This design comes from an exercise in tuning for small area and a short achievable clock period on the open sky130 flow, not from production work. In this exercise RTL edits were held to simulation tests only and were not proved equivalent to the original. The series may have gaps, and a smaller design here may also do less where the tests do not look. Power is estimated from default activity; no workload was simulated.

### config.mk
export PLATFORM = sky130hd
export DESIGN_NAME = CPU
export DESIGN_NICKNAME = CPU
export VERILOG_FILES = /design/flow/design.v
export SDC_FILE = /design/flow/constraint.sdc
export NUM_CORES = 4
export LEC_CHECK = 0
export CAP_MARGIN = 20
export CORE_MARGIN = 2
export CORE_UTILIZATION = 40
export SLEW_MARGIN = 20
### design.v
module nbit_mux(MuxIn,    
                MuxOut,   
					 MuxSel);  
parameter SELECT_WIDTH = 1;
input  [2 ** SELECT_WIDTH-1:0] MuxIn;
input  [SELECT_WIDTH-1:0] MuxSel;
output MuxOut;
assign MuxOut = MuxIn[MuxSel];
endmodule
module nbit_demux(DeMuxIn,    
                  DeMuxOut,   
						DeMuxSel);  
parameter SELECT_WIDTH = 3;
input  DeMuxIn;
input  [SELECT_WIDTH-1:0] DeMuxSel;
output [2 ** SELECT_WIDTH-1:0] DeMuxOut;
wire [2 ** SELECT_WIDTH-1:0] select;
generate
	genvar i;  
	assign select[2 ** SELECT_WIDTH-1:0] = 2 ** DeMuxSel[SELECT_WIDTH-1:0];
	for(i= 0;i< 2 ** SELECT_WIDTH;i= i+1)
	begin:demux_loop
		assign DeMuxOut[i] = DeMuxIn & select[i];
	end	
endgenerate
endmodule
module DFF(D,      
           Q,      
			  Write,  
			  Reset,  
			  Clk);   
	input D;
	input Write;
	input Reset;
	input Clk;
	output Q;
	reg data;
	assign Q= data;
	always @ (posedge Clk)
	if (Reset) begin
		data <= 1'b0;
	end  else begin
		if(Write)
			data <= D; 
	end
endmodule
module nbit_reg(nD,     
                nQ,     
					 Write,  
					 Reset,  
					 Clk);   
	parameter DATA_WIDTH = 32;
	input signed [DATA_WIDTH-1:0] nD;
	input Write;
	input Reset;
	input Clk;
	output signed [DATA_WIDTH-1:0] nQ;
	DFF DFFs[DATA_WIDTH-1:0] (nD, nQ, Write, Reset, Clk);
endmodule
module nbit_register_file(WriteData,    
                          ReadData1,    
                          ReadData2,    
                          ReadSelect1,  
                          ReadSelect2,  
                          WriteSelect,  
                          WriteEnable,  
                          Reset,        
                          Clk);         
parameter REG_SELECT_WIDTH = 5;
parameter DATA_WIDTH = 32;
input [DATA_WIDTH-1:0]       WriteData;
input [REG_SELECT_WIDTH-1:0] ReadSelect1;
input [REG_SELECT_WIDTH-1:0] ReadSelect2;
input [REG_SELECT_WIDTH-1:0] WriteSelect;
input WriteEnable;
input Reset;
input Clk;
output [DATA_WIDTH-1:0] ReadData1;
output [DATA_WIDTH-1:0] ReadData2;
wire [2 ** REG_SELECT_WIDTH-1:0] w_reg_to_outmux [DATA_WIDTH-1:0];
wire [2 ** REG_SELECT_WIDTH-1:0] w_write_select;
generate
	genvar k;  
	for(k= 0;k< DATA_WIDTH;k= k+1)
	begin:mux_loop
		nbit_mux #(REG_SELECT_WIDTH) nbitmuxes1 (w_reg_to_outmux[k], ReadData1[k], ReadSelect1);
		nbit_mux #(REG_SELECT_WIDTH) nbitmuxes2 (w_reg_to_outmux[k], ReadData2[k], ReadSelect2);
	end
endgenerate
nbit_demux #(REG_SELECT_WIDTH) writeselect (WriteEnable, w_write_select, WriteSelect);
generate
	genvar i,j;  
	for(i= 0;i< DATA_WIDTH;i= i+1)
	begin:reg_loop1
		 for(j= 0;j< 2 ** REG_SELECT_WIDTH;j= j+1)
		 begin:reg_loop2
			 DFF DFFS (WriteData[i],w_reg_to_outmux[i][j],w_write_select[j],Reset,Clk);
		 end
	end
endgenerate
endmodule
`timescale 1ns / 1ps
module sign_extender(
	input[15:0] numberIn,
	output[31:0] numberOut
    );
	assign numberOut[31:16] = {16{numberIn[15]}};
	assign numberOut[15:0] = numberIn[15:0];
endmodule
`timescale 1ns / 1ps
module pcSourceMUX(currentPC, ID_PC, PCSource, newPC);
	input signed [31:0] currentPC, ID_PC;
	input PCSource;
	output [31:0] newPC;
	function	signed [31:0] f_newPC;
		input signed [31:0] currentPC, ID_PC;
		input PCSource;
		begin
			case(PCSource)
				0: f_newPC = currentPC;
				1: f_newPC = ID_PC;
			endcase
		end
	endfunction
	assign newPC = f_newPC(currentPC,ID_PC,PCSource);
endmodule
`timescale 1ns / 1ps
module JumpAndBranchLogic(
	input[31:0] instructions,Rs,Rt,
	input signed [31:0] PCplusOne,
	input signed [31:0] SE_Imm,
	output signed [31:0] ID_PC,
	output PCSource
    );
	function f_PCSource;
		input[31:0]Rs;
		input[31:0]Rt;
		input[5:0] opcode;
		begin
			f_PCSource = 1'b0;  
			if(opcode == 6'b000001) begin
				f_PCSource = 1'b1;
			end else if(opcode[5:2] == 4'b1000) begin
				if(opcode[1:0] == 2'b00 && Rs == Rt) begin  
					f_PCSource = 1'b1;
				end else if(opcode[1:0] == 2'b01 && Rs != Rt) begin  
					f_PCSource = 1'b1;
				end else if(opcode[1:0] == 2'b10 && Rs < Rt) begin  
					f_PCSource = 1'b1;
				end else if(opcode[1:0] == 2'b11 && Rs <= Rt) begin  
					f_PCSource = 1'b1;
				end
			end else begin
				f_PCSource = 1'b0;
			end
		end
	endfunction
	assign PCSource= f_PCSource(Rs,Rt,instructions[31:26]);
	function   signed [31:0]f_ID_PC;
		input[31:0] instructions;
		input signed [31:0]  PCplusOne;
		input signed [31:0]  SE_Imm;
		begin 
			f_ID_PC = 0;  
			if(instructions[31:26] == 6'b000001) begin
				f_ID_PC = {PCplusOne[31:26], instructions[25:0]};
			end else if(instructions[31:28] == 4'b1000) begin
				if(instructions[27:26] == 2'b00 && Rs == Rt) begin  
					f_ID_PC = $signed(PCplusOne) + $signed(SE_Imm);
				end else if(instructions[27:26] == 2'b01 && Rs != Rt) begin  
					f_ID_PC = $signed(PCplusOne) + $signed(SE_Imm);
				end else if(instructions[27:26] == 2'b10 && Rs < Rt) begin  
					f_ID_PC = $signed(PCplusOne) + $signed(SE_Imm);
				end else if(instructions[27:26] == 2'b11 && Rs <= Rt) begin  
					f_ID_PC = $signed(PCplusOne) + $signed(SE_Imm);
				end
			end else begin
				f_ID_PC = 0;  
			end
		end
	endfunction
	assign ID_PC = f_ID_PC(instructions,PCplusOne,SE_Imm);
endmodule
`timescale 1ns / 1ps
module ID_Controller(
	input [31:0] instructions,
	output [31:0] controls
	);
	 function [31:0] f_controls;
		input [31:0] instructions;
		begin
			if(instructions[31:29] == 3'b010) begin
				f_controls[31:28] = instructions[29:26];
				f_controls[27:25] = 0;
				f_controls[24:22] = 0;
				f_controls[21] = 0;
				f_controls[20] = 0;
				f_controls[19] = 1;
				f_controls[18:0] = 0;
			end else if(instructions[31:29] == 3'b100) begin
				f_controls = 0;
			end else if(instructions[31:29] == 3'b110) begin
				f_controls[31:28] = instructions[29:26];
				f_controls[27:25] = 3'b000;
				if(instructions[28] == 0 || instructions[28:26] == 3'b111) begin
					f_controls[24:22] = 3'b010;
				end else begin
					f_controls[24:22] = 3'b001;
				end
				f_controls[21] = 0;
				f_controls[20] = 0;
				f_controls[19] = 1;
				f_controls[18:0] = 0;
			end else if(instructions[31:29] == 3'b111) begin  
				f_controls[31:28] = instructions[29:26];
				f_controls[27:25] = 3'b000;
				f_controls[24:22] = 3'b001;
				f_controls[21:0] = 0;
				if(instructions[28] == 1) begin
					f_controls[21] = 1;
				end else begin
					f_controls[19] = 1;
				end
				if(instructions[31:26] == 6'b111011) begin
					f_controls[20] = 1;
				end
			end else begin
				f_controls = 0;
			end
		end
	 endfunction
	assign controls = f_controls(instructions);
endmodule
`timescale 1ns / 1ps
module readSelect_SELECTOR(
	input[31:0] instructions,
	output[4:0] readSelect1, readSelect2
    );
	function[4:0] f_RS1;
		input[31:0] instructions;
		begin
			if(instructions[31:29] == 3'b010 || instructions[31:29] == 3'b110) begin
				f_RS1 = instructions[20:16];
			end else begin
				f_RS1 = instructions[25:21];
			end
		end
	endfunction
	function[4:0] f_RS2;
		input[31:0] instructions;
		begin
			if(instructions[31:29] == 3'b010) begin
				f_RS2 = instructions[15:11];
			end else begin
				f_RS2 = instructions[20:16];
			end
		end
	endfunction
	assign readSelect1 = f_RS1(instructions);
	assign readSelect2 = f_RS2(instructions);
endmodule
`timescale 1ns / 1ps
module EX_MUX(
	input[31:0] i0,i1,i2,i3,i4,
	input [2:0] control,
	output[31:0] out
    );
	 function [31:0] f_out;
		input [31:0] i0,i1,i2,i3,i4;
		input[2:0] control;
		begin
			if(control == 3'b000) begin
				f_out = i0;	
			end else if(control == 3'b001) begin
				f_out = i1;
			end else if(control == 3'b010) begin
				f_out = i2;
			end else if(control == 3'b011) begin
				f_out = i3;
			end else begin
				f_out = i4;
			end
		end
	endfunction
	assign out = f_out(i0,i1,i2,i3,i4,control);
endmodule
`timescale 1ns / 1ps
module ALU(
	input[31:0] A,B,
	input [3:0]ALUOp,
	output [31:0] C
    );
	 function[31:0] f_ALU;
	 input[31:0] A,B;
	 input[3:0] ALUOp;
		begin
			if(ALUOp[3] == 1'b0) begin
				if(ALUOp == 4'b0000) begin
					f_ALU = A;
				end else if(ALUOp == 4'b0001) begin
					f_ALU = ~A;
				end else if(ALUOp == 4'b0010) begin
					f_ALU = A + B;
				end else if(ALUOp == 4'b0011) begin
					f_ALU = A - B;
				end else if(ALUOp == 4'b0100) begin
					f_ALU = A | B;
				end else if(ALUOp == 4'b0101) begin
					f_ALU = A & B;
				end else if(ALUOp == 4'b0110) begin
					f_ALU = A ^ B;
				end else if(ALUOp == 4'b0111) begin
					f_ALU = (($signed(A) < $signed(B))? 1:0);	
				end
			end else if(ALUOp[3] == 1'b1) begin
				if(ALUOp == 4'b1001) begin  
					f_ALU = {A[31:16],B[15:0]};
				end else if(ALUOp == 4'b1010) begin  
					f_ALU = {B[15:0],A[15:0]};
				end else if(ALUOp == 4'b1011) begin  
					f_ALU = B;
				end else begin  
					f_ALU = A;
				end
			end 
		end
	 endfunction
	assign C = f_ALU(A,B,ALUOp);
endmodule
module DMem(WriteData,    
            MemData,      
            Address,      
            MemWrite,     
            Clk);         
parameter ADDRESS_WIDTH = 16;
parameter DATA_WIDTH = 32;
input [DATA_WIDTH-1:0]       WriteData;
input [ADDRESS_WIDTH-1:0]    Address;
input MemWrite;
input Clk;
output [DATA_WIDTH-1:0] MemData;
reg [DATA_WIDTH-1:0] mem_contents [ADDRESS_WIDTH-1:0];
integer i;
assign MemData= mem_contents[Address[3:0]];
always @(posedge Clk)
begin
	if(MemWrite)
	begin
		mem_contents[Address[3:0]]<= WriteData;
	end
end
endmodule
`timescale 1ns / 1ps
module IF(
	input PCWrite,  
	input Reset,Clk,
	input PCSource,  
	input signed [31:0]ID_PC,  
	input [31:0] IMemData,  
	output signed [31:0] PCtoID,
	output [31:0] instructions,
	output signed [31:0] PCtoInsMem
    );
	wire	[31:0]	PCInput;
	nbit_reg	#(32)	PC (PCInput,PCtoInsMem,PCWrite,Reset,Clk);
	assign instructions = IMemData;
	assign PCtoID = $signed(PCtoInsMem) + 1'b1; 
	pcSourceMUX		PCMUX	(PCtoID, ID_PC, PCSource, PCInput);  
endmodule
`timescale 1ns / 1ps
module ID(writeData,readData1,readData2,writeSelect,writeEnable,Reset,Clk,instructions,IF_ID_PC,ID_PC,controls,locations,PCSource,SE_Imm,readSelect1,readSelect2);
	parameter REG_SELECT_WIDTH = 5;
	parameter DATA_WIDTH = 32;
	input [DATA_WIDTH-1:0]       writeData,instructions;
	input[4:0] readSelect1,readSelect2;
	input [REG_SELECT_WIDTH-1:0] writeSelect;
	input	[31:0] IF_ID_PC;
	input writeEnable;
	input Reset;
	input Clk;
	output [DATA_WIDTH-1:0] readData1;
	output [DATA_WIDTH-1:0] readData2;
	output [31:0] ID_PC;
	output [31:0] controls;
	output [25:0] locations;
	output [31:0] SE_Imm;
	output PCSource;
	nbit_register_file REG_FILE (writeData,readData1,readData2,readSelect1,
											readSelect2,writeSelect,writeEnable,Reset,Clk);
	ID_Controller CONTROL(instructions,controls);
	wire [31:0] SE_Imm;
	sign_extender SE (instructions[15:0], SE_Imm);
	JumpAndBranchLogic JABL(instructions,readData1,readData2,IF_ID_PC,SE_Imm,ID_PC,PCSource);
	assign locations = instructions[25:0];
endmodule
`timescale 1ns / 1ps
module EX(
	input [31:0] data1,data2,controls,
	input [25:0] locations,
	output[31:0] ALUOut,
	output[31:0] ImmMemAddress,
	output[31:0] MUXA_OUT,
	output[4:0] EX_DEST
);
	assign EX_DEST = locations[25:21];
	wire[31:0] SE_Imm;
	sign_extender SE (locations[15:0], SE_Imm);
	EX_MUX	MUXA	(data1,0,0,0,0,controls[27:25],MUXA_OUT);
	EX_MUX	MUXB	(data2,{16'b0,locations[15:0]},SE_Imm,0,0,controls[24:22],ImmMemAddress);
	ALU	EX_ALU(MUXA_OUT,ImmMemAddress,controls[31:28], ALUOut);
endmodule
`timescale 1ns / 1ps
module MEM(
	input Clk,
	input[31:0] ALUOut,MemoryWriteData,Controls,
	output[31:0]out_MemoryData
    );
	DMem	DATA_MEMORY (ALUOut,out_MemoryData,MemoryWriteData,Controls[21],Clk);
endmodule
`timescale 1ns / 1ps
module WB(
	input[31:0] ALUOut, MemoryOut, Controls,
	output[31:0] writeBackData,
	output regWrite
    );
	 function[31:0] f_WBD;
		input[31:0] ALUOut, MemoryOut, Controls;
		begin
			if(Controls[20] == 0) begin
				f_WBD = ALUOut;
			end else begin
				f_WBD = MemoryOut;
			end
		end
	endfunction
	function f_regWrite;
		input[31:0] Controls;
		begin
			if(Controls[19] == 1'b1) begin
				f_regWrite = 1;
			end else begin
				f_regWrite = 0;
			end
		end
	endfunction
	assign writeBackData = f_WBD(ALUOut,MemoryOut,Controls);
	assign regWrite = f_regWrite(Controls);
endmodule
`timescale 1ns / 1ps
module CPU(
	 input tempPCWrite, Reset,Clk, tempPCSource,tempGeneralWrite,
	 input[31:0] tempID_PC,
	 input[31:0] IMemData,
	 output[31:0] PCtoInsMem,
	 output  [31:0] PCtoID,
	 output [31:0] IFinstructions,
	 output [31:0] IF_ID_PC, 
	 output[31:0] IF_ID_INSTRUCTIONS,
	 input[31:0] tempWriteData,
	 input[5:0] tempWriteSelect,
	 output[31:0] readData1, readData2,controls,
	 output signed [31:0] ID_PC, 
	 output PCSource,
	 output[25:0] locations,
	 output [31:0] SE_Imm,
	 output[4:0] rs1,rs2,
	 output[31:0] ID_EX_Rdata1,ID_EX_Rdata2,ID_EX_Controls,
	 output[25:0]ID_EX_Locations,
	 output[31:0] tempALUOut,ImmMemData,MUXA_Out,EX_MEM_ImmMemData,
	 output[4:0] EX_DEST,
	 output[31:0] EX_MEM_CONTROLS,EX_MEM_ALUOut,
	 output[4:0] EX_MEM_DEST,
	output[31:0] MEM_MemoryOut,
	output[31:0] MEM_WB_CONTROLS,MEM_WB_ALUout,MEM_WB_MemoryOut,
	output[4:0] MEM_WB_DEST,
	output[31:0] WB_writeBackData,
	output WB_RegWrite
	);
	IF	INSFETCH(tempPCWrite, Reset, Clk, PCSource, ID_PC, IMemData, PCtoID,IFinstructions,PCtoInsMem);
	wire IF_ID_Flush = PCSource | Reset;
	nbit_reg	#(32) PC_REG (PCtoID,IF_ID_PC,tempGeneralWrite,IF_ID_Flush,Clk);
	nbit_reg	#(32) IN_REG	(IFinstructions,IF_ID_INSTRUCTIONS,tempGeneralWrite,IF_ID_Flush,Clk);
	readSelect_SELECTOR RSS (IF_ID_INSTRUCTIONS, rs1,rs2);
	ID			INSTRUCTDECODE(WB_writeBackData,readData1,readData2,MEM_WB_DEST,WB_RegWrite, Reset,Clk,IF_ID_INSTRUCTIONS,IF_ID_PC,
				ID_PC,controls,locations,PCSource,SE_Imm,rs1,rs2);
	nbit_reg	#(32) ID_EX_REG1 (controls,ID_EX_Controls,tempGeneralWrite,Reset,Clk);
	nbit_reg	#(26)	ID_EX_REG2 (locations,ID_EX_Locations,tempGeneralWrite,Reset,Clk);
	nbit_reg	#(32)	ID_EX_REG3 (readData1,ID_EX_Rdata1,tempGeneralWrite,Reset,Clk);
	nbit_reg	#(32)	ID_EX_REG4 (readData2,ID_EX_Rdata2,tempGeneralWrite,Reset,Clk);
	EX	EXEC (ID_EX_Rdata1,ID_EX_Rdata2,ID_EX_Controls,ID_EX_Locations,tempALUOut,ImmMemData,MUXA_Out,EX_DEST);
	nbit_reg	#(32)	EX_MEM_CONTROL_REG(ID_EX_Controls,EX_MEM_CONTROLS,tempGeneralWrite,Reset,Clk);
	nbit_reg	#(32)	EX_MEM_ALUOUT(tempALUOut,EX_MEM_ALUOut,tempGeneralWrite,Reset,Clk);
	nbit_reg	#(5)	EX_MEM_DEST_REG(EX_DEST,EX_MEM_DEST,tempGeneralWrite,Reset,Clk);
	nbit_reg	#(32)	IMM_MEM_DATA_REG(ImmMemData,EX_MEM_ImmMemData,tempGeneralWrite,Reset,Clk);
	MEM	MEMORY	(Clk,EX_MEM_ALUOut,EX_MEM_ImmMemData,EX_MEM_CONTROLS,MEM_MemoryOut);
	nbit_reg	#(32)	MEM_WB_CONTROLS_REG(EX_MEM_CONTROLS,MEM_WB_CONTROLS,tempGeneralWrite,Reset,Clk);
	nbit_reg	#(32) MEM_WB_ALUOUT_REG(EX_MEM_ALUOut,MEM_WB_ALUout,tempGeneralWrite,Reset,Clk);
	nbit_reg	#(32)	MEM_WB_MEMOUT_REG(MEM_MemoryOut,MEM_WB_MemoryOut,tempGeneralWrite,Reset,Clk);
	nbit_reg	#(5) MEM_WB_DEST_REG(EX_MEM_DEST,MEM_WB_DEST,tempGeneralWrite,Reset,Clk);
	WB	WRITE_BACK(MEM_WB_ALUout,MEM_WB_MemoryOut,MEM_WB_CONTROLS, WB_writeBackData,WB_RegWrite);
endmodule
### constraint.sdc
create_clock -name core_clock -period 11.0 [get_ports {Clk}]
set_input_delay 2.2000 -clock core_clock [delete_from_list [all_inputs] [get_ports {Clk}]]
set_output_delay 2.2000 -clock core_clock [all_outputs]
set_load 0.01 [all_outputs]
### run.sh
#!/bin/bash
# synth_recipe.tcl (not shown) runs the flow's synth.tcl, then flattens the netlist and writes it again
# the make line also repeats each setting of config.mk as NAME=value (left out here)
make -C /OpenROAD-flow-scripts/flow DESIGN_CONFIG=/design/flow/config.mk WORK_HOME=/design/flow/orfs CLKGATE_MAP_FILE= SYNTH_SCRIPT=/design/flow/synth_recipe.tcl finish
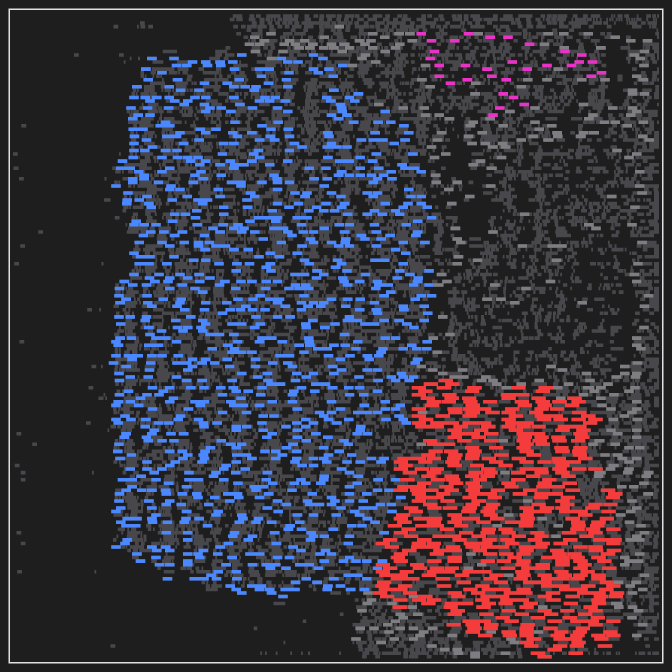
Figure 1: run 1, sequential cells grouped by signal name.
Key: INSFETCH.PC.DFFs.data = magenta [sequential cells 32, where north-east]; MEMORY.DATA_MEMORY.mem_contents = red [sequential cells 512, where south-east]; INSTRUCTDECODE.REG_FILE.reg_loop1.reg_loop2.DFFS.data = blue [sequential cells 1024]
Another 323 sequential cells are not coloured.
sequential cell area share: 38.5%
sequential group power: 7.41 mW

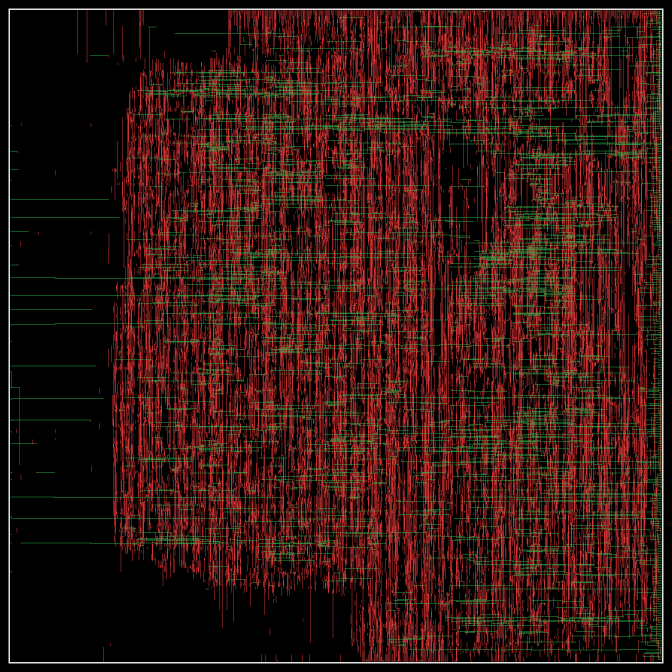
Figure 2: run 1, routed metal, one colour a layer.
Two of the layers only.
Key: M2 = red [wire length 174 mm]; M3 = green [wire length 35.0 mm]
count of vias placed by the detailed router: 76200
All-Layer GR Usage: 29.3%
wire length reported by the detailed router: 379 mm
Routed WL per cell: 30.0 µm

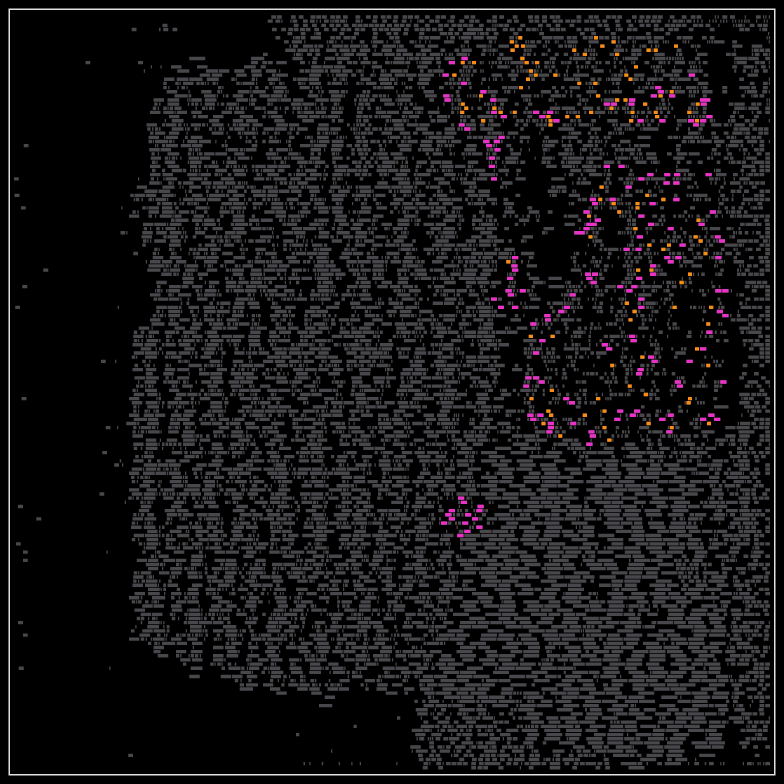
Figure 3: run 1, logic cells by family.
Key: xor and xnor cells = orange [cells 111, most used xnor2_1]; fa/ha/maj cells = magenta [cells 164, most used ha_1]
proportion of cell area occupied by multi-input gates: 42.1%
most common cell after layout, fill and taps aside: nor2_1
Cell Count, Final, Fillers Out: 12600

==> summary.txt, run 1 <==
Timing
  – Min setup slack post-route: 0.614 ns
  – Clock period minus final worst setup slack: 10.39 ns
  – Final Hold Vio Count: 0
  – Final cycle utilization of the critical path: 94.4%
  – Total negative slack for setup checks: 0 ns
  – Final setup violation count: 0

Route
  – Number of iterations in the first detailed-routing pass: 6
  – Residual antenna-violating net count after detailed routing: 0
  – Post-detailed-route via-to-cell ratio: approximately 6
  – Met1 WL: 150 mm
  – Met2 wire length: 174 mm
  – Highest layer used for signal routing: met5
  – Routed wl met3: 35.0 mm

CTS
  – H-tree levels: 4
  – CTS tree: built
  – Inserted Clock Buffers: 195
  – Buffers from clock root to sink, at most: 3
  – Root buffer cell: clkbuf_16
  – Register clock-pin slew on the reported worst setup and hold paths: 0.06 ns
  – Post-CTS Setup Repair Bufs: 0
  – Clock Latency Late Sink: 0.90 ns

Synth
  – Synthesized instance count: about 9500
  – Synth top area share: 27.9%
  – Async SR Flop Fraction: 0%
  – Leading area contributor after synthesis: dfxtp_1
  – Yosys Warn Count: 11
  – Area contributors post-synth: dfxtp_1, edfxtp_1, mux4_2
  – Number of flip-flops and latches in the synthesized netlist: 1891
  – Unique cell type count in the Yosys netlist: 84
  – Most common cell in the synthesized netlist: nor2_1
  – Area of the mapped netlist: between 90000 and 100000 µm²
  – Post-synthesis average cell area: between 10 and 15 µm²

Layout
  – Fraction of area in clock buffers and inverters: 6.00%
  – Number of non-clock inverters in the layout: ~210
  – Number of nets in the finished design: 9520
  – Area-dominant cell class after layout: multi-input combinational cells
  – Leading cell types in the layout, fill and taps excluded: nor2_1, dfxtp_1, a211oi_1
  – Multi-input combinational cell area: 47100 µm²
  – Share of cells above drive strength 1: 15.1%
  – Final-layout clock buffer total: 283
  – Multi-input gates: 5896
  – Signal buffers share of area: 9.14%

Power
  – Switching Share: between 20 and 30%
  – Total combinational power: between 2 and 2.5 mW
  – Combinational cell fraction of total power: 14.2%
  – Static leakage: 37.7 nW
  – Power per unit of standard cell area: 149 nW/µm²
  – Proportion of power drawn by the clock network: 41.5%
  – Net switching component of the power: 4.67 mW
  – Total design power: 16.7 mW
  – Internal: 12.0 mW

Worst setup path
  – Worst-case reg-to-reg path depth: 24
  – Source of the critical timing path: IN_REG.DFFs[30].data
  – Type of origin of the critical path: flip-flop
  – Setup crit end: ID_PC[6]
  – Critical R2R Capture: PC_REG.DFFs[15].data
  – Worst Path Arrival: ~8 ns
  – Worst endpoint required time: 8.80 ns
  – Worst r2r src: IN_REG.DFFs[30].data

Worst hold path
  – Worst hold path stage count: 2
  – Origin of the worst min-delay path: IMM_MEM_DATA_REG.DFFs[13].data

Floorplan
  – Number of core rows: 182
  – Tap cells: roughly 3200
  – Die area: 251000 µm²
  – Starting utilization of the core area: 40.2%
  – Area of the placeable core: 246000 µm²
  – X dimension of the die: 501 µm
  – Boundary pin count: 954

Place
  – Area after detailed placement: 105000 µm²
  – Weighted congestion at the end of routability-driven global placement: 0.947
  – Number of cells after detailed placement: 12300

GRT
  – Met1 Usage GRT: 38.5%
  – First-pass GRT wire length: 534 mm
  – Aggregate global routing overflow: 0
  – Most used routing layer in global routing: met2
  – Global Route met3 Usage: 5.62%

Status
  – Run status: no timing/DRC/antenna violations

Flow run
  – Number of max-cap violations: 0
[run 1: kinds of logic (layout without fill, tap and decap cells)]
family,Yosys count,after routing,share of synthesized area [%]
AO/OA/AOI/OAI,1937,1937,14.0
XOR/XNOR,111,111,0.984
adder cells (fa/ha/maj),164,164,2.10
buffers and inverters,1831,1633,10.2
flip-flops,1891,1891,43.5
multiplexers,958,958,18.3
other,1,97,0.00380
AND/OR/NAND/NOR,2634,2634,11.0
[run 1: worst max-delay path, stage by stage, from the launching register on]
cell and delay (ns):
dfxtp_1 0.56, nand2b_1 0.10, buf_4 0.23, nor2_4 0.35, mux2i_4 0.91, buf_12 0.35
buf_4 0.25, mux4_2 0.19, nand2_1 0.05, and3_1 0.20, a311oi_1 0.36, a21oi_1 0.22
ha_1 0.39, nand3_1 0.10, nor3_1 0.81, nand4_1 0.29, xnor2_1 0.23, a21oi_1 0.12
o22ai_4 0.18, buf_12 0.25, a22o_1 0.40, clkdlybuf4s50_1 0.64
--- run 2 (changed files replaced; the others as in run 1) ---
removed: run.sh
==> design.v <==
module nbit_mux(MuxIn,    
                MuxOut,   
					 MuxSel);  
parameter SELECT_WIDTH = 1;
input  [2 ** SELECT_WIDTH-1:0] MuxIn;
input  [SELECT_WIDTH-1:0] MuxSel;
output MuxOut;
assign MuxOut = MuxIn[MuxSel];
endmodule
module nbit_demux(DeMuxIn,    
                  DeMuxOut,   
						DeMuxSel);  
parameter SELECT_WIDTH = 3;
input  DeMuxIn;
input  [SELECT_WIDTH-1:0] DeMuxSel;
output [2 ** SELECT_WIDTH-1:0] DeMuxOut;
wire [2 ** SELECT_WIDTH-1:0] select;
generate
	genvar i;  
	assign select[2 ** SELECT_WIDTH-1:0] = 2 ** DeMuxSel[SELECT_WIDTH-1:0];
	for(i= 0;i< 2 ** SELECT_WIDTH;i= i+1)
	begin:demux_loop
		assign DeMuxOut[i] = DeMuxIn & select[i];
	end	
endgenerate
endmodule
module DFF(D,      
           Q,      
			  Write,  
			  Reset,  
			  Clk);   
	input D;
	input Write;
	input Reset;
	input Clk;
	output Q;
	reg data;
	assign Q= data;
	always @ (posedge Clk)
	if (Reset) begin
		data <= 1'b0;
	end  else begin
		if(Write)
			data <= D; 
	end
endmodule
module nbit_reg(nD,     
                nQ,     
					 Write,  
					 Reset,  
					 Clk);   
	parameter DATA_WIDTH = 32;
	input signed [DATA_WIDTH-1:0] nD;
	input Write;
	input Reset;
	input Clk;
	output signed [DATA_WIDTH-1:0] nQ;
	DFF DFFs[DATA_WIDTH-1:0] (nD, nQ, Write, Reset, Clk);
endmodule
module nbit_register_file(WriteData,    
                          ReadData1,    
                          ReadData2,    
                          ReadSelect1,  
                          ReadSelect2,  
                          WriteSelect,  
                          WriteEnable,  
                          Reset,        
                          Clk);         
parameter REG_SELECT_WIDTH = 5;
parameter DATA_WIDTH = 32;
input [DATA_WIDTH-1:0]       WriteData;
input [REG_SELECT_WIDTH-1:0] ReadSelect1;
input [REG_SELECT_WIDTH-1:0] ReadSelect2;
input [REG_SELECT_WIDTH-1:0] WriteSelect;
input WriteEnable;
input Reset;
input Clk;
output [DATA_WIDTH-1:0] ReadData1;
output [DATA_WIDTH-1:0] ReadData2;
wire [2 ** REG_SELECT_WIDTH-1:0] w_reg_to_outmux [DATA_WIDTH-1:0];
wire [2 ** REG_SELECT_WIDTH-1:0] w_write_select;
generate
	genvar k;  
	for(k= 0;k< DATA_WIDTH;k= k+1)
	begin:mux_loop
		nbit_mux #(REG_SELECT_WIDTH) nbitmuxes1 (w_reg_to_outmux[k], ReadData1[k], ReadSelect1);
		nbit_mux #(REG_SELECT_WIDTH) nbitmuxes2 (w_reg_to_outmux[k], ReadData2[k], ReadSelect2);
	end
endgenerate
nbit_demux #(REG_SELECT_WIDTH) writeselect (WriteEnable, w_write_select, WriteSelect);
generate
	genvar i,j;  
	for(i= 0;i< DATA_WIDTH;i= i+1)
	begin:reg_loop1
		 for(j= 0;j< 2 ** REG_SELECT_WIDTH;j= j+1)
		 begin:reg_loop2
			 DFF DFFS (WriteData[i],w_reg_to_outmux[i][j],w_write_select[j],Reset,Clk);
		 end
	end
endgenerate
endmodule
`timescale 1ns / 1ps
module sign_extender(
	input[15:0] numberIn,
	output[31:0] numberOut
    );
	assign numberOut[31:16] = {16{numberIn[15]}};
	assign numberOut[15:0] = numberIn[15:0];
endmodule
`timescale 1ns / 1ps
module pcSourceMUX(currentPC, ID_PC, PCSource, newPC);
	input signed [31:0] currentPC, ID_PC;
	input PCSource;
	output [31:0] newPC;
	function	signed [31:0] f_newPC;
		input signed [31:0] currentPC, ID_PC;
		input PCSource;
		begin
			case(PCSource)
				0: f_newPC = currentPC;
				1: f_newPC = ID_PC;
			endcase
		end
	endfunction
	assign newPC = f_newPC(currentPC,ID_PC,PCSource);
endmodule
`timescale 1ns / 1ps
module JumpAndBranchLogic(
	input[31:0] instructions,Rs,Rt,
	input signed [31:0] PCplusOne,
	input signed [31:0] SE_Imm,
	output signed [31:0] ID_PC,
	output PCSource
    );
	function f_PCSource;
		input[31:0]Rs;
		input[31:0]Rt;
		input[5:0] opcode;
		begin
			f_PCSource = 1'b0;  
			if(opcode == 6'b000001) begin
				f_PCSource = 1'b1;
			end else if(opcode[5:2] == 4'b1000) begin
				if(opcode[1:0] == 2'b00 && Rs == Rt) begin  
					f_PCSource = 1'b1;
				end else if(opcode[1:0] == 2'b01 && Rs != Rt) begin  
					f_PCSource = 1'b1;
				end else if(opcode[1:0] == 2'b10 && Rs < Rt) begin  
					f_PCSource = 1'b1;
				end else if(opcode[1:0] == 2'b11 && Rs <= Rt) begin  
					f_PCSource = 1'b1;
				end
			end else begin
				f_PCSource = 1'b0;
			end
		end
	endfunction
	assign PCSource= f_PCSource(Rs,Rt,instructions[31:26]);
	function   signed [31:0]f_ID_PC;
		input[31:0] instructions;
		input signed [31:0]  PCplusOne;
		input signed [31:0]  SE_Imm;
		begin 
			f_ID_PC = 0;  
			if(instructions[31:26] == 6'b000001) begin
				f_ID_PC = {PCplusOne[31:26], instructions[25:0]};
			end else if(instructions[31:28] == 4'b1000) begin
				if(instructions[27:26] == 2'b00 && Rs == Rt) begin  
					f_ID_PC = $signed(PCplusOne) + $signed(SE_Imm);
				end else if(instructions[27:26] == 2'b01 && Rs != Rt) begin  
					f_ID_PC = $signed(PCplusOne) + $signed(SE_Imm);
				end else if(instructions[27:26] == 2'b10 && Rs < Rt) begin  
					f_ID_PC = $signed(PCplusOne) + $signed(SE_Imm);
				end else if(instructions[27:26] == 2'b11 && Rs <= Rt) begin  
					f_ID_PC = $signed(PCplusOne) + $signed(SE_Imm);
				end
			end else begin
				f_ID_PC = 0;  
			end
		end
	endfunction
	assign ID_PC = f_ID_PC(instructions,PCplusOne,SE_Imm);
endmodule
`timescale 1ns / 1ps
module ID_Controller(
	input [31:0] instructions,
	output [31:0] controls
	);
	 function [31:0] f_controls;
		input [31:0] instructions;
		begin
			if(instructions[31:29] == 3'b010) begin
				f_controls[31:28] = instructions[29:26];
				f_controls[27:25] = 0;
				f_controls[24:22] = 0;
				f_controls[21] = 0;
				f_controls[20] = 0;
				f_controls[19] = 1;
				f_controls[18:0] = 0;
			end else if(instructions[31:29] == 3'b100) begin
				f_controls = 0;
			end else if(instructions[31:29] == 3'b110) begin
				f_controls[31:28] = instructions[29:26];
				f_controls[27:25] = 3'b000;
				if(instructions[28] == 0 || instructions[28:26] == 3'b111) begin
					f_controls[24:22] = 3'b010;
				end else begin
					f_controls[24:22] = 3'b001;
				end
				f_controls[21] = 0;
				f_controls[20] = 0;
				f_controls[19] = 1;
				f_controls[18:0] = 0;
			end else if(instructions[31:29] == 3'b111) begin  
				f_controls[31:28] = instructions[29:26];
				f_controls[27:25] = 3'b000;
				f_controls[24:22] = 3'b001;
				f_controls[21:0] = 0;
				if(instructions[28] == 1) begin
					f_controls[21] = 1;
				end else begin
					f_controls[19] = 1;
				end
				if(instructions[31:26] == 6'b111011) begin
					f_controls[20] = 1;
				end
			end else begin
				f_controls = 0;
			end
		end
	 endfunction
	assign controls = f_controls(instructions);
endmodule
`timescale 1ns / 1ps
module readSelect_SELECTOR(
	input[31:0] instructions,
	output[4:0] readSelect1, readSelect2
    );
	function[4:0] f_RS1;
		input[31:0] instructions;
		begin
			if(instructions[31:29] == 3'b010 || instructions[31:29] == 3'b110) begin
				f_RS1 = instructions[20:16];
			end else begin
				f_RS1 = instructions[25:21];
			end
		end
	endfunction
	function[4:0] f_RS2;
		input[31:0] instructions;
		begin
			if(instructions[31:29] == 3'b010) begin
				f_RS2 = instructions[15:11];
			end else begin
				f_RS2 = instructions[20:16];
			end
		end
	endfunction
	assign readSelect1 = f_RS1(instructions);
	assign readSelect2 = f_RS2(instructions);
endmodule
`timescale 1ns / 1ps
module EX_MUX(
	input[31:0] i0,i1,i2,i3,i4,
	input [2:0] control,
	output[31:0] out
    );
	 function [31:0] f_out;
		input [31:0] i0,i1,i2,i3,i4;
		input[2:0] control;
		begin
			if(control == 3'b000) begin
				f_out = i0;	
			end else if(control == 3'b001) begin
				f_out = i1;
			end else if(control == 3'b010) begin
				f_out = i2;
			end else if(control == 3'b011) begin
				f_out = i3;
			end else begin
				f_out = i4;
			end
		end
	endfunction
	assign out = f_out(i0,i1,i2,i3,i4,control);
endmodule
`timescale 1ns / 1ps
module ALU(
	input[31:0] A,B,
	input [3:0]ALUOp,
	output [31:0] C
    );
	 function[31:0] f_ALU;
	 input[31:0] A,B;
	 input[3:0] ALUOp;
		begin
			if(ALUOp[3] == 1'b0) begin
				if(ALUOp == 4'b0000) begin
					f_ALU = A;
				end else if(ALUOp == 4'b0001) begin
					f_ALU = ~A;
				end else if(ALUOp == 4'b0010) begin
					f_ALU = A + B;
				end else if(ALUOp == 4'b0011) begin
					f_ALU = A - B;
				end else if(ALUOp == 4'b0100) begin
					f_ALU = A | B;
				end else if(ALUOp == 4'b0101) begin
					f_ALU = A & B;
				end else if(ALUOp == 4'b0110) begin
					f_ALU = A ^ B;
				end else if(ALUOp == 4'b0111) begin
					f_ALU = (($signed(A) < $signed(B))? 1:0);	
				end
			end else if(ALUOp[3] == 1'b1) begin
				if(ALUOp == 4'b1001) begin  
					f_ALU = {A[31:16],B[15:0]};
				end else if(ALUOp == 4'b1010) begin  
					f_ALU = {B[15:0],A[15:0]};
				end else if(ALUOp == 4'b1011) begin  
					f_ALU = B;
				end else begin  
					f_ALU = A;
				end
			end 
		end
	 endfunction
	assign C = f_ALU(A,B,ALUOp);
endmodule
module DMem(WriteData,    
            MemData,      
            Address,      
            MemWrite,     
            Clk);         
parameter ADDRESS_WIDTH = 16;
parameter DATA_WIDTH = 32;
input [DATA_WIDTH-1:0]       WriteData;
input [ADDRESS_WIDTH-1:0]    Address;
input MemWrite;
input Clk;
output [DATA_WIDTH-1:0] MemData;
reg [DATA_WIDTH-1:0] mem_contents [ADDRESS_WIDTH-1:0];
integer i;
assign MemData= mem_contents[Address[3:0]];
always @(posedge Clk)
begin
	if(MemWrite)
	begin
		mem_contents[Address[3:0]]<= WriteData;
	end
end
endmodule
`timescale 1ns / 1ps
module IF(
	input PCWrite,  
	input Reset,Clk,
	input PCSource,  
	input signed [31:0]ID_PC,  
	input [31:0] IMemData,  
	output signed [31:0] PCtoID,
	output [31:0] instructions,
	output signed [31:0] PCtoInsMem
    );
	wire	[31:0]	PCInput;
	nbit_reg	#(32)	PC (PCInput,PCtoInsMem,PCWrite,Reset,Clk);
	assign instructions = IMemData;
	assign PCtoID = $signed(PCtoInsMem) + 1'b1; 
	pcSourceMUX		PCMUX	(PCtoID, ID_PC, PCSource, PCInput);  
endmodule
`timescale 1ns / 1ps
module ID(writeData,readData1,readData2,writeSelect,writeEnable,Reset,Clk,instructions,IF_ID_PC,ID_PC,controls,locations,PCSource,SE_Imm,readSelect1,readSelect2);
	parameter REG_SELECT_WIDTH = 5;
	parameter DATA_WIDTH = 32;
	input [DATA_WIDTH-1:0]       writeData,instructions;
	input[4:0] readSelect1,readSelect2;
	input [REG_SELECT_WIDTH-1:0] writeSelect;
	input	[31:0] IF_ID_PC;
	input writeEnable;
	input Reset;
	input Clk;
	output [DATA_WIDTH-1:0] readData1;
	output [DATA_WIDTH-1:0] readData2;
	output [31:0] ID_PC;
	output [31:0] controls;
	output [25:0] locations;
	output [31:0] SE_Imm;
	output PCSource;
	nbit_register_file REG_FILE (writeData,readData1,readData2,readSelect1,
											readSelect2,writeSelect,writeEnable,Reset,Clk);
	ID_Controller CONTROL(instructions,controls);
	wire [31:0] SE_Imm;
	sign_extender SE (instructions[15:0], SE_Imm);
	JumpAndBranchLogic JABL(instructions,readData1,readData2,IF_ID_PC,SE_Imm,ID_PC,PCSource);
	assign locations = instructions[25:0];
endmodule
`timescale 1ns / 1ps
module EX(
	input [31:0] data1,data2,controls,
	input [25:0] locations,
	output[31:0] ALUOut,
	output[31:0] ImmMemAddress,
	output[31:0] MUXA_OUT,
	output[4:0] EX_DEST
);
	assign EX_DEST = locations[25:21];
	wire[31:0] SE_Imm;
	sign_extender SE (locations[15:0], SE_Imm);
	EX_MUX	MUXA	(data1,0,0,0,0,controls[27:25],MUXA_OUT);
	EX_MUX	MUXB	(data2,{16'b0,locations[15:0]},SE_Imm,0,0,controls[24:22],ImmMemAddress);
	ALU	EX_ALU(MUXA_OUT,ImmMemAddress,controls[31:28], ALUOut);
endmodule
`timescale 1ns / 1ps
module MEM(
	input Clk,
	input[31:0] ALUOut,MemoryWriteData,Controls,
	output[31:0]out_MemoryData
    );
	DMem	DATA_MEMORY (ALUOut,out_MemoryData,MemoryWriteData,Controls[21],Clk);
endmodule
`timescale 1ns / 1ps
module WB(
	input[31:0] ALUOut, MemoryOut, Controls,
	output[31:0] writeBackData,
	output regWrite
    );
	 function[31:0] f_WBD;
		input[31:0] ALUOut, MemoryOut, Controls;
		begin
			if(Controls[20] == 0) begin
				f_WBD = ALUOut;
			end else begin
				f_WBD = MemoryOut;
			end
		end
	endfunction
	function f_regWrite;
		input[31:0] Controls;
		begin
			if(Controls[19] == 1'b1) begin
				f_regWrite = 1;
			end else begin
				f_regWrite = 0;
			end
		end
	endfunction
	assign writeBackData = f_WBD(ALUOut,MemoryOut,Controls);
	assign regWrite = f_regWrite(Controls);
endmodule
`timescale 1ns / 1ps
module CPU(
	input tempPCWrite, Reset, Clk, tempPCSource, tempGeneralWrite,
	input [31:0] tempID_PC,
	input [31:0] IMemData,
	output [31:0] PCtoInsMem,
	output [31:0] PCtoID,
	output [31:0] IFinstructions,
	output [31:0] IF_ID_PC,
	output [31:0] IF_ID_INSTRUCTIONS,
	input [31:0] tempWriteData,
	input [5:0] tempWriteSelect,
	output [31:0] readData1, readData2, controls,
	output signed [31:0] ID_PC,
	output PCSource,
	output [25:0] locations,
	output [31:0] SE_Imm,
	output [4:0] rs1, rs2,
	output [31:0] ID_EX_Rdata1, ID_EX_Rdata2, ID_EX_Controls,
	output [25:0] ID_EX_Locations,
	output [31:0] tempALUOut, ImmMemData, MUXA_Out, EX_MEM_ImmMemData,
	output [4:0] EX_DEST,
	output [31:0] EX_MEM_CONTROLS, EX_MEM_ALUOut,
	output [4:0] EX_MEM_DEST,
	output [31:0] MEM_MemoryOut,
	output [31:0] MEM_WB_CONTROLS, MEM_WB_ALUout, MEM_WB_MemoryOut,
	output [4:0] MEM_WB_DEST,
	output [31:0] WB_writeBackData,
	output WB_RegWrite
	);
	wire GW = tempGeneralWrite;
	function [4:0] f_rs1;
		input [31:0] ins;
		f_rs1 = (ins[31:29] == 3'b010 || ins[31:29] == 3'b110) ? ins[20:16] : ins[25:21];
	endfunction
	function [4:0] f_rs2;
		input [31:0] ins;
		f_rs2 = (ins[31:29] == 3'b010) ? ins[15:11] : ins[20:16];
	endfunction
	function [31:0] f_controls;
		input [5:0] op;
		begin
			f_controls = 32'b0;
			if (op[5:3] == 3'b010) begin
				f_controls[31:28] = op[3:0];
				f_controls[19] = 1'b1;
			end else if (op[5:3] == 3'b110) begin
				f_controls[31:28] = op[3:0];
				f_controls[24:22] = (op[2] == 1'b0 || op[2:0] == 3'b111) ? 3'b010 : 3'b001;
				f_controls[19] = 1'b1;
			end else if (op[5:3] == 3'b111) begin
				f_controls[31:28] = op[3:0];
				f_controls[24:22] = 3'b001;
				f_controls[21] = op[2];
				f_controls[19] = ~op[2];
				f_controls[20] = (op[2:0] == 3'b011);
			end
		end
	endfunction
	function [31:0] f_muxb;
		input [31:0] rd2;
		input [15:0] imm;
		input [2:0] sel;
		begin
			case (sel)
				3'b000: f_muxb = rd2;
				3'b001: f_muxb = {16'b0, imm};
				3'b010: f_muxb = {{16{imm[15]}}, imm};
				default: f_muxb = 32'b0;
			endcase
		end
	endfunction
	function [31:0] f_rf_read;
		input [31:0] sel;
		input [1023:0] rf;
		integer j;
		begin
			f_rf_read = 32'b0;
			for (j = 0; j < 32; j = j + 1)
				f_rf_read = f_rf_read | (rf[32*j +: 32] & {32{sel[j]}});
		end
	endfunction
	function [31:0] f_alu;
		input [31:0] A, B;
		input [3:0] op;
		begin
			case (op)
				4'b0000: f_alu = A;
				4'b0001: f_alu = ~A;
				4'b0010: f_alu = A + B;
				4'b0011: f_alu = A - B;
				4'b0100: f_alu = A | B;
				4'b0101: f_alu = A & B;
				4'b0110: f_alu = A ^ B;
				4'b0111: f_alu = {31'b0, $signed(A) < $signed(B)};
				4'b1001: f_alu = {A[31:16], B[15:0]};
				4'b1010: f_alu = {B[15:0], A[15:0]};
				4'b1011: f_alu = B;
				default: f_alu = A;
			endcase
		end
	endfunction
	reg [31:0] PC, PCp1;
	assign PCtoInsMem = PC;
	assign PCtoID = PCp1;
	assign IFinstructions = IMemData;
	genvar g;
	reg [31:0] ifid_pc, ifid_ins;
	assign IF_ID_PC = ifid_pc;
	assign IF_ID_INSTRUCTIONS = ifid_ins;
	wire [5:0] op = ifid_ins[31:26];
	assign rs1 = f_rs1(ifid_ins);
	assign rs2 = f_rs2(ifid_ins);
	assign controls = f_controls(op);
	assign locations = ifid_ins[25:0];
	assign SE_Imm = {{16{ifid_ins[15]}}, ifid_ins[15:0]};
	reg [31:0] R1, R2;    
	assign readData1 = R1;
	assign readData2 = R2;
	reg [7:0] grp_eq, grp_lt;
	reg [4:0] btype;
	wire [4:0] n_btype = {IMemData[31:26] == 6'b000001, IMemData[31:26] == 6'b100000,
	                      IMemData[31:26] == 6'b100001, IMemData[31:26] == 6'b100010,
	                      IMemData[31:26] == 6'b100011};
	wire taken_out, taken;
	br_taken BRO (grp_eq, grp_lt, btype, taken_out);
	br_taken BRI (grp_eq, grp_lt, btype, taken);
	assign PCSource = taken_out;
	reg [31:0] target;
	wire [31:0] br_target;
	add32 TADD (PCp1, {{16{IMemData[15]}}, IMemData[15:0]}, br_target);
	wire [31:0] n_target = (IMemData[31:26] == 6'b000001) ? {PCp1[31:26], IMemData[25:0]} : br_target;
	assign ID_PC = taken_out ? target : 32'b0;
	wire [31:0] id_B = f_muxb(R2, ifid_ins[15:0], controls[24:22]);
	wire [31:0] id_alu = f_alu(R1, id_B, controls[31:28]);
	wire wr = WB_RegWrite;
	wire [4:0] wsel = MEM_WB_DEST;
	wire [31:0] wd = WB_writeBackData;
	wire [31:0] rf_wd = Reset ? 32'b0 : wd;
	wire [31:0] rf [0:31];
	wire [1023:0] rf_flat;
	generate
		for (g = 0; g < 32; g = g + 1) begin : regs
			reg [31:0] r;
			always @(posedge Clk)
				if (Reset | (wr & (wsel == g)))
					r <= rf_wd;
			assign rf[g] = r;
			assign rf_flat[32*g+31:32*g] = r;
		end
	endgenerate
	wire [31:0] rd1_raw, rd2_raw;
	wire cls_ri = (IMemData[31:29] == 3'b010) | (IMemData[31:29] == 3'b110);
	wire cls_r = (IMemData[31:29] == 3'b010);
	wire [31:0] sel1, sel2;
	dec_sel DEC1 (IMemData[20:16], IMemData[25:21], cls_ri, sel1);
	dec_sel DEC2 (IMemData[15:11], IMemData[20:16], cls_r, sel2);
	assign rd1_raw = f_rf_read(sel1, rf_flat);
	assign rd2_raw = f_rf_read(sel2, rf_flat);
	wire [4:0] n_rs1 = cls_ri ? IMemData[20:16] : IMemData[25:21];
	wire [4:0] n_rs2 = cls_r ? IMemData[15:11] : IMemData[20:16];
	wire [31:0] n_rd1 = (wr & (wsel == n_rs1)) ? wd : rd1_raw;
	wire [31:0] n_rd2 = (wr & (wsel == n_rs2)) ? wd : rd2_raw;
	wire [31:0] h_rd1 = (wr & (wsel == rs1)) ? wd : R1;
	wire [31:0] h_rd2 = (wr & (wsel == rs2)) ? wd : R2;
	wire [31:0] z_rd = (wr & (wsel == 5'd0)) ? wd : rf[0];
	wire [31:0] E1 = Reset ? 32'b0 : taken ? z_rd : GW ? n_rd1 : h_rd1;
	wire [31:0] E2 = Reset ? 32'b0 : taken ? z_rd : GW ? n_rd2 : h_rd2;
	wire [7:0] n_geq, n_glt, h_geq, h_glt;
	generate
		for (g = 0; g < 8; g = g + 1) begin : grp
			cmp4 CN (n_rd1[4*g+3:4*g], n_rd2[4*g+3:4*g], n_geq[g], n_glt[g]);
			cmp4 CH (h_rd1[4*g+3:4*g], h_rd2[4*g+3:4*g], h_geq[g], h_glt[g]);
		end
	endgenerate
	reg [31:0] idex_rd1, idex_rd2, idex_ctl, idex_alu;
	reg [25:0] idex_loc;
	assign ID_EX_Rdata1 = idex_rd1;
	assign ID_EX_Rdata2 = idex_rd2;
	assign ID_EX_Controls = idex_ctl;
	assign ID_EX_Locations = idex_loc;
	assign MUXA_Out = idex_rd1;
	assign ImmMemData = f_muxb(idex_rd2, idex_loc[15:0], idex_ctl[24:22]);
	assign tempALUOut = idex_alu;
	assign EX_DEST = idex_loc[25:21];
	reg [31:0] exmem_ctl, exmem_alu, exmem_imm;
	reg [4:0] exmem_dest;
	assign EX_MEM_CONTROLS = exmem_ctl;
	assign EX_MEM_ALUOut = exmem_alu;
	assign EX_MEM_ImmMemData = exmem_imm;
	assign EX_MEM_DEST = exmem_dest;
	wire dm_we = exmem_ctl[21];
	wire [3:0] dm_wa = exmem_imm[3:0];
	wire [31:0] dm [0:15];
	generate
		for (g = 0; g < 16; g = g + 1) begin : dmem
			reg [31:0] m;
			always @(posedge Clk)
				if (dm_we & (dm_wa == g))
					m <= exmem_alu;
			assign dm[g] = m;
		end
	endgenerate
	reg [31:0] mem_out;
	wire [3:0] n_dm_a = Reset ? 4'd0 : GW ? ImmMemData[3:0] : dm_wa;
	wire [31:0] n_mem_out = (dm_we & (dm_wa == n_dm_a)) ? exmem_alu : dm[n_dm_a];
	assign MEM_MemoryOut = mem_out;
	reg [31:0] memwb_ctl, memwb_alu, memwb_mem;
	reg [4:0] memwb_dest;
	assign MEM_WB_CONTROLS = memwb_ctl;
	assign MEM_WB_ALUout = memwb_alu;
	assign MEM_WB_MemoryOut = memwb_mem;
	assign MEM_WB_DEST = memwb_dest;
	assign WB_writeBackData = memwb_ctl[20] ? memwb_mem : memwb_alu;
	assign WB_RegWrite = memwb_ctl[19];
	wire [31:0] target_p1, PCp1_p1;
	inc32 INCT (target, target_p1);
	inc32 INCP (PCp1, PCp1_p1);
	wire [31:0] n_PC = Reset ? 32'b0 : tempPCWrite ? (taken ? target : PCp1) : PC;
	always @(posedge Clk) begin
		PC <= n_PC;
		if (Reset)
			PCp1 <= 32'd1;
		else if (tempPCWrite)
			PCp1 <= taken ? target_p1 : PCp1_p1;
		if (Reset | taken) begin
			ifid_pc <= 32'b0;
			ifid_ins <= 32'b0;
			btype <= 5'b0;
		end else if (GW) begin
			ifid_pc <= PCp1;
			ifid_ins <= IMemData;
			btype <= n_btype;
		end
		R1 <= E1;
		R2 <= E2;
		if (Reset | taken) begin
			grp_eq <= 8'hff;
			grp_lt <= 8'h00;
		end else if (GW) begin
			grp_eq <= n_geq;
			grp_lt <= n_glt;
		end else begin
			grp_eq <= h_geq;
			grp_lt <= h_glt;
		end
		if (Reset | taken)
			target <= 32'b0;
		else if (GW)
			target <= n_target;
		mem_out <= n_mem_out;
		if (Reset) begin
			idex_rd1 <= 32'b0;
			idex_rd2 <= 32'b0;
			idex_ctl <= 32'b0;
			idex_loc <= 26'b0;
			idex_alu <= 32'b0;
			exmem_ctl <= 32'b0;
			exmem_alu <= 32'b0;
			exmem_imm <= 32'b0;
			exmem_dest <= 5'b0;
			memwb_ctl <= 32'b0;
			memwb_alu <= 32'b0;
			memwb_mem <= 32'b0;
			memwb_dest <= 5'b0;
		end else if (GW) begin
			idex_rd1 <= R1;
			idex_rd2 <= R2;
			idex_ctl <= controls;
			idex_loc <= ifid_ins[25:0];
			idex_alu <= id_alu;
			exmem_ctl <= idex_ctl;
			exmem_alu <= idex_alu;
			exmem_imm <= ImmMemData;
			exmem_dest <= EX_DEST;
			memwb_ctl <= exmem_ctl;
			memwb_alu <= exmem_alu;
			memwb_mem <= MEM_MemoryOut;
			memwb_dest <= exmem_dest;
		end
	end
endmodule
module br_taken(input [7:0] ge, input [7:0] gl, input [4:0] bt, output taken);
	wire [3:0] e1 = {ge[7] & ge[6], ge[5] & ge[4], ge[3] & ge[2], ge[1] & ge[0]};
	wire [3:0] l1 = {gl[7] | (ge[7] & gl[6]), gl[5] | (ge[5] & gl[4]),
	                 gl[3] | (ge[3] & gl[2]), gl[1] | (ge[1] & gl[0])};
	wire [1:0] e2 = {e1[3] & e1[2], e1[1] & e1[0]};
	wire [1:0] l2 = {l1[3] | (e1[3] & l1[2]), l1[1] | (e1[1] & l1[0])};
	wire eq = e2[1] & e2[0];
	wire lt = l2[1] | (e2[1] & l2[0]);
	assign taken = bt[4] | (bt[3] & eq) | (bt[2] & ~eq) | (bt[1] & lt) | (bt[0] & (lt | eq));
endmodule
module cmp4(input [3:0] a, input [3:0] b, output eq, output lt);
	assign eq = (a == b);
	assign lt = (a < b);
endmodule
module dec_sel(input [4:0] a, input [4:0] b, input s, output [31:0] sel);
	genvar i;
	generate
		for (i = 0; i < 32; i = i + 1) begin : dec
			assign sel[i] = s ? (a == i) : (b == i);
		end
	endgenerate
endmodule
module add32(input [31:0] a, input [31:0] b, output [31:0] y);
	assign y = a + b;
endmodule
module inc32(input [31:0] a, output [31:0] y);
	assign y = a + 32'd1;
endmodule
==> flow/run.sh <==
#!/bin/bash
set -euo pipefail
bash standard.sh synth > synth.log 2>&1
bash standard.sh SETUP_SLACK_MARGIN=6.2 \
  BUFFER_PORTS_ARGS="-buffer_cell sky130_fd_sc_hd__buf_1" finish > layout.log 2>&1
==> standard.sh <==
#!/bin/bash
# synth_recipe.tcl (not shown) runs the flow's synth.tcl, then flattens the netlist and writes it again
# the make line also repeats each setting of config.mk as NAME=value (left out here)
make -C /OpenROAD-flow-scripts/flow DESIGN_CONFIG=/design/flow/config.mk WORK_HOME=/design/flow/orfs CLKGATE_MAP_FILE= SYNTH_SCRIPT=/design/flow/synth_recipe.tcl "${@:-finish}"
==> config.mk <==
export PLATFORM = sky130hd
export DESIGN_NAME = CPU
export DESIGN_NICKNAME = CPU
export VERILOG_FILES = /design/flow/design.v
export SDC_FILE = /design/flow/constraint.sdc
export NUM_CORES = 4
export LEC_CHECK = 0
export CAP_MARGIN = 20
export CORE_MARGIN = 2
export CORE_UTILIZATION = 45
export SLEW_MARGIN = 20
export SYNTH_HIERARCHICAL = 1
export SYNTH_MINIMUM_KEEP_SIZE = 0
export TNS_END_PERCENT = 0
==> summary.txt, run 2 <==
Status
  – Run status: no timing/DRC/antenna violations (unchanged)

Worst setup path
  – Most frequent cell on the critical path: buf_4
  – Source of the critical timing path: IMemData[29] (was IN_REG.DFFs[30].data)
  – Kind of cell adding the most delay to the critical path: simple AND/OR/NAND/NOR gates (unchanged)
  – Slowest cell delay on critical path: 0.58 ns (was 0.91 ns)
  – Worst endpoint required time: 11.75 ns (was 8.80 ns)
  – Worst Path Arrival: 6.06 ns (was 8.19 ns)
  – Worst-case reg-to-reg path depth: 15 (was 24)
  – Setup crit end: grp_eq[3] (was ID_PC[6])
  – Worst r2r src: ifid_ins[29] (was IN_REG.DFFs[30].data)
  – Crit path buffers/inverters: 6 (was 5)
  – Instance count on the critical path: 19 (was 21)
  – Type of origin of the critical path: input port (was flip-flop)
  – Cell with the largest stage delay on the worst path: nor3_4 (was mux2i_4)
  – Critical R2R Capture: idex_alu[0] (was PC_REG.DFFs[15].data)

Flow run
  – Number of max-cap violations: 0 (unchanged)

Layout
  – Most common cell after layout, fill and taps aside: edfxtp_1 (was nor2_1)
  – Multi-input combinational cell area: 38200 µm² (was 47100 µm²)
  – Sequential cell area: 57400 µm² (was 43000 µm²)
  – Sequential cell count of the final layout: 2100 (was 1891)
  – Share of cells above drive strength 1: 14.1% (was 15.1%)
  – Fraction of area in clock buffers and inverters: 6.14% (was 6.00%)
  – Proportion of cell area occupied by multi-input gates: 32.9% (was 42.1%)
  – Signal buffers share of area: 7.55% (was 9.14%)
  – Leading cell types in the layout, fill and taps excluded: edfxtp_1, buf_1, nor2_1 (was nor2_1, dfxtp_1, a211oi_1)
  – Sequential cell area share: 49.5% (was 38.5%)
  – Multi-input gates: 5086 (was 5896)
  – Area-dominant cell class after layout: flip-flops and latches (was multi-input combinational cells)

CTS
  – H-tree levels: 4 (unchanged)
  – Buffers from clock root to sink, at most: 3 (unchanged)
  – Root buffer cell: clkbuf_16 (unchanged)
  – CTS tree: built (unchanged)
  – Post-CTS Setup Repair Bufs: 122 (was 0)
  – Inserted Clock Buffers: 214 (was 195)
  – Register clock-pin slew on the reported worst setup and hold paths: 0.06 ns (about the same)

Timing
  – Total negative slack for setup checks: 0 ns (unchanged)
  – Worst slew slack as a fraction of its limit: 22.3% (was 15.6%)
  – Clock period minus final worst setup slack: 5.31 ns (was 10.39 ns)
  – Min setup slack post-route: 5.69 ns (was 0.614 ns)
  – Final cycle utilization of the critical path: 48.3% (was 94.4%)
  – Final Hold Vio Count: 0 (unchanged)
  – Final setup violation count: 0 (unchanged)

Route
  – Number of iterations in the first detailed-routing pass: 14 (was 6)
  – Residual antenna-violating net count after detailed routing: 0 (unchanged)

Worst hold path
  – Worst hold path stage count: 2 (unchanged)
  – Origin of the worst min-delay path: PC[6] (was IMM_MEM_DATA_REG.DFFs[13].data)

Floorplan
  – Starting utilization of the core area: 45.2% (was 40.2%)
  – Area of the placeable core: 217000 µm² (was 246000 µm²)
  – Die area: 222000 µm² (was 251000 µm²)
  – X dimension of the die: 471 µm (was 501 µm)

Power
  – Internal: 13.7 mW (was 12.0 mW)
  – Total design power: 19.3 mW (was 16.7 mW)
  – Switching Share: 28.6% (was 28.0%)
  – Proportion of power drawn by the clock network: 38.8% (was 41.5%)
  – Sequential group power: 9.15 mW (was 7.41 mW)
  – Combinational cell fraction of total power: 13.7% (was 14.2%)
  – Leading power group: sequential cells (unchanged)

Synth
  – Synth top area share: 47.1% (was 27.9%)
  – Synthesized instance count: 8135 (was 9527)
  – Post-synthesis average cell area: 12.0 µm² (was 10.4 µm²)
  – Most common cell in the synthesized netlist: edfxtp_1 (was nor2_1)
  – Leading area contributor after synthesis: edfxtp_1 (was dfxtp_1)
  – Area contributors post-synth: edfxtp_1, dfxtp_1, mux2i_1 (was dfxtp_1, edfxtp_1, mux4_2)
  – Yosys Warn Count: 7 (was 11)
  – Async SR Flop Fraction: 0% (unchanged)
  – Unique cell type count in the Yosys netlist: 114 (was 84)
  – Number of flip-flops and latches in the synthesized netlist: 2100 (was 1891)

GRT
  – Antenna violations before repair: 28 (was 17)
  – Aggregate global routing overflow: 0 (unchanged)
  – First-pass GRT wire length: 647 mm (was 534 mm)

Place
  – Area after detailed placement: 104000 µm² (was 105000 µm²)
  – Weighted congestion at the end of routability-driven global placement: 0.987 (was 0.947)
  – Number of cells after detailed placement: 11400 (was 12300)
==> run 2: cell families (layout without fill, tap and decap cells) <==
family	count (synthesis)	count (layout)	share of synthesized area, %
AO/OA/AOI/OAI	2336	2336	18.0
flip-flops	2100	2100	58.6
AND/OR/NAND/NOR	1762	1766	8.85
buffers and inverters	1044	1972	5.10
multiplexers	570	570	5.84
adder cells (fa/ha/maj)	197	197	2.54
XOR/XNOR	125	125	1.12
other	1	113	0.00383
==> run 2: worst register-to-register path, cell delays in order, from the launching register on <==
cell	delay, ns
dfxtp_2	0.43
nand2b_4	0.31
a211oi_1	0.35
and2_1	0.18
buf_4	0.26
a21oi_1	0.14
ha_1	0.49
or3_4	0.44
or4_4	0.46
o2111ai_2	0.32
nor3_2	0.10
a2111oi_2	0.44
o22a_2	0.28
a21oi_1	0.08
o221ai_1	0.38
a211oi_1	0.13
==> run 2: metal layers <==
layer	vias up	GRT usage, %	part of all wire (%)
met4	34	32.9	10
li1	33300	-	-
met5	-	0.368	0.14
met2	7799	59.4	41
met3	2264	16.5	15
met1	41700	51.0	35
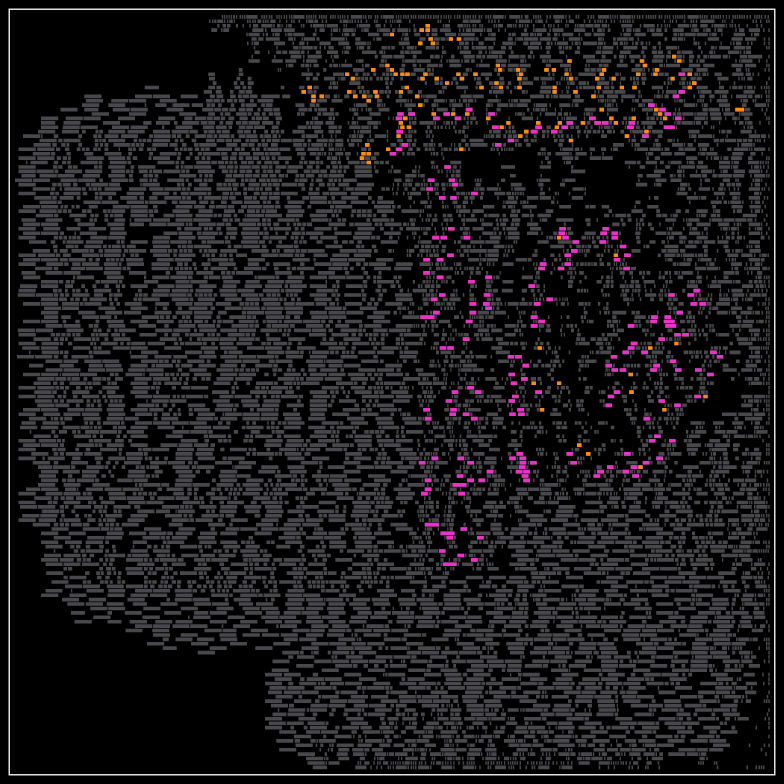
Figure 4: run 2, logic cells by family.
Key: fa/ha/maj cells = magenta [cells 197, most used ha_1]; xor and xnor cells = orange [cells 125, most used xnor2_1]

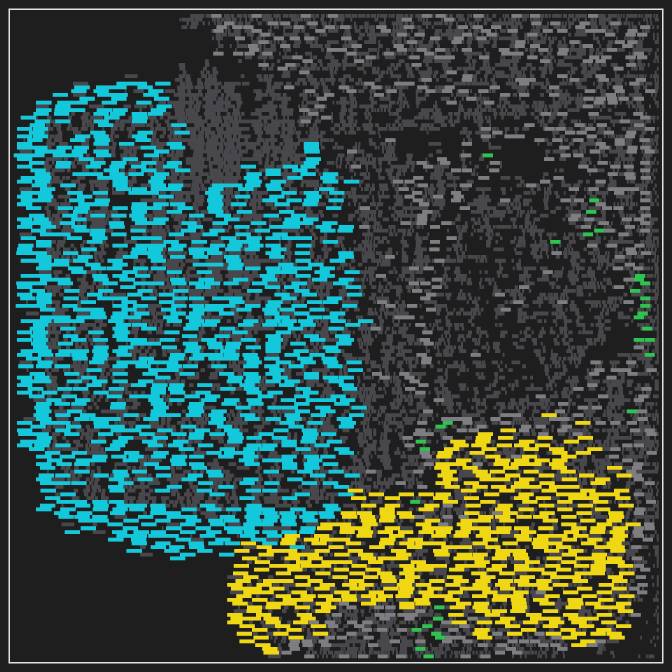
Figure 5: run 2, sequential cells grouped by signal name.
Key: dmem.m = yellow [sequential cells 512]; idex_rd1 = green [sequential cells 32]; regs.r = cyan [sequential cells 1024]
Another 532 sequential cells are not coloured.

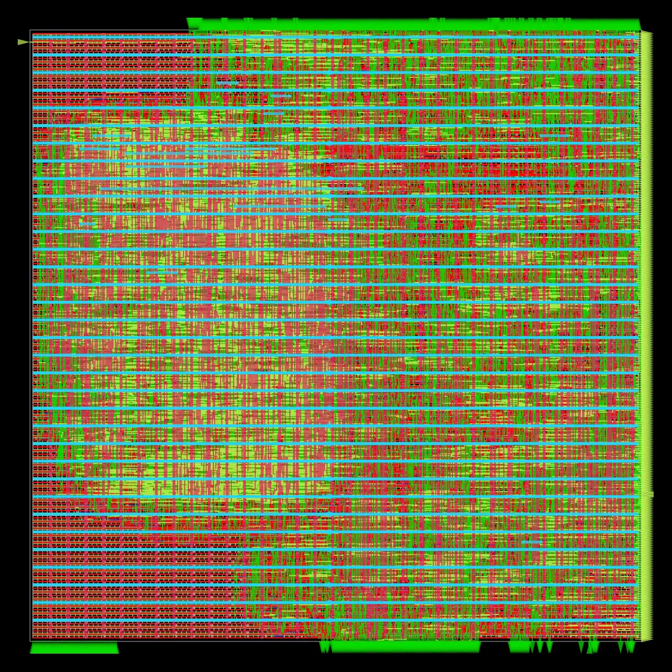
Figure 6: run 2, finished layout with every layer on.
number of core rows: 171
boundary pin count: 954
wire length reported by the detailed router: 488 mm

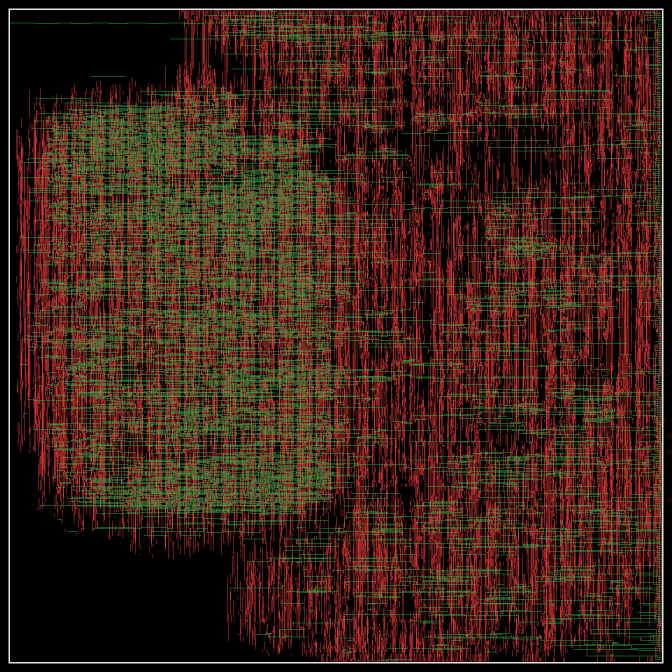
Figure 7: run 2, routed metal, one colour a layer.
Two of the layers only.
Key: M2 = red [wire length 199 mm]; M3 = green [wire length 71.1 mm]
count of vias placed by the detailed router: 85100
Routed WL per cell: 40.5 µm
All-Layer GR Usage: 42.0%

==> run 3: changes to the inputs <==
--- a/config.mk
+++ b/config.mk
@@ -10,2 +10,4 @@
 export CORE_UTILIZATION = 45
+export CTS_CLUSTER_DIAMETER = 100
+export CTS_CLUSTER_SIZE = 20
 export SLEW_MARGIN = 20
==> summary.txt, run 3 <==
Synth
  – Leading area contributor after synthesis: edfxtp_1 (unchanged)
  – Synthesized instance count: 8135 (unchanged)
  – Async SR Flop Fraction: 0% (unchanged)
  – Compound-gate portion of the synthesized area: 18.0% (unchanged)
  – Yosys Warn Count: 7 (unchanged)
  – Number of flip-flops and latches in the synthesized netlist: 2100 (unchanged)
  – Synth top area share: 47.1% (unchanged)
  – Post-synthesis average cell area: 12.0 µm² (unchanged)
  – Simple-Gate Fraction of Synth Area: 8.85% (unchanged)
  – Most common cell in the synthesized netlist: edfxtp_1 (unchanged)
  – Area share of fa/ha/maj cells after synthesis: 2.54% (unchanged)

Route
  – Post-detailed-route via-to-cell ratio: 7.12 (was 7.07)
  – Highest layer used for signal routing: met5 (unchanged)
  – Residual antenna-violating net count after detailed routing: 0 (unchanged)
  – Routed wl met3: 69.6 mm (was 71.1 mm)
  – Met2 wire length: 198 mm (was 199 mm)
  – Number of iterations in the first detailed-routing pass: 12 (was 14)

Floorplan
  – Area of the placeable core: 217000 µm² (unchanged)
  – X dimension of the die: 471 µm (unchanged)
  – Number of core rows: 171 (unchanged)
  – Starting utilization of the core area: 45.2% (unchanged)

CTS
  – CTS tree: built (unchanged)
  – Inserted Clock Buffers: 120 (was 214)
  – Register clock-pin slew on the reported worst setup and hold paths: 0.09 ns (was 0.06 ns)
  – H-tree levels: 3 (was 4)
  – Buffers from clock root to sink, at most: 3 (unchanged)
  – Root buffer cell: clkbuf_16 (unchanged)
  – Post-CTS Setup Repair Bufs: 91 (was 122)
  – Clock Latency Late Sink: 0.88 ns (was 0.91 ns)

Layout
  – Most common cell after layout, fill and taps aside: edfxtp_1 (unchanged)
  – Number of nets in the finished design: 9158 (was 9274)
  – Share of cells above drive strength 1: 12.3% (was 14.1%)

Worst setup path
  – Crit path buffers/inverters: 5 (was 6)
  – Worst endpoint required time: 11.71 ns (was 11.75 ns)
  – Cell with the largest stage delay on the worst path: a22oi_2 (was nor3_4)
  – Cells along the critical path: buf_8, nand2b_4, buf_12, nor2_2, nand4b_1, a22oi_2, buf_6, buf_4, a22oi_1, nand4_1, nor3_4, mux2i_2, inv_1, ha_1, and4_1, mux2i_4, nand2_1 (was buf_8, nand2b_4, buf_6, nor2_4, or3b_4, buf_4, a22oi_2, buf_12, buf_4, a22o_1, a221oi_2, nand4_1, nor3_4, mux2i_1, inv_1, ha_1, and4_4, mux2i_4, nand2_1)
  – Slowest cell delay on critical path: 0.45 ns (was 0.58 ns)
  – Kind of cell adding the most delay to the critical path: simple AND/OR/NAND/NOR gates (unchanged)
  – Type of origin of the critical path: input port (unchanged)
  – Worst Path Arrival: 6.03 ns (was 6.06 ns)

GRT
  – Antenna violations before repair: 28 (unchanged)
  – Most used routing layer in global routing: met2 (unchanged)
  – Aggregate global routing overflow: 0 (unchanged)
  – First-pass GRT wire length: 640 mm (was 647 mm)
  – Global Route met2 Usage: 59.1% (was 59.4%)
  – Global Route met3 Usage: 16.4% (was 16.5%)

Timing
  – Final Hold Vio Count: 0 (unchanged)
  – Total negative slack for setup checks: 0 ns (unchanged)
  – Clock period minus final worst setup slack: 5.31 ns (about the same)
  – Final cycle utilization of the critical path: 48.3% (about the same)
  – Final setup violation count: 0 (unchanged)

Power
  – Switching Share: 29.8% (was 28.6%)
  – Net switching component of the power: 4.97 mW (was 5.51 mW)
  – Leading power group: sequential cells (unchanged)
  – Power per unit of standard cell area: 148 nW/µm² (was 166 nW/µm²)
  – Static leakage: 39.8 nW (was 41.7 nW)
  – Total combinational power: 2.63 mW (about the same)
  – Combinational cell fraction of total power: 15.8% (was 13.7%)
  – Proportion of power drawn by the clock network: 29.3% (was 38.8%)

Status
  – Run status: no timing/DRC/antenna violations (unchanged)

Place
  – Weighted congestion at the end of routability-driven global placement: 0.987 (unchanged)

Flow run
  – Number of max-cap violations: 0 (unchanged)
run 3: cell counts after synthesis:
No cell type changed its count.
run 3: per-stage QoR:
stage               setup WS (ns)  cell area (µm²)  instances  hold WS (ns)  power, mW
detailed placement           3.22           104000      11400         0.479       11.6
CTS                          5.87           111000      11700         0.491       16.4
global placement             3.26           104000      11400         0.471       11.6
finish                       5.69           112000      11800         0.489       16.7
global route                 5.72           112000      11800         0.517       17.0
floorplan                    5.81            98900       8226         0.474       10.5
run 3: layout make-up:
class	instances	area [µm²]
Inverter	244	923
Antenna cell	32	80.1
Fill cell	18800	104000
Sequential cell	2100	57400
Timing Repair inverter	2	15.0
Multi-Input combinational cell	5088	38300
Timing Repair Buffer	1298	8440
Tap cell	2854	3570
Clock inverter	20	338
Clock buffer	167	3220
run 3: path summary, 6_finish.rpt:
path / from / to / slack, ns / cells past startpoint
min reg2reg: PC[6] / PC[6] / 0.49 / 2
min: PC[6] / PC[6] / 0.49 / 2
max reg2reg: ifid_ins[29] / idex_alu[0] / 6.00 / 15
max: IMemData[29] / grp_eq[4] / 5.69 / 17
run 3: tightest hold or removal path, cell delays in order (launching register included):
cell      delay [ns]
dfxtp_1         0.32
nor2_1          0.08
a211oi_1        0.05
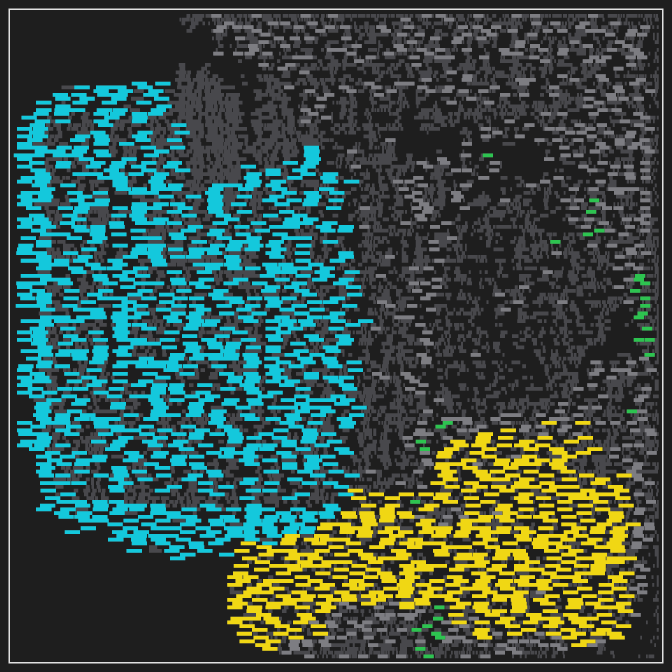
Figure 8: run 3, sequential cells grouped by signal name.
Key: regs.r = cyan [sequential cells 1024]; dmem.m = yellow [sequential cells 512]; idex_rd1 = green [sequential cells 32]
sequential cell area: 57400 µm²
sequential group power: 9.14 mW
sequential cell area share: 51.1%
final cell utilization of the core: 51.8%

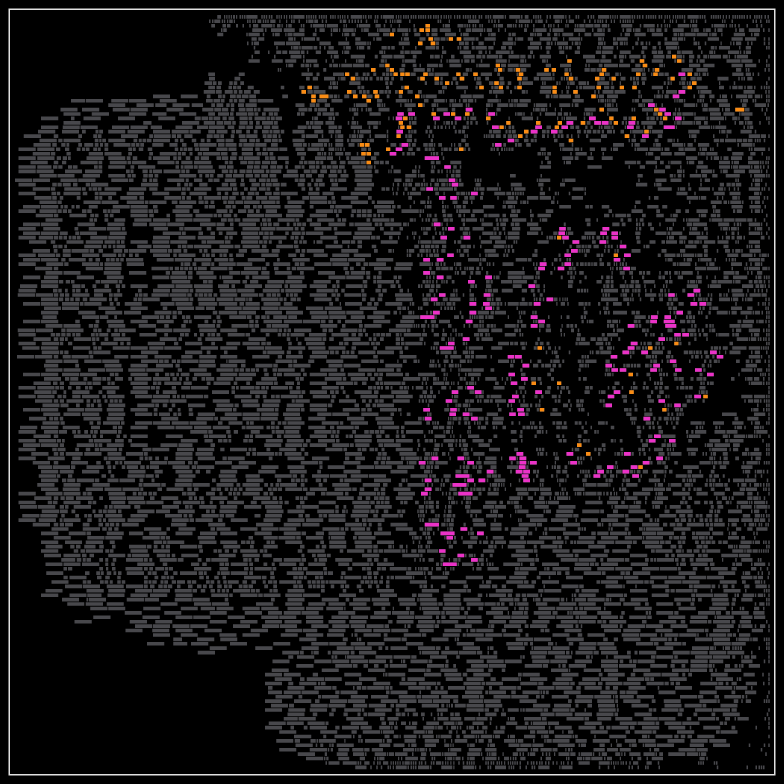
Figure 9: run 3, logic cells by family.
Key: xor and xnor cells = orange [cells 125, most used xnor2_1]; fa/ha/maj cells = magenta [cells 197, most used ha_1]

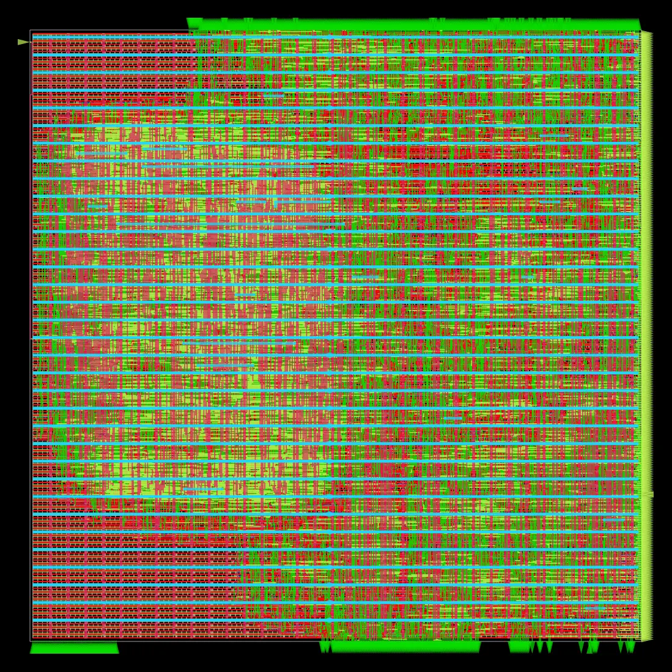
Figure 10: run 3, finished layout with every layer on.
die area: 222000 µm²
Cell Count, Final, Fillers Out: 11800

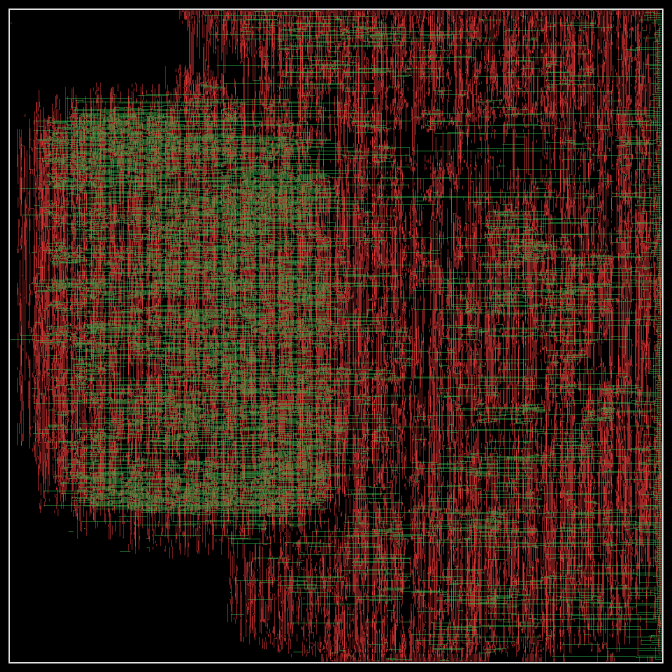
Figure 11: run 3, routed metal, one colour a layer.
Two of the layers only.
Key: M3 = green [wire length 69.6 mm]; M2 = red [wire length 198 mm]
wire length reported by the detailed router: 483 mm
count of vias placed by the detailed router: 84100
Routed WL per cell: 40.9 µm
All-Layer GR Usage: 41.5%

==> run 4: changes to the inputs <==
--- a/config.mk
+++ b/config.mk
@@ -10,4 +10,4 @@
 export CORE_UTILIZATION = 45
-export CTS_CLUSTER_DIAMETER = 100
-export CTS_CLUSTER_SIZE = 20
+export CTS_CLUSTER_DIAMETER = 115
+export CTS_CLUSTER_SIZE = 24
 export SLEW_MARGIN = 20
==> summary.txt, run 4 <==
Place
  – Number of cells after detailed placement: 11400 (unchanged)
  – Area after detailed placement: 104000 µm² (unchanged)
  – Weighted congestion at the end of routability-driven global placement: 0.987 (unchanged)
  – Setup WS pre-CTS: 3.22 ns (unchanged)

Route
  – Wire length reported by the detailed router: 485 mm (was 483 mm)
  – Post-detailed-route via-to-cell ratio: 7.14 (was 7.12)
  – Met2 wire length: 199 mm (was 198 mm)
  – Highest layer used for signal routing: met5 (unchanged)
  – Routed wl met3: 69.7 mm (was 69.6 mm)
  – Residual antenna-violating net count after detailed routing: 0 (unchanged)
  – Met1 WL: 168 mm (about the same)

Worst setup path
  – Cell with the largest stage delay on the worst path: nor3_4 (was a22oi_2)
  – Most frequent cell on the critical path: buf_12
  – Worst endpoint required time: 11.69 ns (was 11.71 ns)
  – Type of origin of the critical path: input port (unchanged)
  – Critical R2R Capture: idex_alu[23] (was idex_alu[0])
  – Setup crit end: grp_eq[3] (was grp_eq[4])
  – Cells along the critical path: buf_2, nor2_4, buf_12, or3b_4, buf_4, a22oi_2, buf_12, clkbuf_16, a22o_1, a221oi_2, nand4_1, nor3_4, mux2i_1, inv_1, ha_4, and4_4, mux2i_4, nand2_1 (was buf_8, nand2b_4, buf_12, nor2_2, nand4b_1, a22oi_2, buf_6, buf_4, a22oi_1, nand4_1, nor3_4, mux2i_2, inv_1, ha_1, and4_1, mux2i_4, nand2_1)
  – Crit path buffers/inverters: 6 (was 5)
  – Worst setup path category: input port to flip-flop (unchanged)
  – Kind of cell adding the most delay to the critical path: simple AND/OR/NAND/NOR gates (unchanged)
  – Source of the critical timing path: IMemData[31] (was IMemData[29])
  – Worst Path Arrival: 6.02 ns (was 6.03 ns)
  – Worst-case reg-to-reg path depth: 15 (unchanged)
  – Worst-case register-to-register setup slack: 5.91 ns (was 6.00 ns)
  – Worst r2r src: ifid_ins[30] (was ifid_ins[29])
  – Top fanout value on the critical path: 10 (was 11)
  – Instance count on the critical path: 18 (was 17)
  – Slowest cell delay on critical path: 0.56 ns (was 0.45 ns)

Power
  – Proportion of power drawn by the clock network: 27.4% (was 29.3%)
  – Sequential share of power: 56.3% (was 54.9%)
  – Static leakage: 39.6 nW (was 39.8 nW)
  – Internal: 11.3 mW (was 11.7 mW)
  – Power per unit of standard cell area: 145 nW/µm² (was 148 nW/µm²)
  – Switching Share: 30.1% (was 29.8%)
  – Combinational cell fraction of total power: 16.3% (was 15.8%)
  – Net switching component of the power: 4.88 mW (was 4.97 mW)
  – Total design power: 16.2 mW (was 16.7 mW)

Synth
  – Post-synthesis average cell area: 12.0 µm² (unchanged)
  – Synthesized instance count: 8135 (unchanged)
  – Portion of netlist area occupied by mux cells: 5.84% (unchanged)
  – Number of flip-flops and latches in the synthesized netlist: 2100 (unchanged)
  – Leading area contributor after synthesis: edfxtp_1 (unchanged)
  – Area of the mapped netlist: 98000 µm² (unchanged)
  – Most common cell in the synthesized netlist: edfxtp_1 (unchanged)
  – Main combinational cell family by area after synthesis: compound AO/OA/AOI/OAI gates (unchanged)
  – Unique cell type count in the Yosys netlist: 114 (unchanged)
  – Compound-gate portion of the synthesized area: 18.0% (unchanged)
  – Async SR Flop Fraction: 0% (unchanged)
  – Synth top area share: 47.1% (unchanged)
  – Area contributors post-synth: edfxtp_1, dfxtp_1, mux2i_1 (unchanged)
  – Simple-Gate Fraction of Synth Area: 8.85% (unchanged)
  – Yosys Warn Count: 7 (unchanged)
  – Area share of fa/ha/maj cells after synthesis: 2.54% (unchanged)

Floorplan
  – Boundary pin count: 954 (unchanged)
  – Number of core rows: 171 (unchanged)
  – Die area: 222000 µm² (unchanged)
  – Starting utilization of the core area: 45.2% (unchanged)
  – Area of the placeable core: 217000 µm² (unchanged)
  – X dimension of the die: 471 µm (unchanged)

GRT
  – All-Layer GR Usage: 41.8% (was 41.5%)
  – Global Route met2 Usage: 59.6% (was 59.1%)
  – Global Route met3 Usage: 16.5% (was 16.4%)
  – Most used routing layer in global routing: met2 (unchanged)
  – Met1 Usage GRT: 51.0% (was 50.6%)
  – First-pass GRT wire length: 644 mm (was 640 mm)
  – Aggregate global routing overflow: 0 (unchanged)

Worst hold path
  – End of the worst hold path: PC[12] (was PC[6])
  – Worst hold path stage count: 2 (unchanged)
  – Origin of the worst min-delay path: PC[12] (was PC[6])

Timing
  – Clock period minus final worst setup slack: 5.33 ns (was 5.31 ns)
  – Measured slew at the worst slew-check pin: 1.19 ns (was 1.26 ns)
  – Worst slew slack as a fraction of its limit: 20.9% (was 15.8%)
  – Min setup slack post-route: 5.67 ns (was 5.69 ns)
  – Total negative slack for setup checks: 0 ns (unchanged)
  – Worst Hold Margin: 0.494 ns (was 0.489 ns)
  – Final Hold Vio Count: 0 (unchanged)
  – Final cycle utilization of the critical path: 48.5% (was 48.3%)

Layout
  – Largest reg by FF count: regs.r (unchanged)
  – Share of cells above drive strength 1: 12.0% (was 12.3%)
  – Most common cell after layout, fill and taps aside: edfxtp_1 (unchanged)
  – Number of nets in the finished design: 9148 (was 9158)
  – Leading cell types in the layout, fill and taps excluded: edfxtp_1, buf_1, nor2_1 (unchanged)
  – Post-route standard cell area excluding fillers: 112000 µm² (about the same)

CTS
  – H-tree levels: 3 (unchanged)
  – Root buffer cell: clkbuf_16 (unchanged)
  – CTS tree: built (unchanged)
  – Clock Latency Late Sink: 0.85 ns (was 0.88 ns)
  – Register clock-pin slew on the reported worst setup and hold paths: 0.10 ns (was 0.09 ns)
  – Inserted Clock Buffers: 100 (was 120)

Status
  – Run status: no timing/DRC/antenna violations (unchanged)

Flow run
  – Number of max-cap violations: 0 (unchanged)
-- run 4: final cells by class --
type,instances,area [µm²]
Clock inverter,15,259
Inverter,244,923
Multi-Input combinational cell,5086,38200
Fill cell,18800,105000
Clock buffer,147,2680
Timing Repair Buffer,1310,8730
Sequential cell,2100,57400
Timing Repair inverter,2,15.0
Antenna cell,37,92.6
Tap cell,2854,3570
-- run 4: cell families after synthesis --
kind of cell,Yosys count
AOI/OAI and AO/OA,2336
DFF,2100
and+or+nand+nor,1762
buffers and inverters,1044
muxes,570
adders and majority gates,197
xor gates and xnor gates,125
other,1
-- run 4: power groups by stage --
stage / logic, mW / clock network, mW / registers (mW)
after global routing: 2.72 / 4.68 / 9.15
after floorplan: 1.37 / 0 / 9.16
final: 2.64 / 4.45 / 9.14
after detailed placement: 2.33 / 0 / 9.29
after CTS: 2.49 / 4.43 / 9.11
after global placement: 2.32 / 0 / 9.28
-- run 4: what timing repair did --
item | 4_1_cts | 5_1_grt
gates cloned | 25 | 2
hold endpoints to repair | 0 | 0
endpoints found under the setup margin | 270 | 188
hold buffers | 0 | 0
gates resized for setup | 481 | 49
setup buffers | 127 | 18
pin swaps | 99 | 50
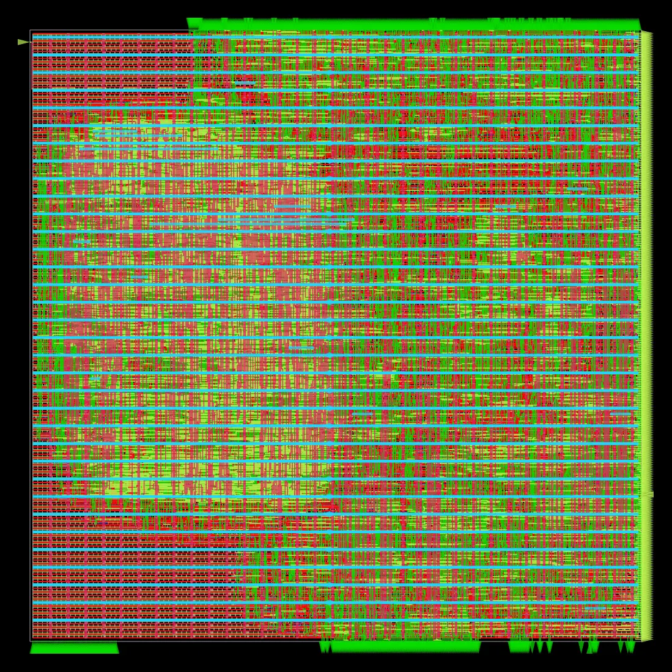
Figure 12: run 4, finished layout with every layer on.
Cell Count, Final, Fillers Out: 11800
final cell utilization of the core: 51.6%
die outline height: 471 µm

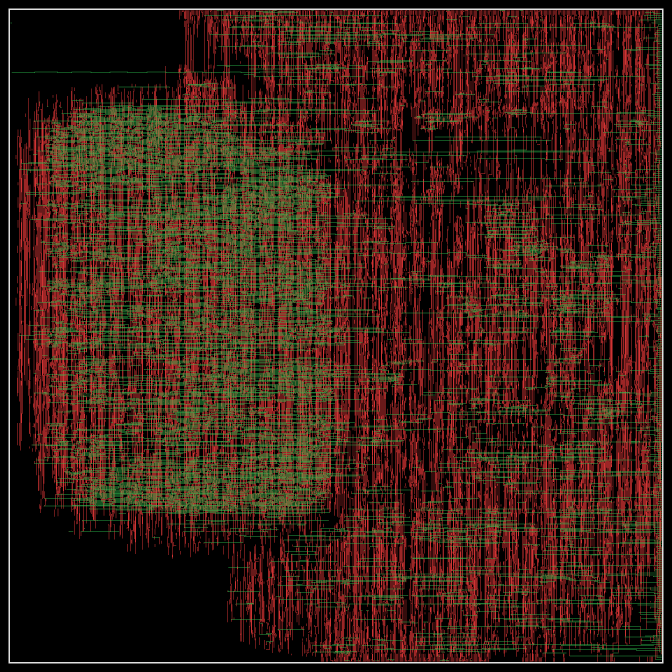
Figure 13: run 4, routed metal, one colour a layer.
Two of the layers only.
Key: M2 = red [wire length 199 mm]; M3 = green [wire length 69.7 mm]
count of vias placed by the detailed router: 84200
Routed WL per cell: 41.1 µm

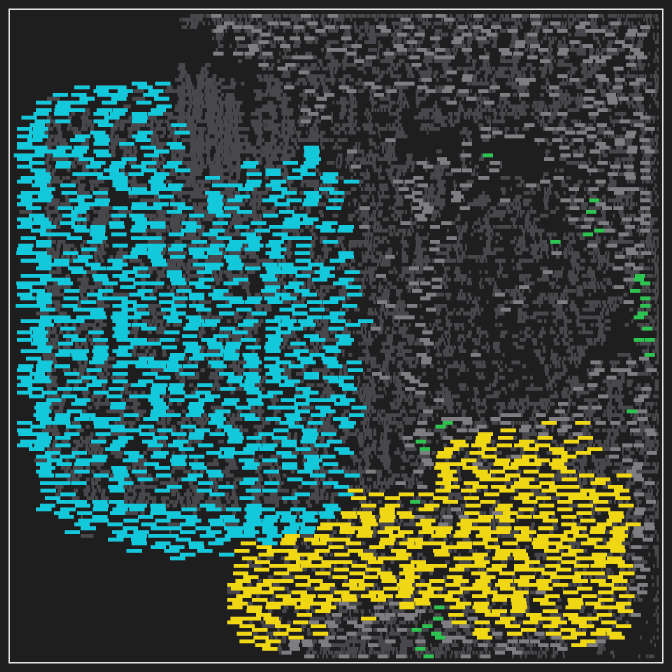
Figure 14: run 4, sequential cells grouped by signal name.
Key: dmem.m = yellow [sequential cells 512]; idex_rd1 = green [sequential cells 32]; regs.r = cyan [sequential cells 1024]
sequential cell area share: 51.3%

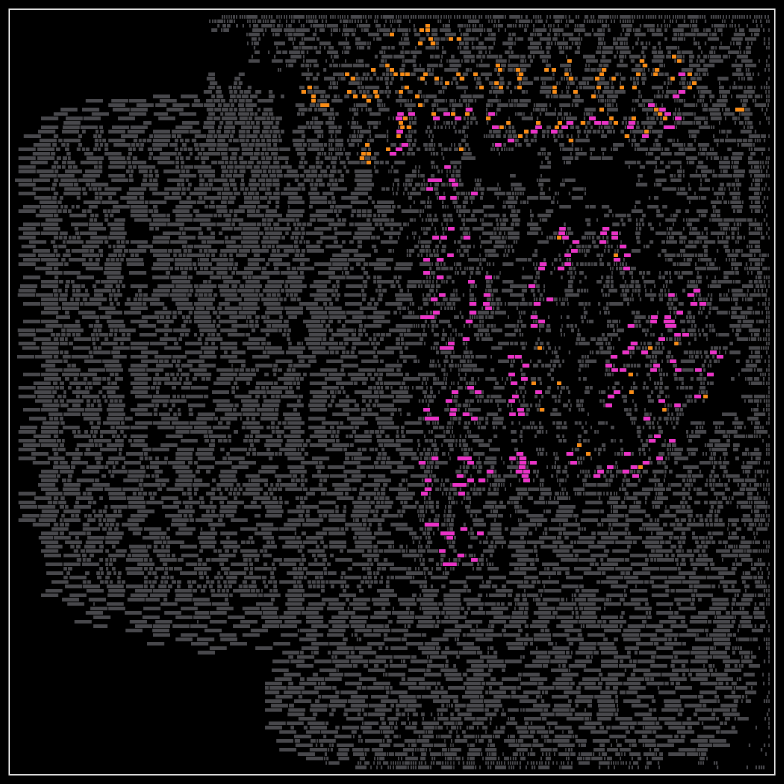
Figure 15: run 4, logic cells by family.
Key: fa/ha/maj cells = magenta [cells 197, most used ha_1]; xor and xnor cells = orange [cells 125, most used xnor2_1]

==> run 5: changes to the inputs <==
==> run.sh (new file) <==
#!/bin/bash
# synth_recipe.tcl (not shown) runs the flow's synth.tcl, then flattens the netlist and writes it again
# the make line also repeats each setting of config.mk as NAME=value (left out here)
make -C /OpenROAD-flow-scripts/flow DESIGN_CONFIG=/design/flow/config.mk WORK_HOME=/design/flow/orfs CLKGATE_MAP_FILE= SYNTH_SCRIPT=/design/flow/synth_recipe.tcl finish
--- a/config.mk
+++ b/config.mk
@@ -10,4 +10,3 @@
 export CORE_UTILIZATION = 45
-export CTS_CLUSTER_DIAMETER = 115
-export CTS_CLUSTER_SIZE = 24
+export SETUP_SLACK_MARGIN = 5
 export SLEW_MARGIN = 20
removed: flow/run.sh
removed: standard.sh
==> summary.txt, run 5 <==
Power
  – Leading power group: sequential cells (unchanged)
  – Static leakage: 42.4 nW (was 39.6 nW)
  – Combinational cell fraction of total power: 13.4% (was 16.3%)
  – Total combinational power: 2.63 mW (was 2.64 mW)
  – Net switching component of the power: 5.50 mW (was 4.88 mW)
  – Power per unit of standard cell area: 167 nW/µm² (was 145 nW/µm²)
  – Sequential share of power: 46.6% (was 56.3%)
  – Total design power: 19.6 mW (was 16.2 mW)

Worst hold path
  – End of the worst hold path: PC[22] (was PC[12])

Place
  – Number of cells after detailed placement: 11400 (about the same)
  – Weighted congestion at the end of routability-driven global placement: 1.00 (was 0.987)
  – Setup WS pre-CTS: 2.77 ns (was 3.22 ns)
  – Area after detailed placement: 109000 µm² (was 104000 µm²)

CTS
  – Inserted Clock Buffers: 218 (was 100)
  – Register clock-pin slew on the reported worst setup and hold paths: 0.06 ns (was 0.10 ns)
  – Clock Latency Late Sink: 0.92 ns (was 0.85 ns)
  – Buffers from clock root to sink, at most: 3 (unchanged)
  – Root buffer cell: clkbuf_16 (unchanged)
  – Post-CTS Setup Repair Bufs: 31 (was 127)
  – Number of gates resized after CTS: 60 (was 481)
  – H-tree levels: 4 (was 3)

Route
  – Met1 WL: 169 mm (was 168 mm)
  – Count of vias placed by the detailed router: 83700 (was 84200)
  – Residual antenna-violating net count after detailed routing: 0 (unchanged)
  – Post-detailed-route via-to-cell ratio: 7.04 (was 7.14)
  – Routed wl met3: 65.7 mm (was 69.7 mm)
  – Routed WL per cell: 40.5 µm (was 41.1 µm)
  – Met2 wire length: 205 mm (was 199 mm)
  – Highest layer used for signal routing: met5 (unchanged)

Synth
  – Async SR Flop Fraction: 0% (unchanged)
  – Leading area contributor after synthesis: edfxtp_1 (unchanged)
  – Area contributors post-synth: edfxtp_1, dfxtp_1, mux2i_1 (unchanged)
  – Yosys Warn Count: 7 (unchanged)
  – Area of the mapped netlist: 98000 µm² (unchanged)
  – Synthesized instance count: 8135 (unchanged)
  – Synth top area share: 47.1% (unchanged)
  – Unique cell type count in the Yosys netlist: 114 (unchanged)
  – Number of flip-flops and latches in the synthesized netlist: 2100 (unchanged)
  – Most common cell in the synthesized netlist: edfxtp_1 (unchanged)
  – Post-synthesis average cell area: 12.0 µm² (unchanged)

Worst setup path
  – Worst r2r src: ifid_ins[29] (was ifid_ins[30])
  – Worst-case reg-to-reg path depth: 15 (unchanged)
  – Instance count on the critical path: 16 (was 18)
  – Most frequent cell on the critical path: buf_4 (was buf_12)
  – Worst endpoint required time: 11.72 ns (was 11.69 ns)
  – Kind of cell adding the most delay to the critical path: buffers and inverters (was simple AND/OR/NAND/NOR gates)
  – Worst setup path category: input port to flip-flop (unchanged)
  – Worst-case register-to-register setup slack: 5.07 ns (was 5.91 ns)
  – Source of the critical timing path: IMemData[31] (unchanged)
  – Type of origin of the critical path: input port (unchanged)

Timing
  – Final Hold Vio Count: 0 (unchanged)
  – Clock period minus final worst setup slack: 6.34 ns (was 5.33 ns)
  – Worst slew slack as a fraction of its limit: 19.7% (was 20.9%)
  – Worst Hold Margin: 0.486 ns (was 0.494 ns)
  – Final setup violation count: 0 (unchanged)

Floorplan
  – Number of core rows: 171 (unchanged)
  – Starting utilization of the core area: 45.2% (unchanged)
  – Boundary pin count: 954 (unchanged)

GRT
  – First-pass GRT wire length: 644 mm (about the same)
  – Met1 Usage GRT: 52.0% (was 51.0%)
  – Global Route met3 Usage: 13.7% (was 16.5%)
  – All-Layer GR Usage: 41.7% (was 41.8%)
  – Aggregate global routing overflow: 0 (unchanged)

Layout
  – Leading cell types in the layout, fill and taps excluded: edfxtp_1, clkdlybuf4s50_1, nor2_1 (was edfxtp_1, buf_1, nor2_1)
  – Largest reg by FF count: regs.r (unchanged)

Flow run
  – Number of max-cap violations: 0 (unchanged)

Status
  – Run status: no timing/DRC/antenna violations (unchanged)
[run 5: changes by cell type in the layout (fill, tap and decap cells not counted), moves of 29 or more]
cell	before	now
a221oi_1	275	308
a221oi_2	36	4
buf_1	775	0
buf_12	73	24
buf_6	46	17
clkbuf_16	101	221
clkdlybuf4s50_1	0	786
clkinv_2	1	39
nor3_4	45	12
[run 5: area by class of cell]
cell class	instances	area, µm²
Antenna cell	17	42.5
Multi-Input combinational cell	5082	37100
Inverter	244	921
Sequential cell	2100	57400
Fill cell	18300	98800
Tap cell	2854	3570
Clock buffer	299	6060
Timing Repair Buffer	1177	11200
Timing Repair inverter	1	7.51
Clock inverter	109	1540
[run 5: kinds of logic (layout without fill, tap and decap cells)]
| logic type | Yosys count | after routing | synth area share, % |
|---|---|---|---|
| adders and majority gates | 197 | 197 | 2.54 |
| AOI/OAI and AO/OA | 2336 | 2336 | 18.0 |
| xor gates and xnor gates | 125 | 125 | 1.12 |
| and+or+nand+nor | 1762 | 1762 | 8.85 |
| muxes | 570 | 570 | 5.84 |
| buffers and inverters | 1044 | 1830 | 5.10 |
| DFF | 2100 | 2100 | 58.6 |
| other | 1 | 109 | 0.00383 |
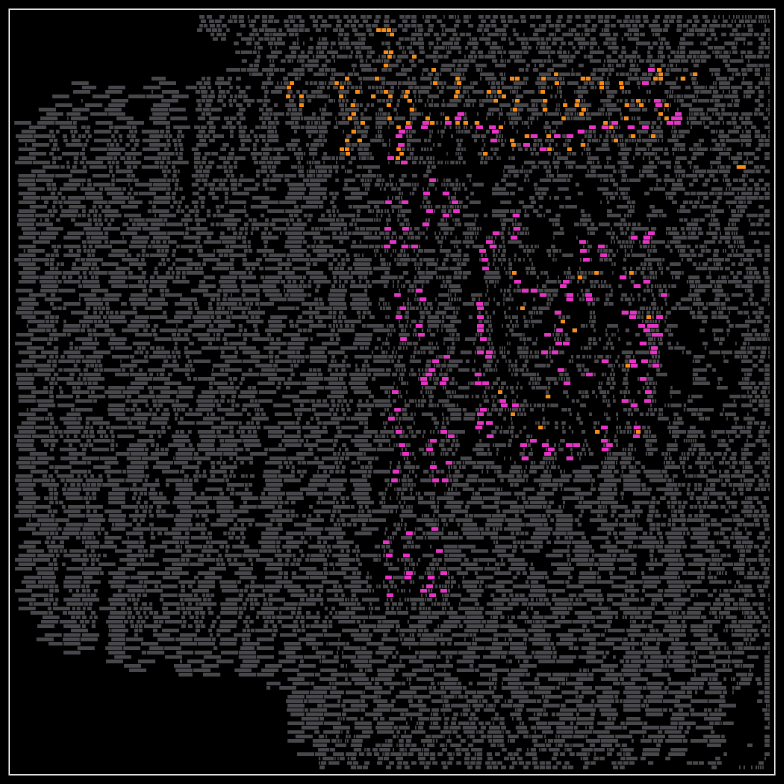
Figure 16: run 5, logic cells by family.
Key: xor and xnor cells = orange [cells 125, most used xnor2_1]; fa/ha/maj cells = magenta [cells 197, most used ha_1]
Cell Count, Final, Fillers Out: 11900
most common cell after layout, fill and taps aside: edfxtp_1
proportion of cell area occupied by multi-input gates: 31.5%

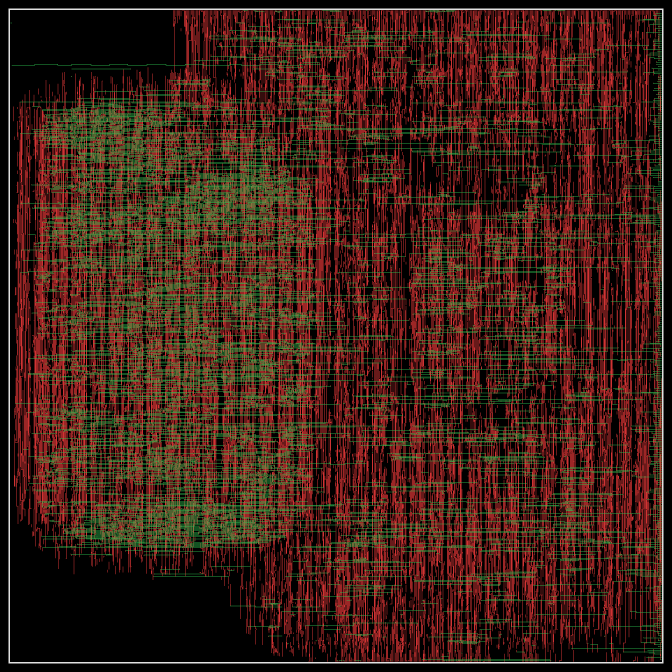
Figure 17: run 5, routed metal, one colour a layer.
Two of the layers only.
Key: M2 = red [wire length 205 mm]; M3 = green [wire length 65.7 mm]

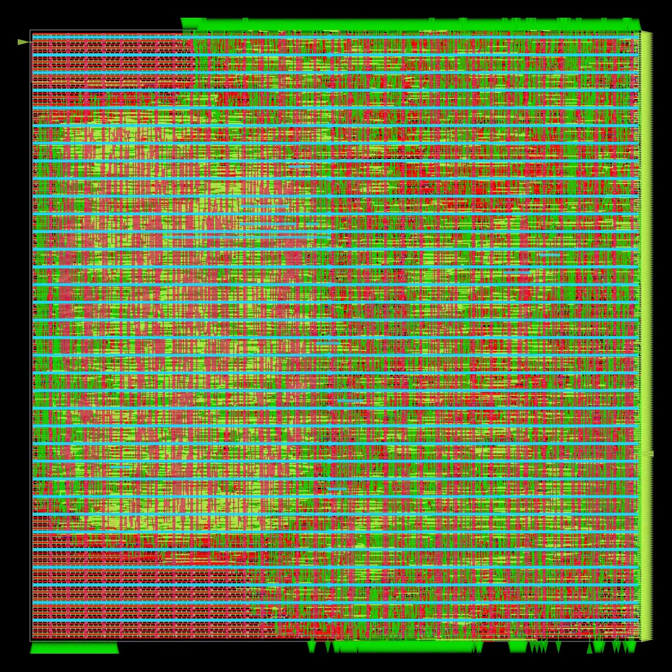
Figure 18: run 5, finished layout with every layer on.
x dimension of the die: 471 µm
wire length reported by the detailed router: 481 mm
post-route standard cell area excluding fillers: 118000 µm²

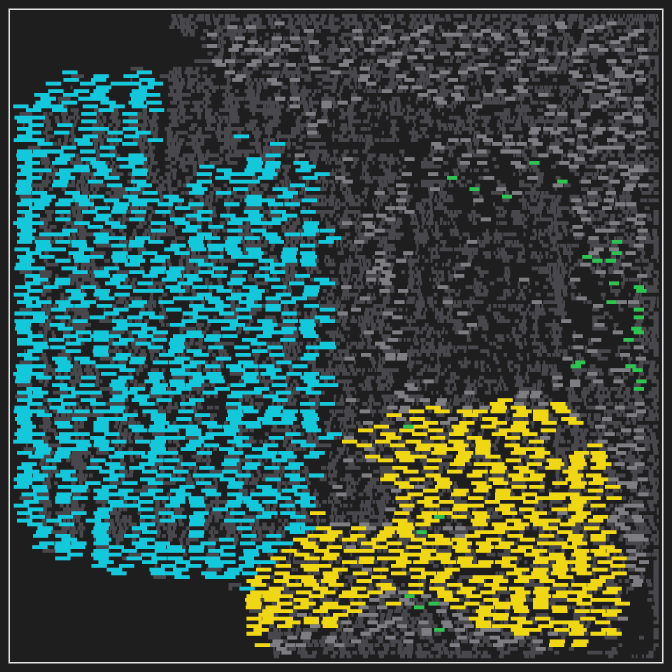
Figure 19: run 5, sequential cells grouped by signal name.
Key: idex_rd1 = green [sequential cells 32]; regs.r = cyan [sequential cells 1024]; dmem.m = yellow [sequential cells 512]
final cell utilization of the core: 54.4%
sequential group power: 9.16 mW

re-timing with driven ports:
In the flow no input, the clock included, has a driving cell. The finished layouts below were timed again as built, in two steps.
Step 1 assumes that a clkbuf_16 drives the clock port and a buf_2 every other input.
Step 2 also shifts input and output timing later by t, the mid clock arrival at the registers, as if the neighbouring blocks saw the same clock.
Three values: no drivers, after step 1, after step 2; two values: the first two.
run	t, ns	setup WS [ns]	hold WS [ns]	worst register clock-pin slew, ns	worst slew at a driven data input, ns
run 1	0.964	0.614 / 0.512 / 1.476	0.491 / 0.491 / 0.491	0.07 / 0.07	0.06
run 2	0.988	5.686 / 5.713 / 4.748	0.486 / 0.486 / 0.486	0.07 / 0.07	0.17
run 3	0.940	5.685 / 5.738 / 4.799	0.489 / 0.489 / 0.489	0.10 / 0.10	0.16
run 4	0.912	5.668 / 5.743 / 4.831	0.494 / 0.494 / 0.494	0.11 / 0.11	0.17
run 5	0.984	4.661 / 4.660 / 3.757	0.486 / 0.486 / 0.486	0.07 / 0.07	0.05
After both steps every run listed still meets setup and hold. The setup slack of run 2, which loses most, moves by +0.027 ns with the drivers and by -0.938 ns with both steps.
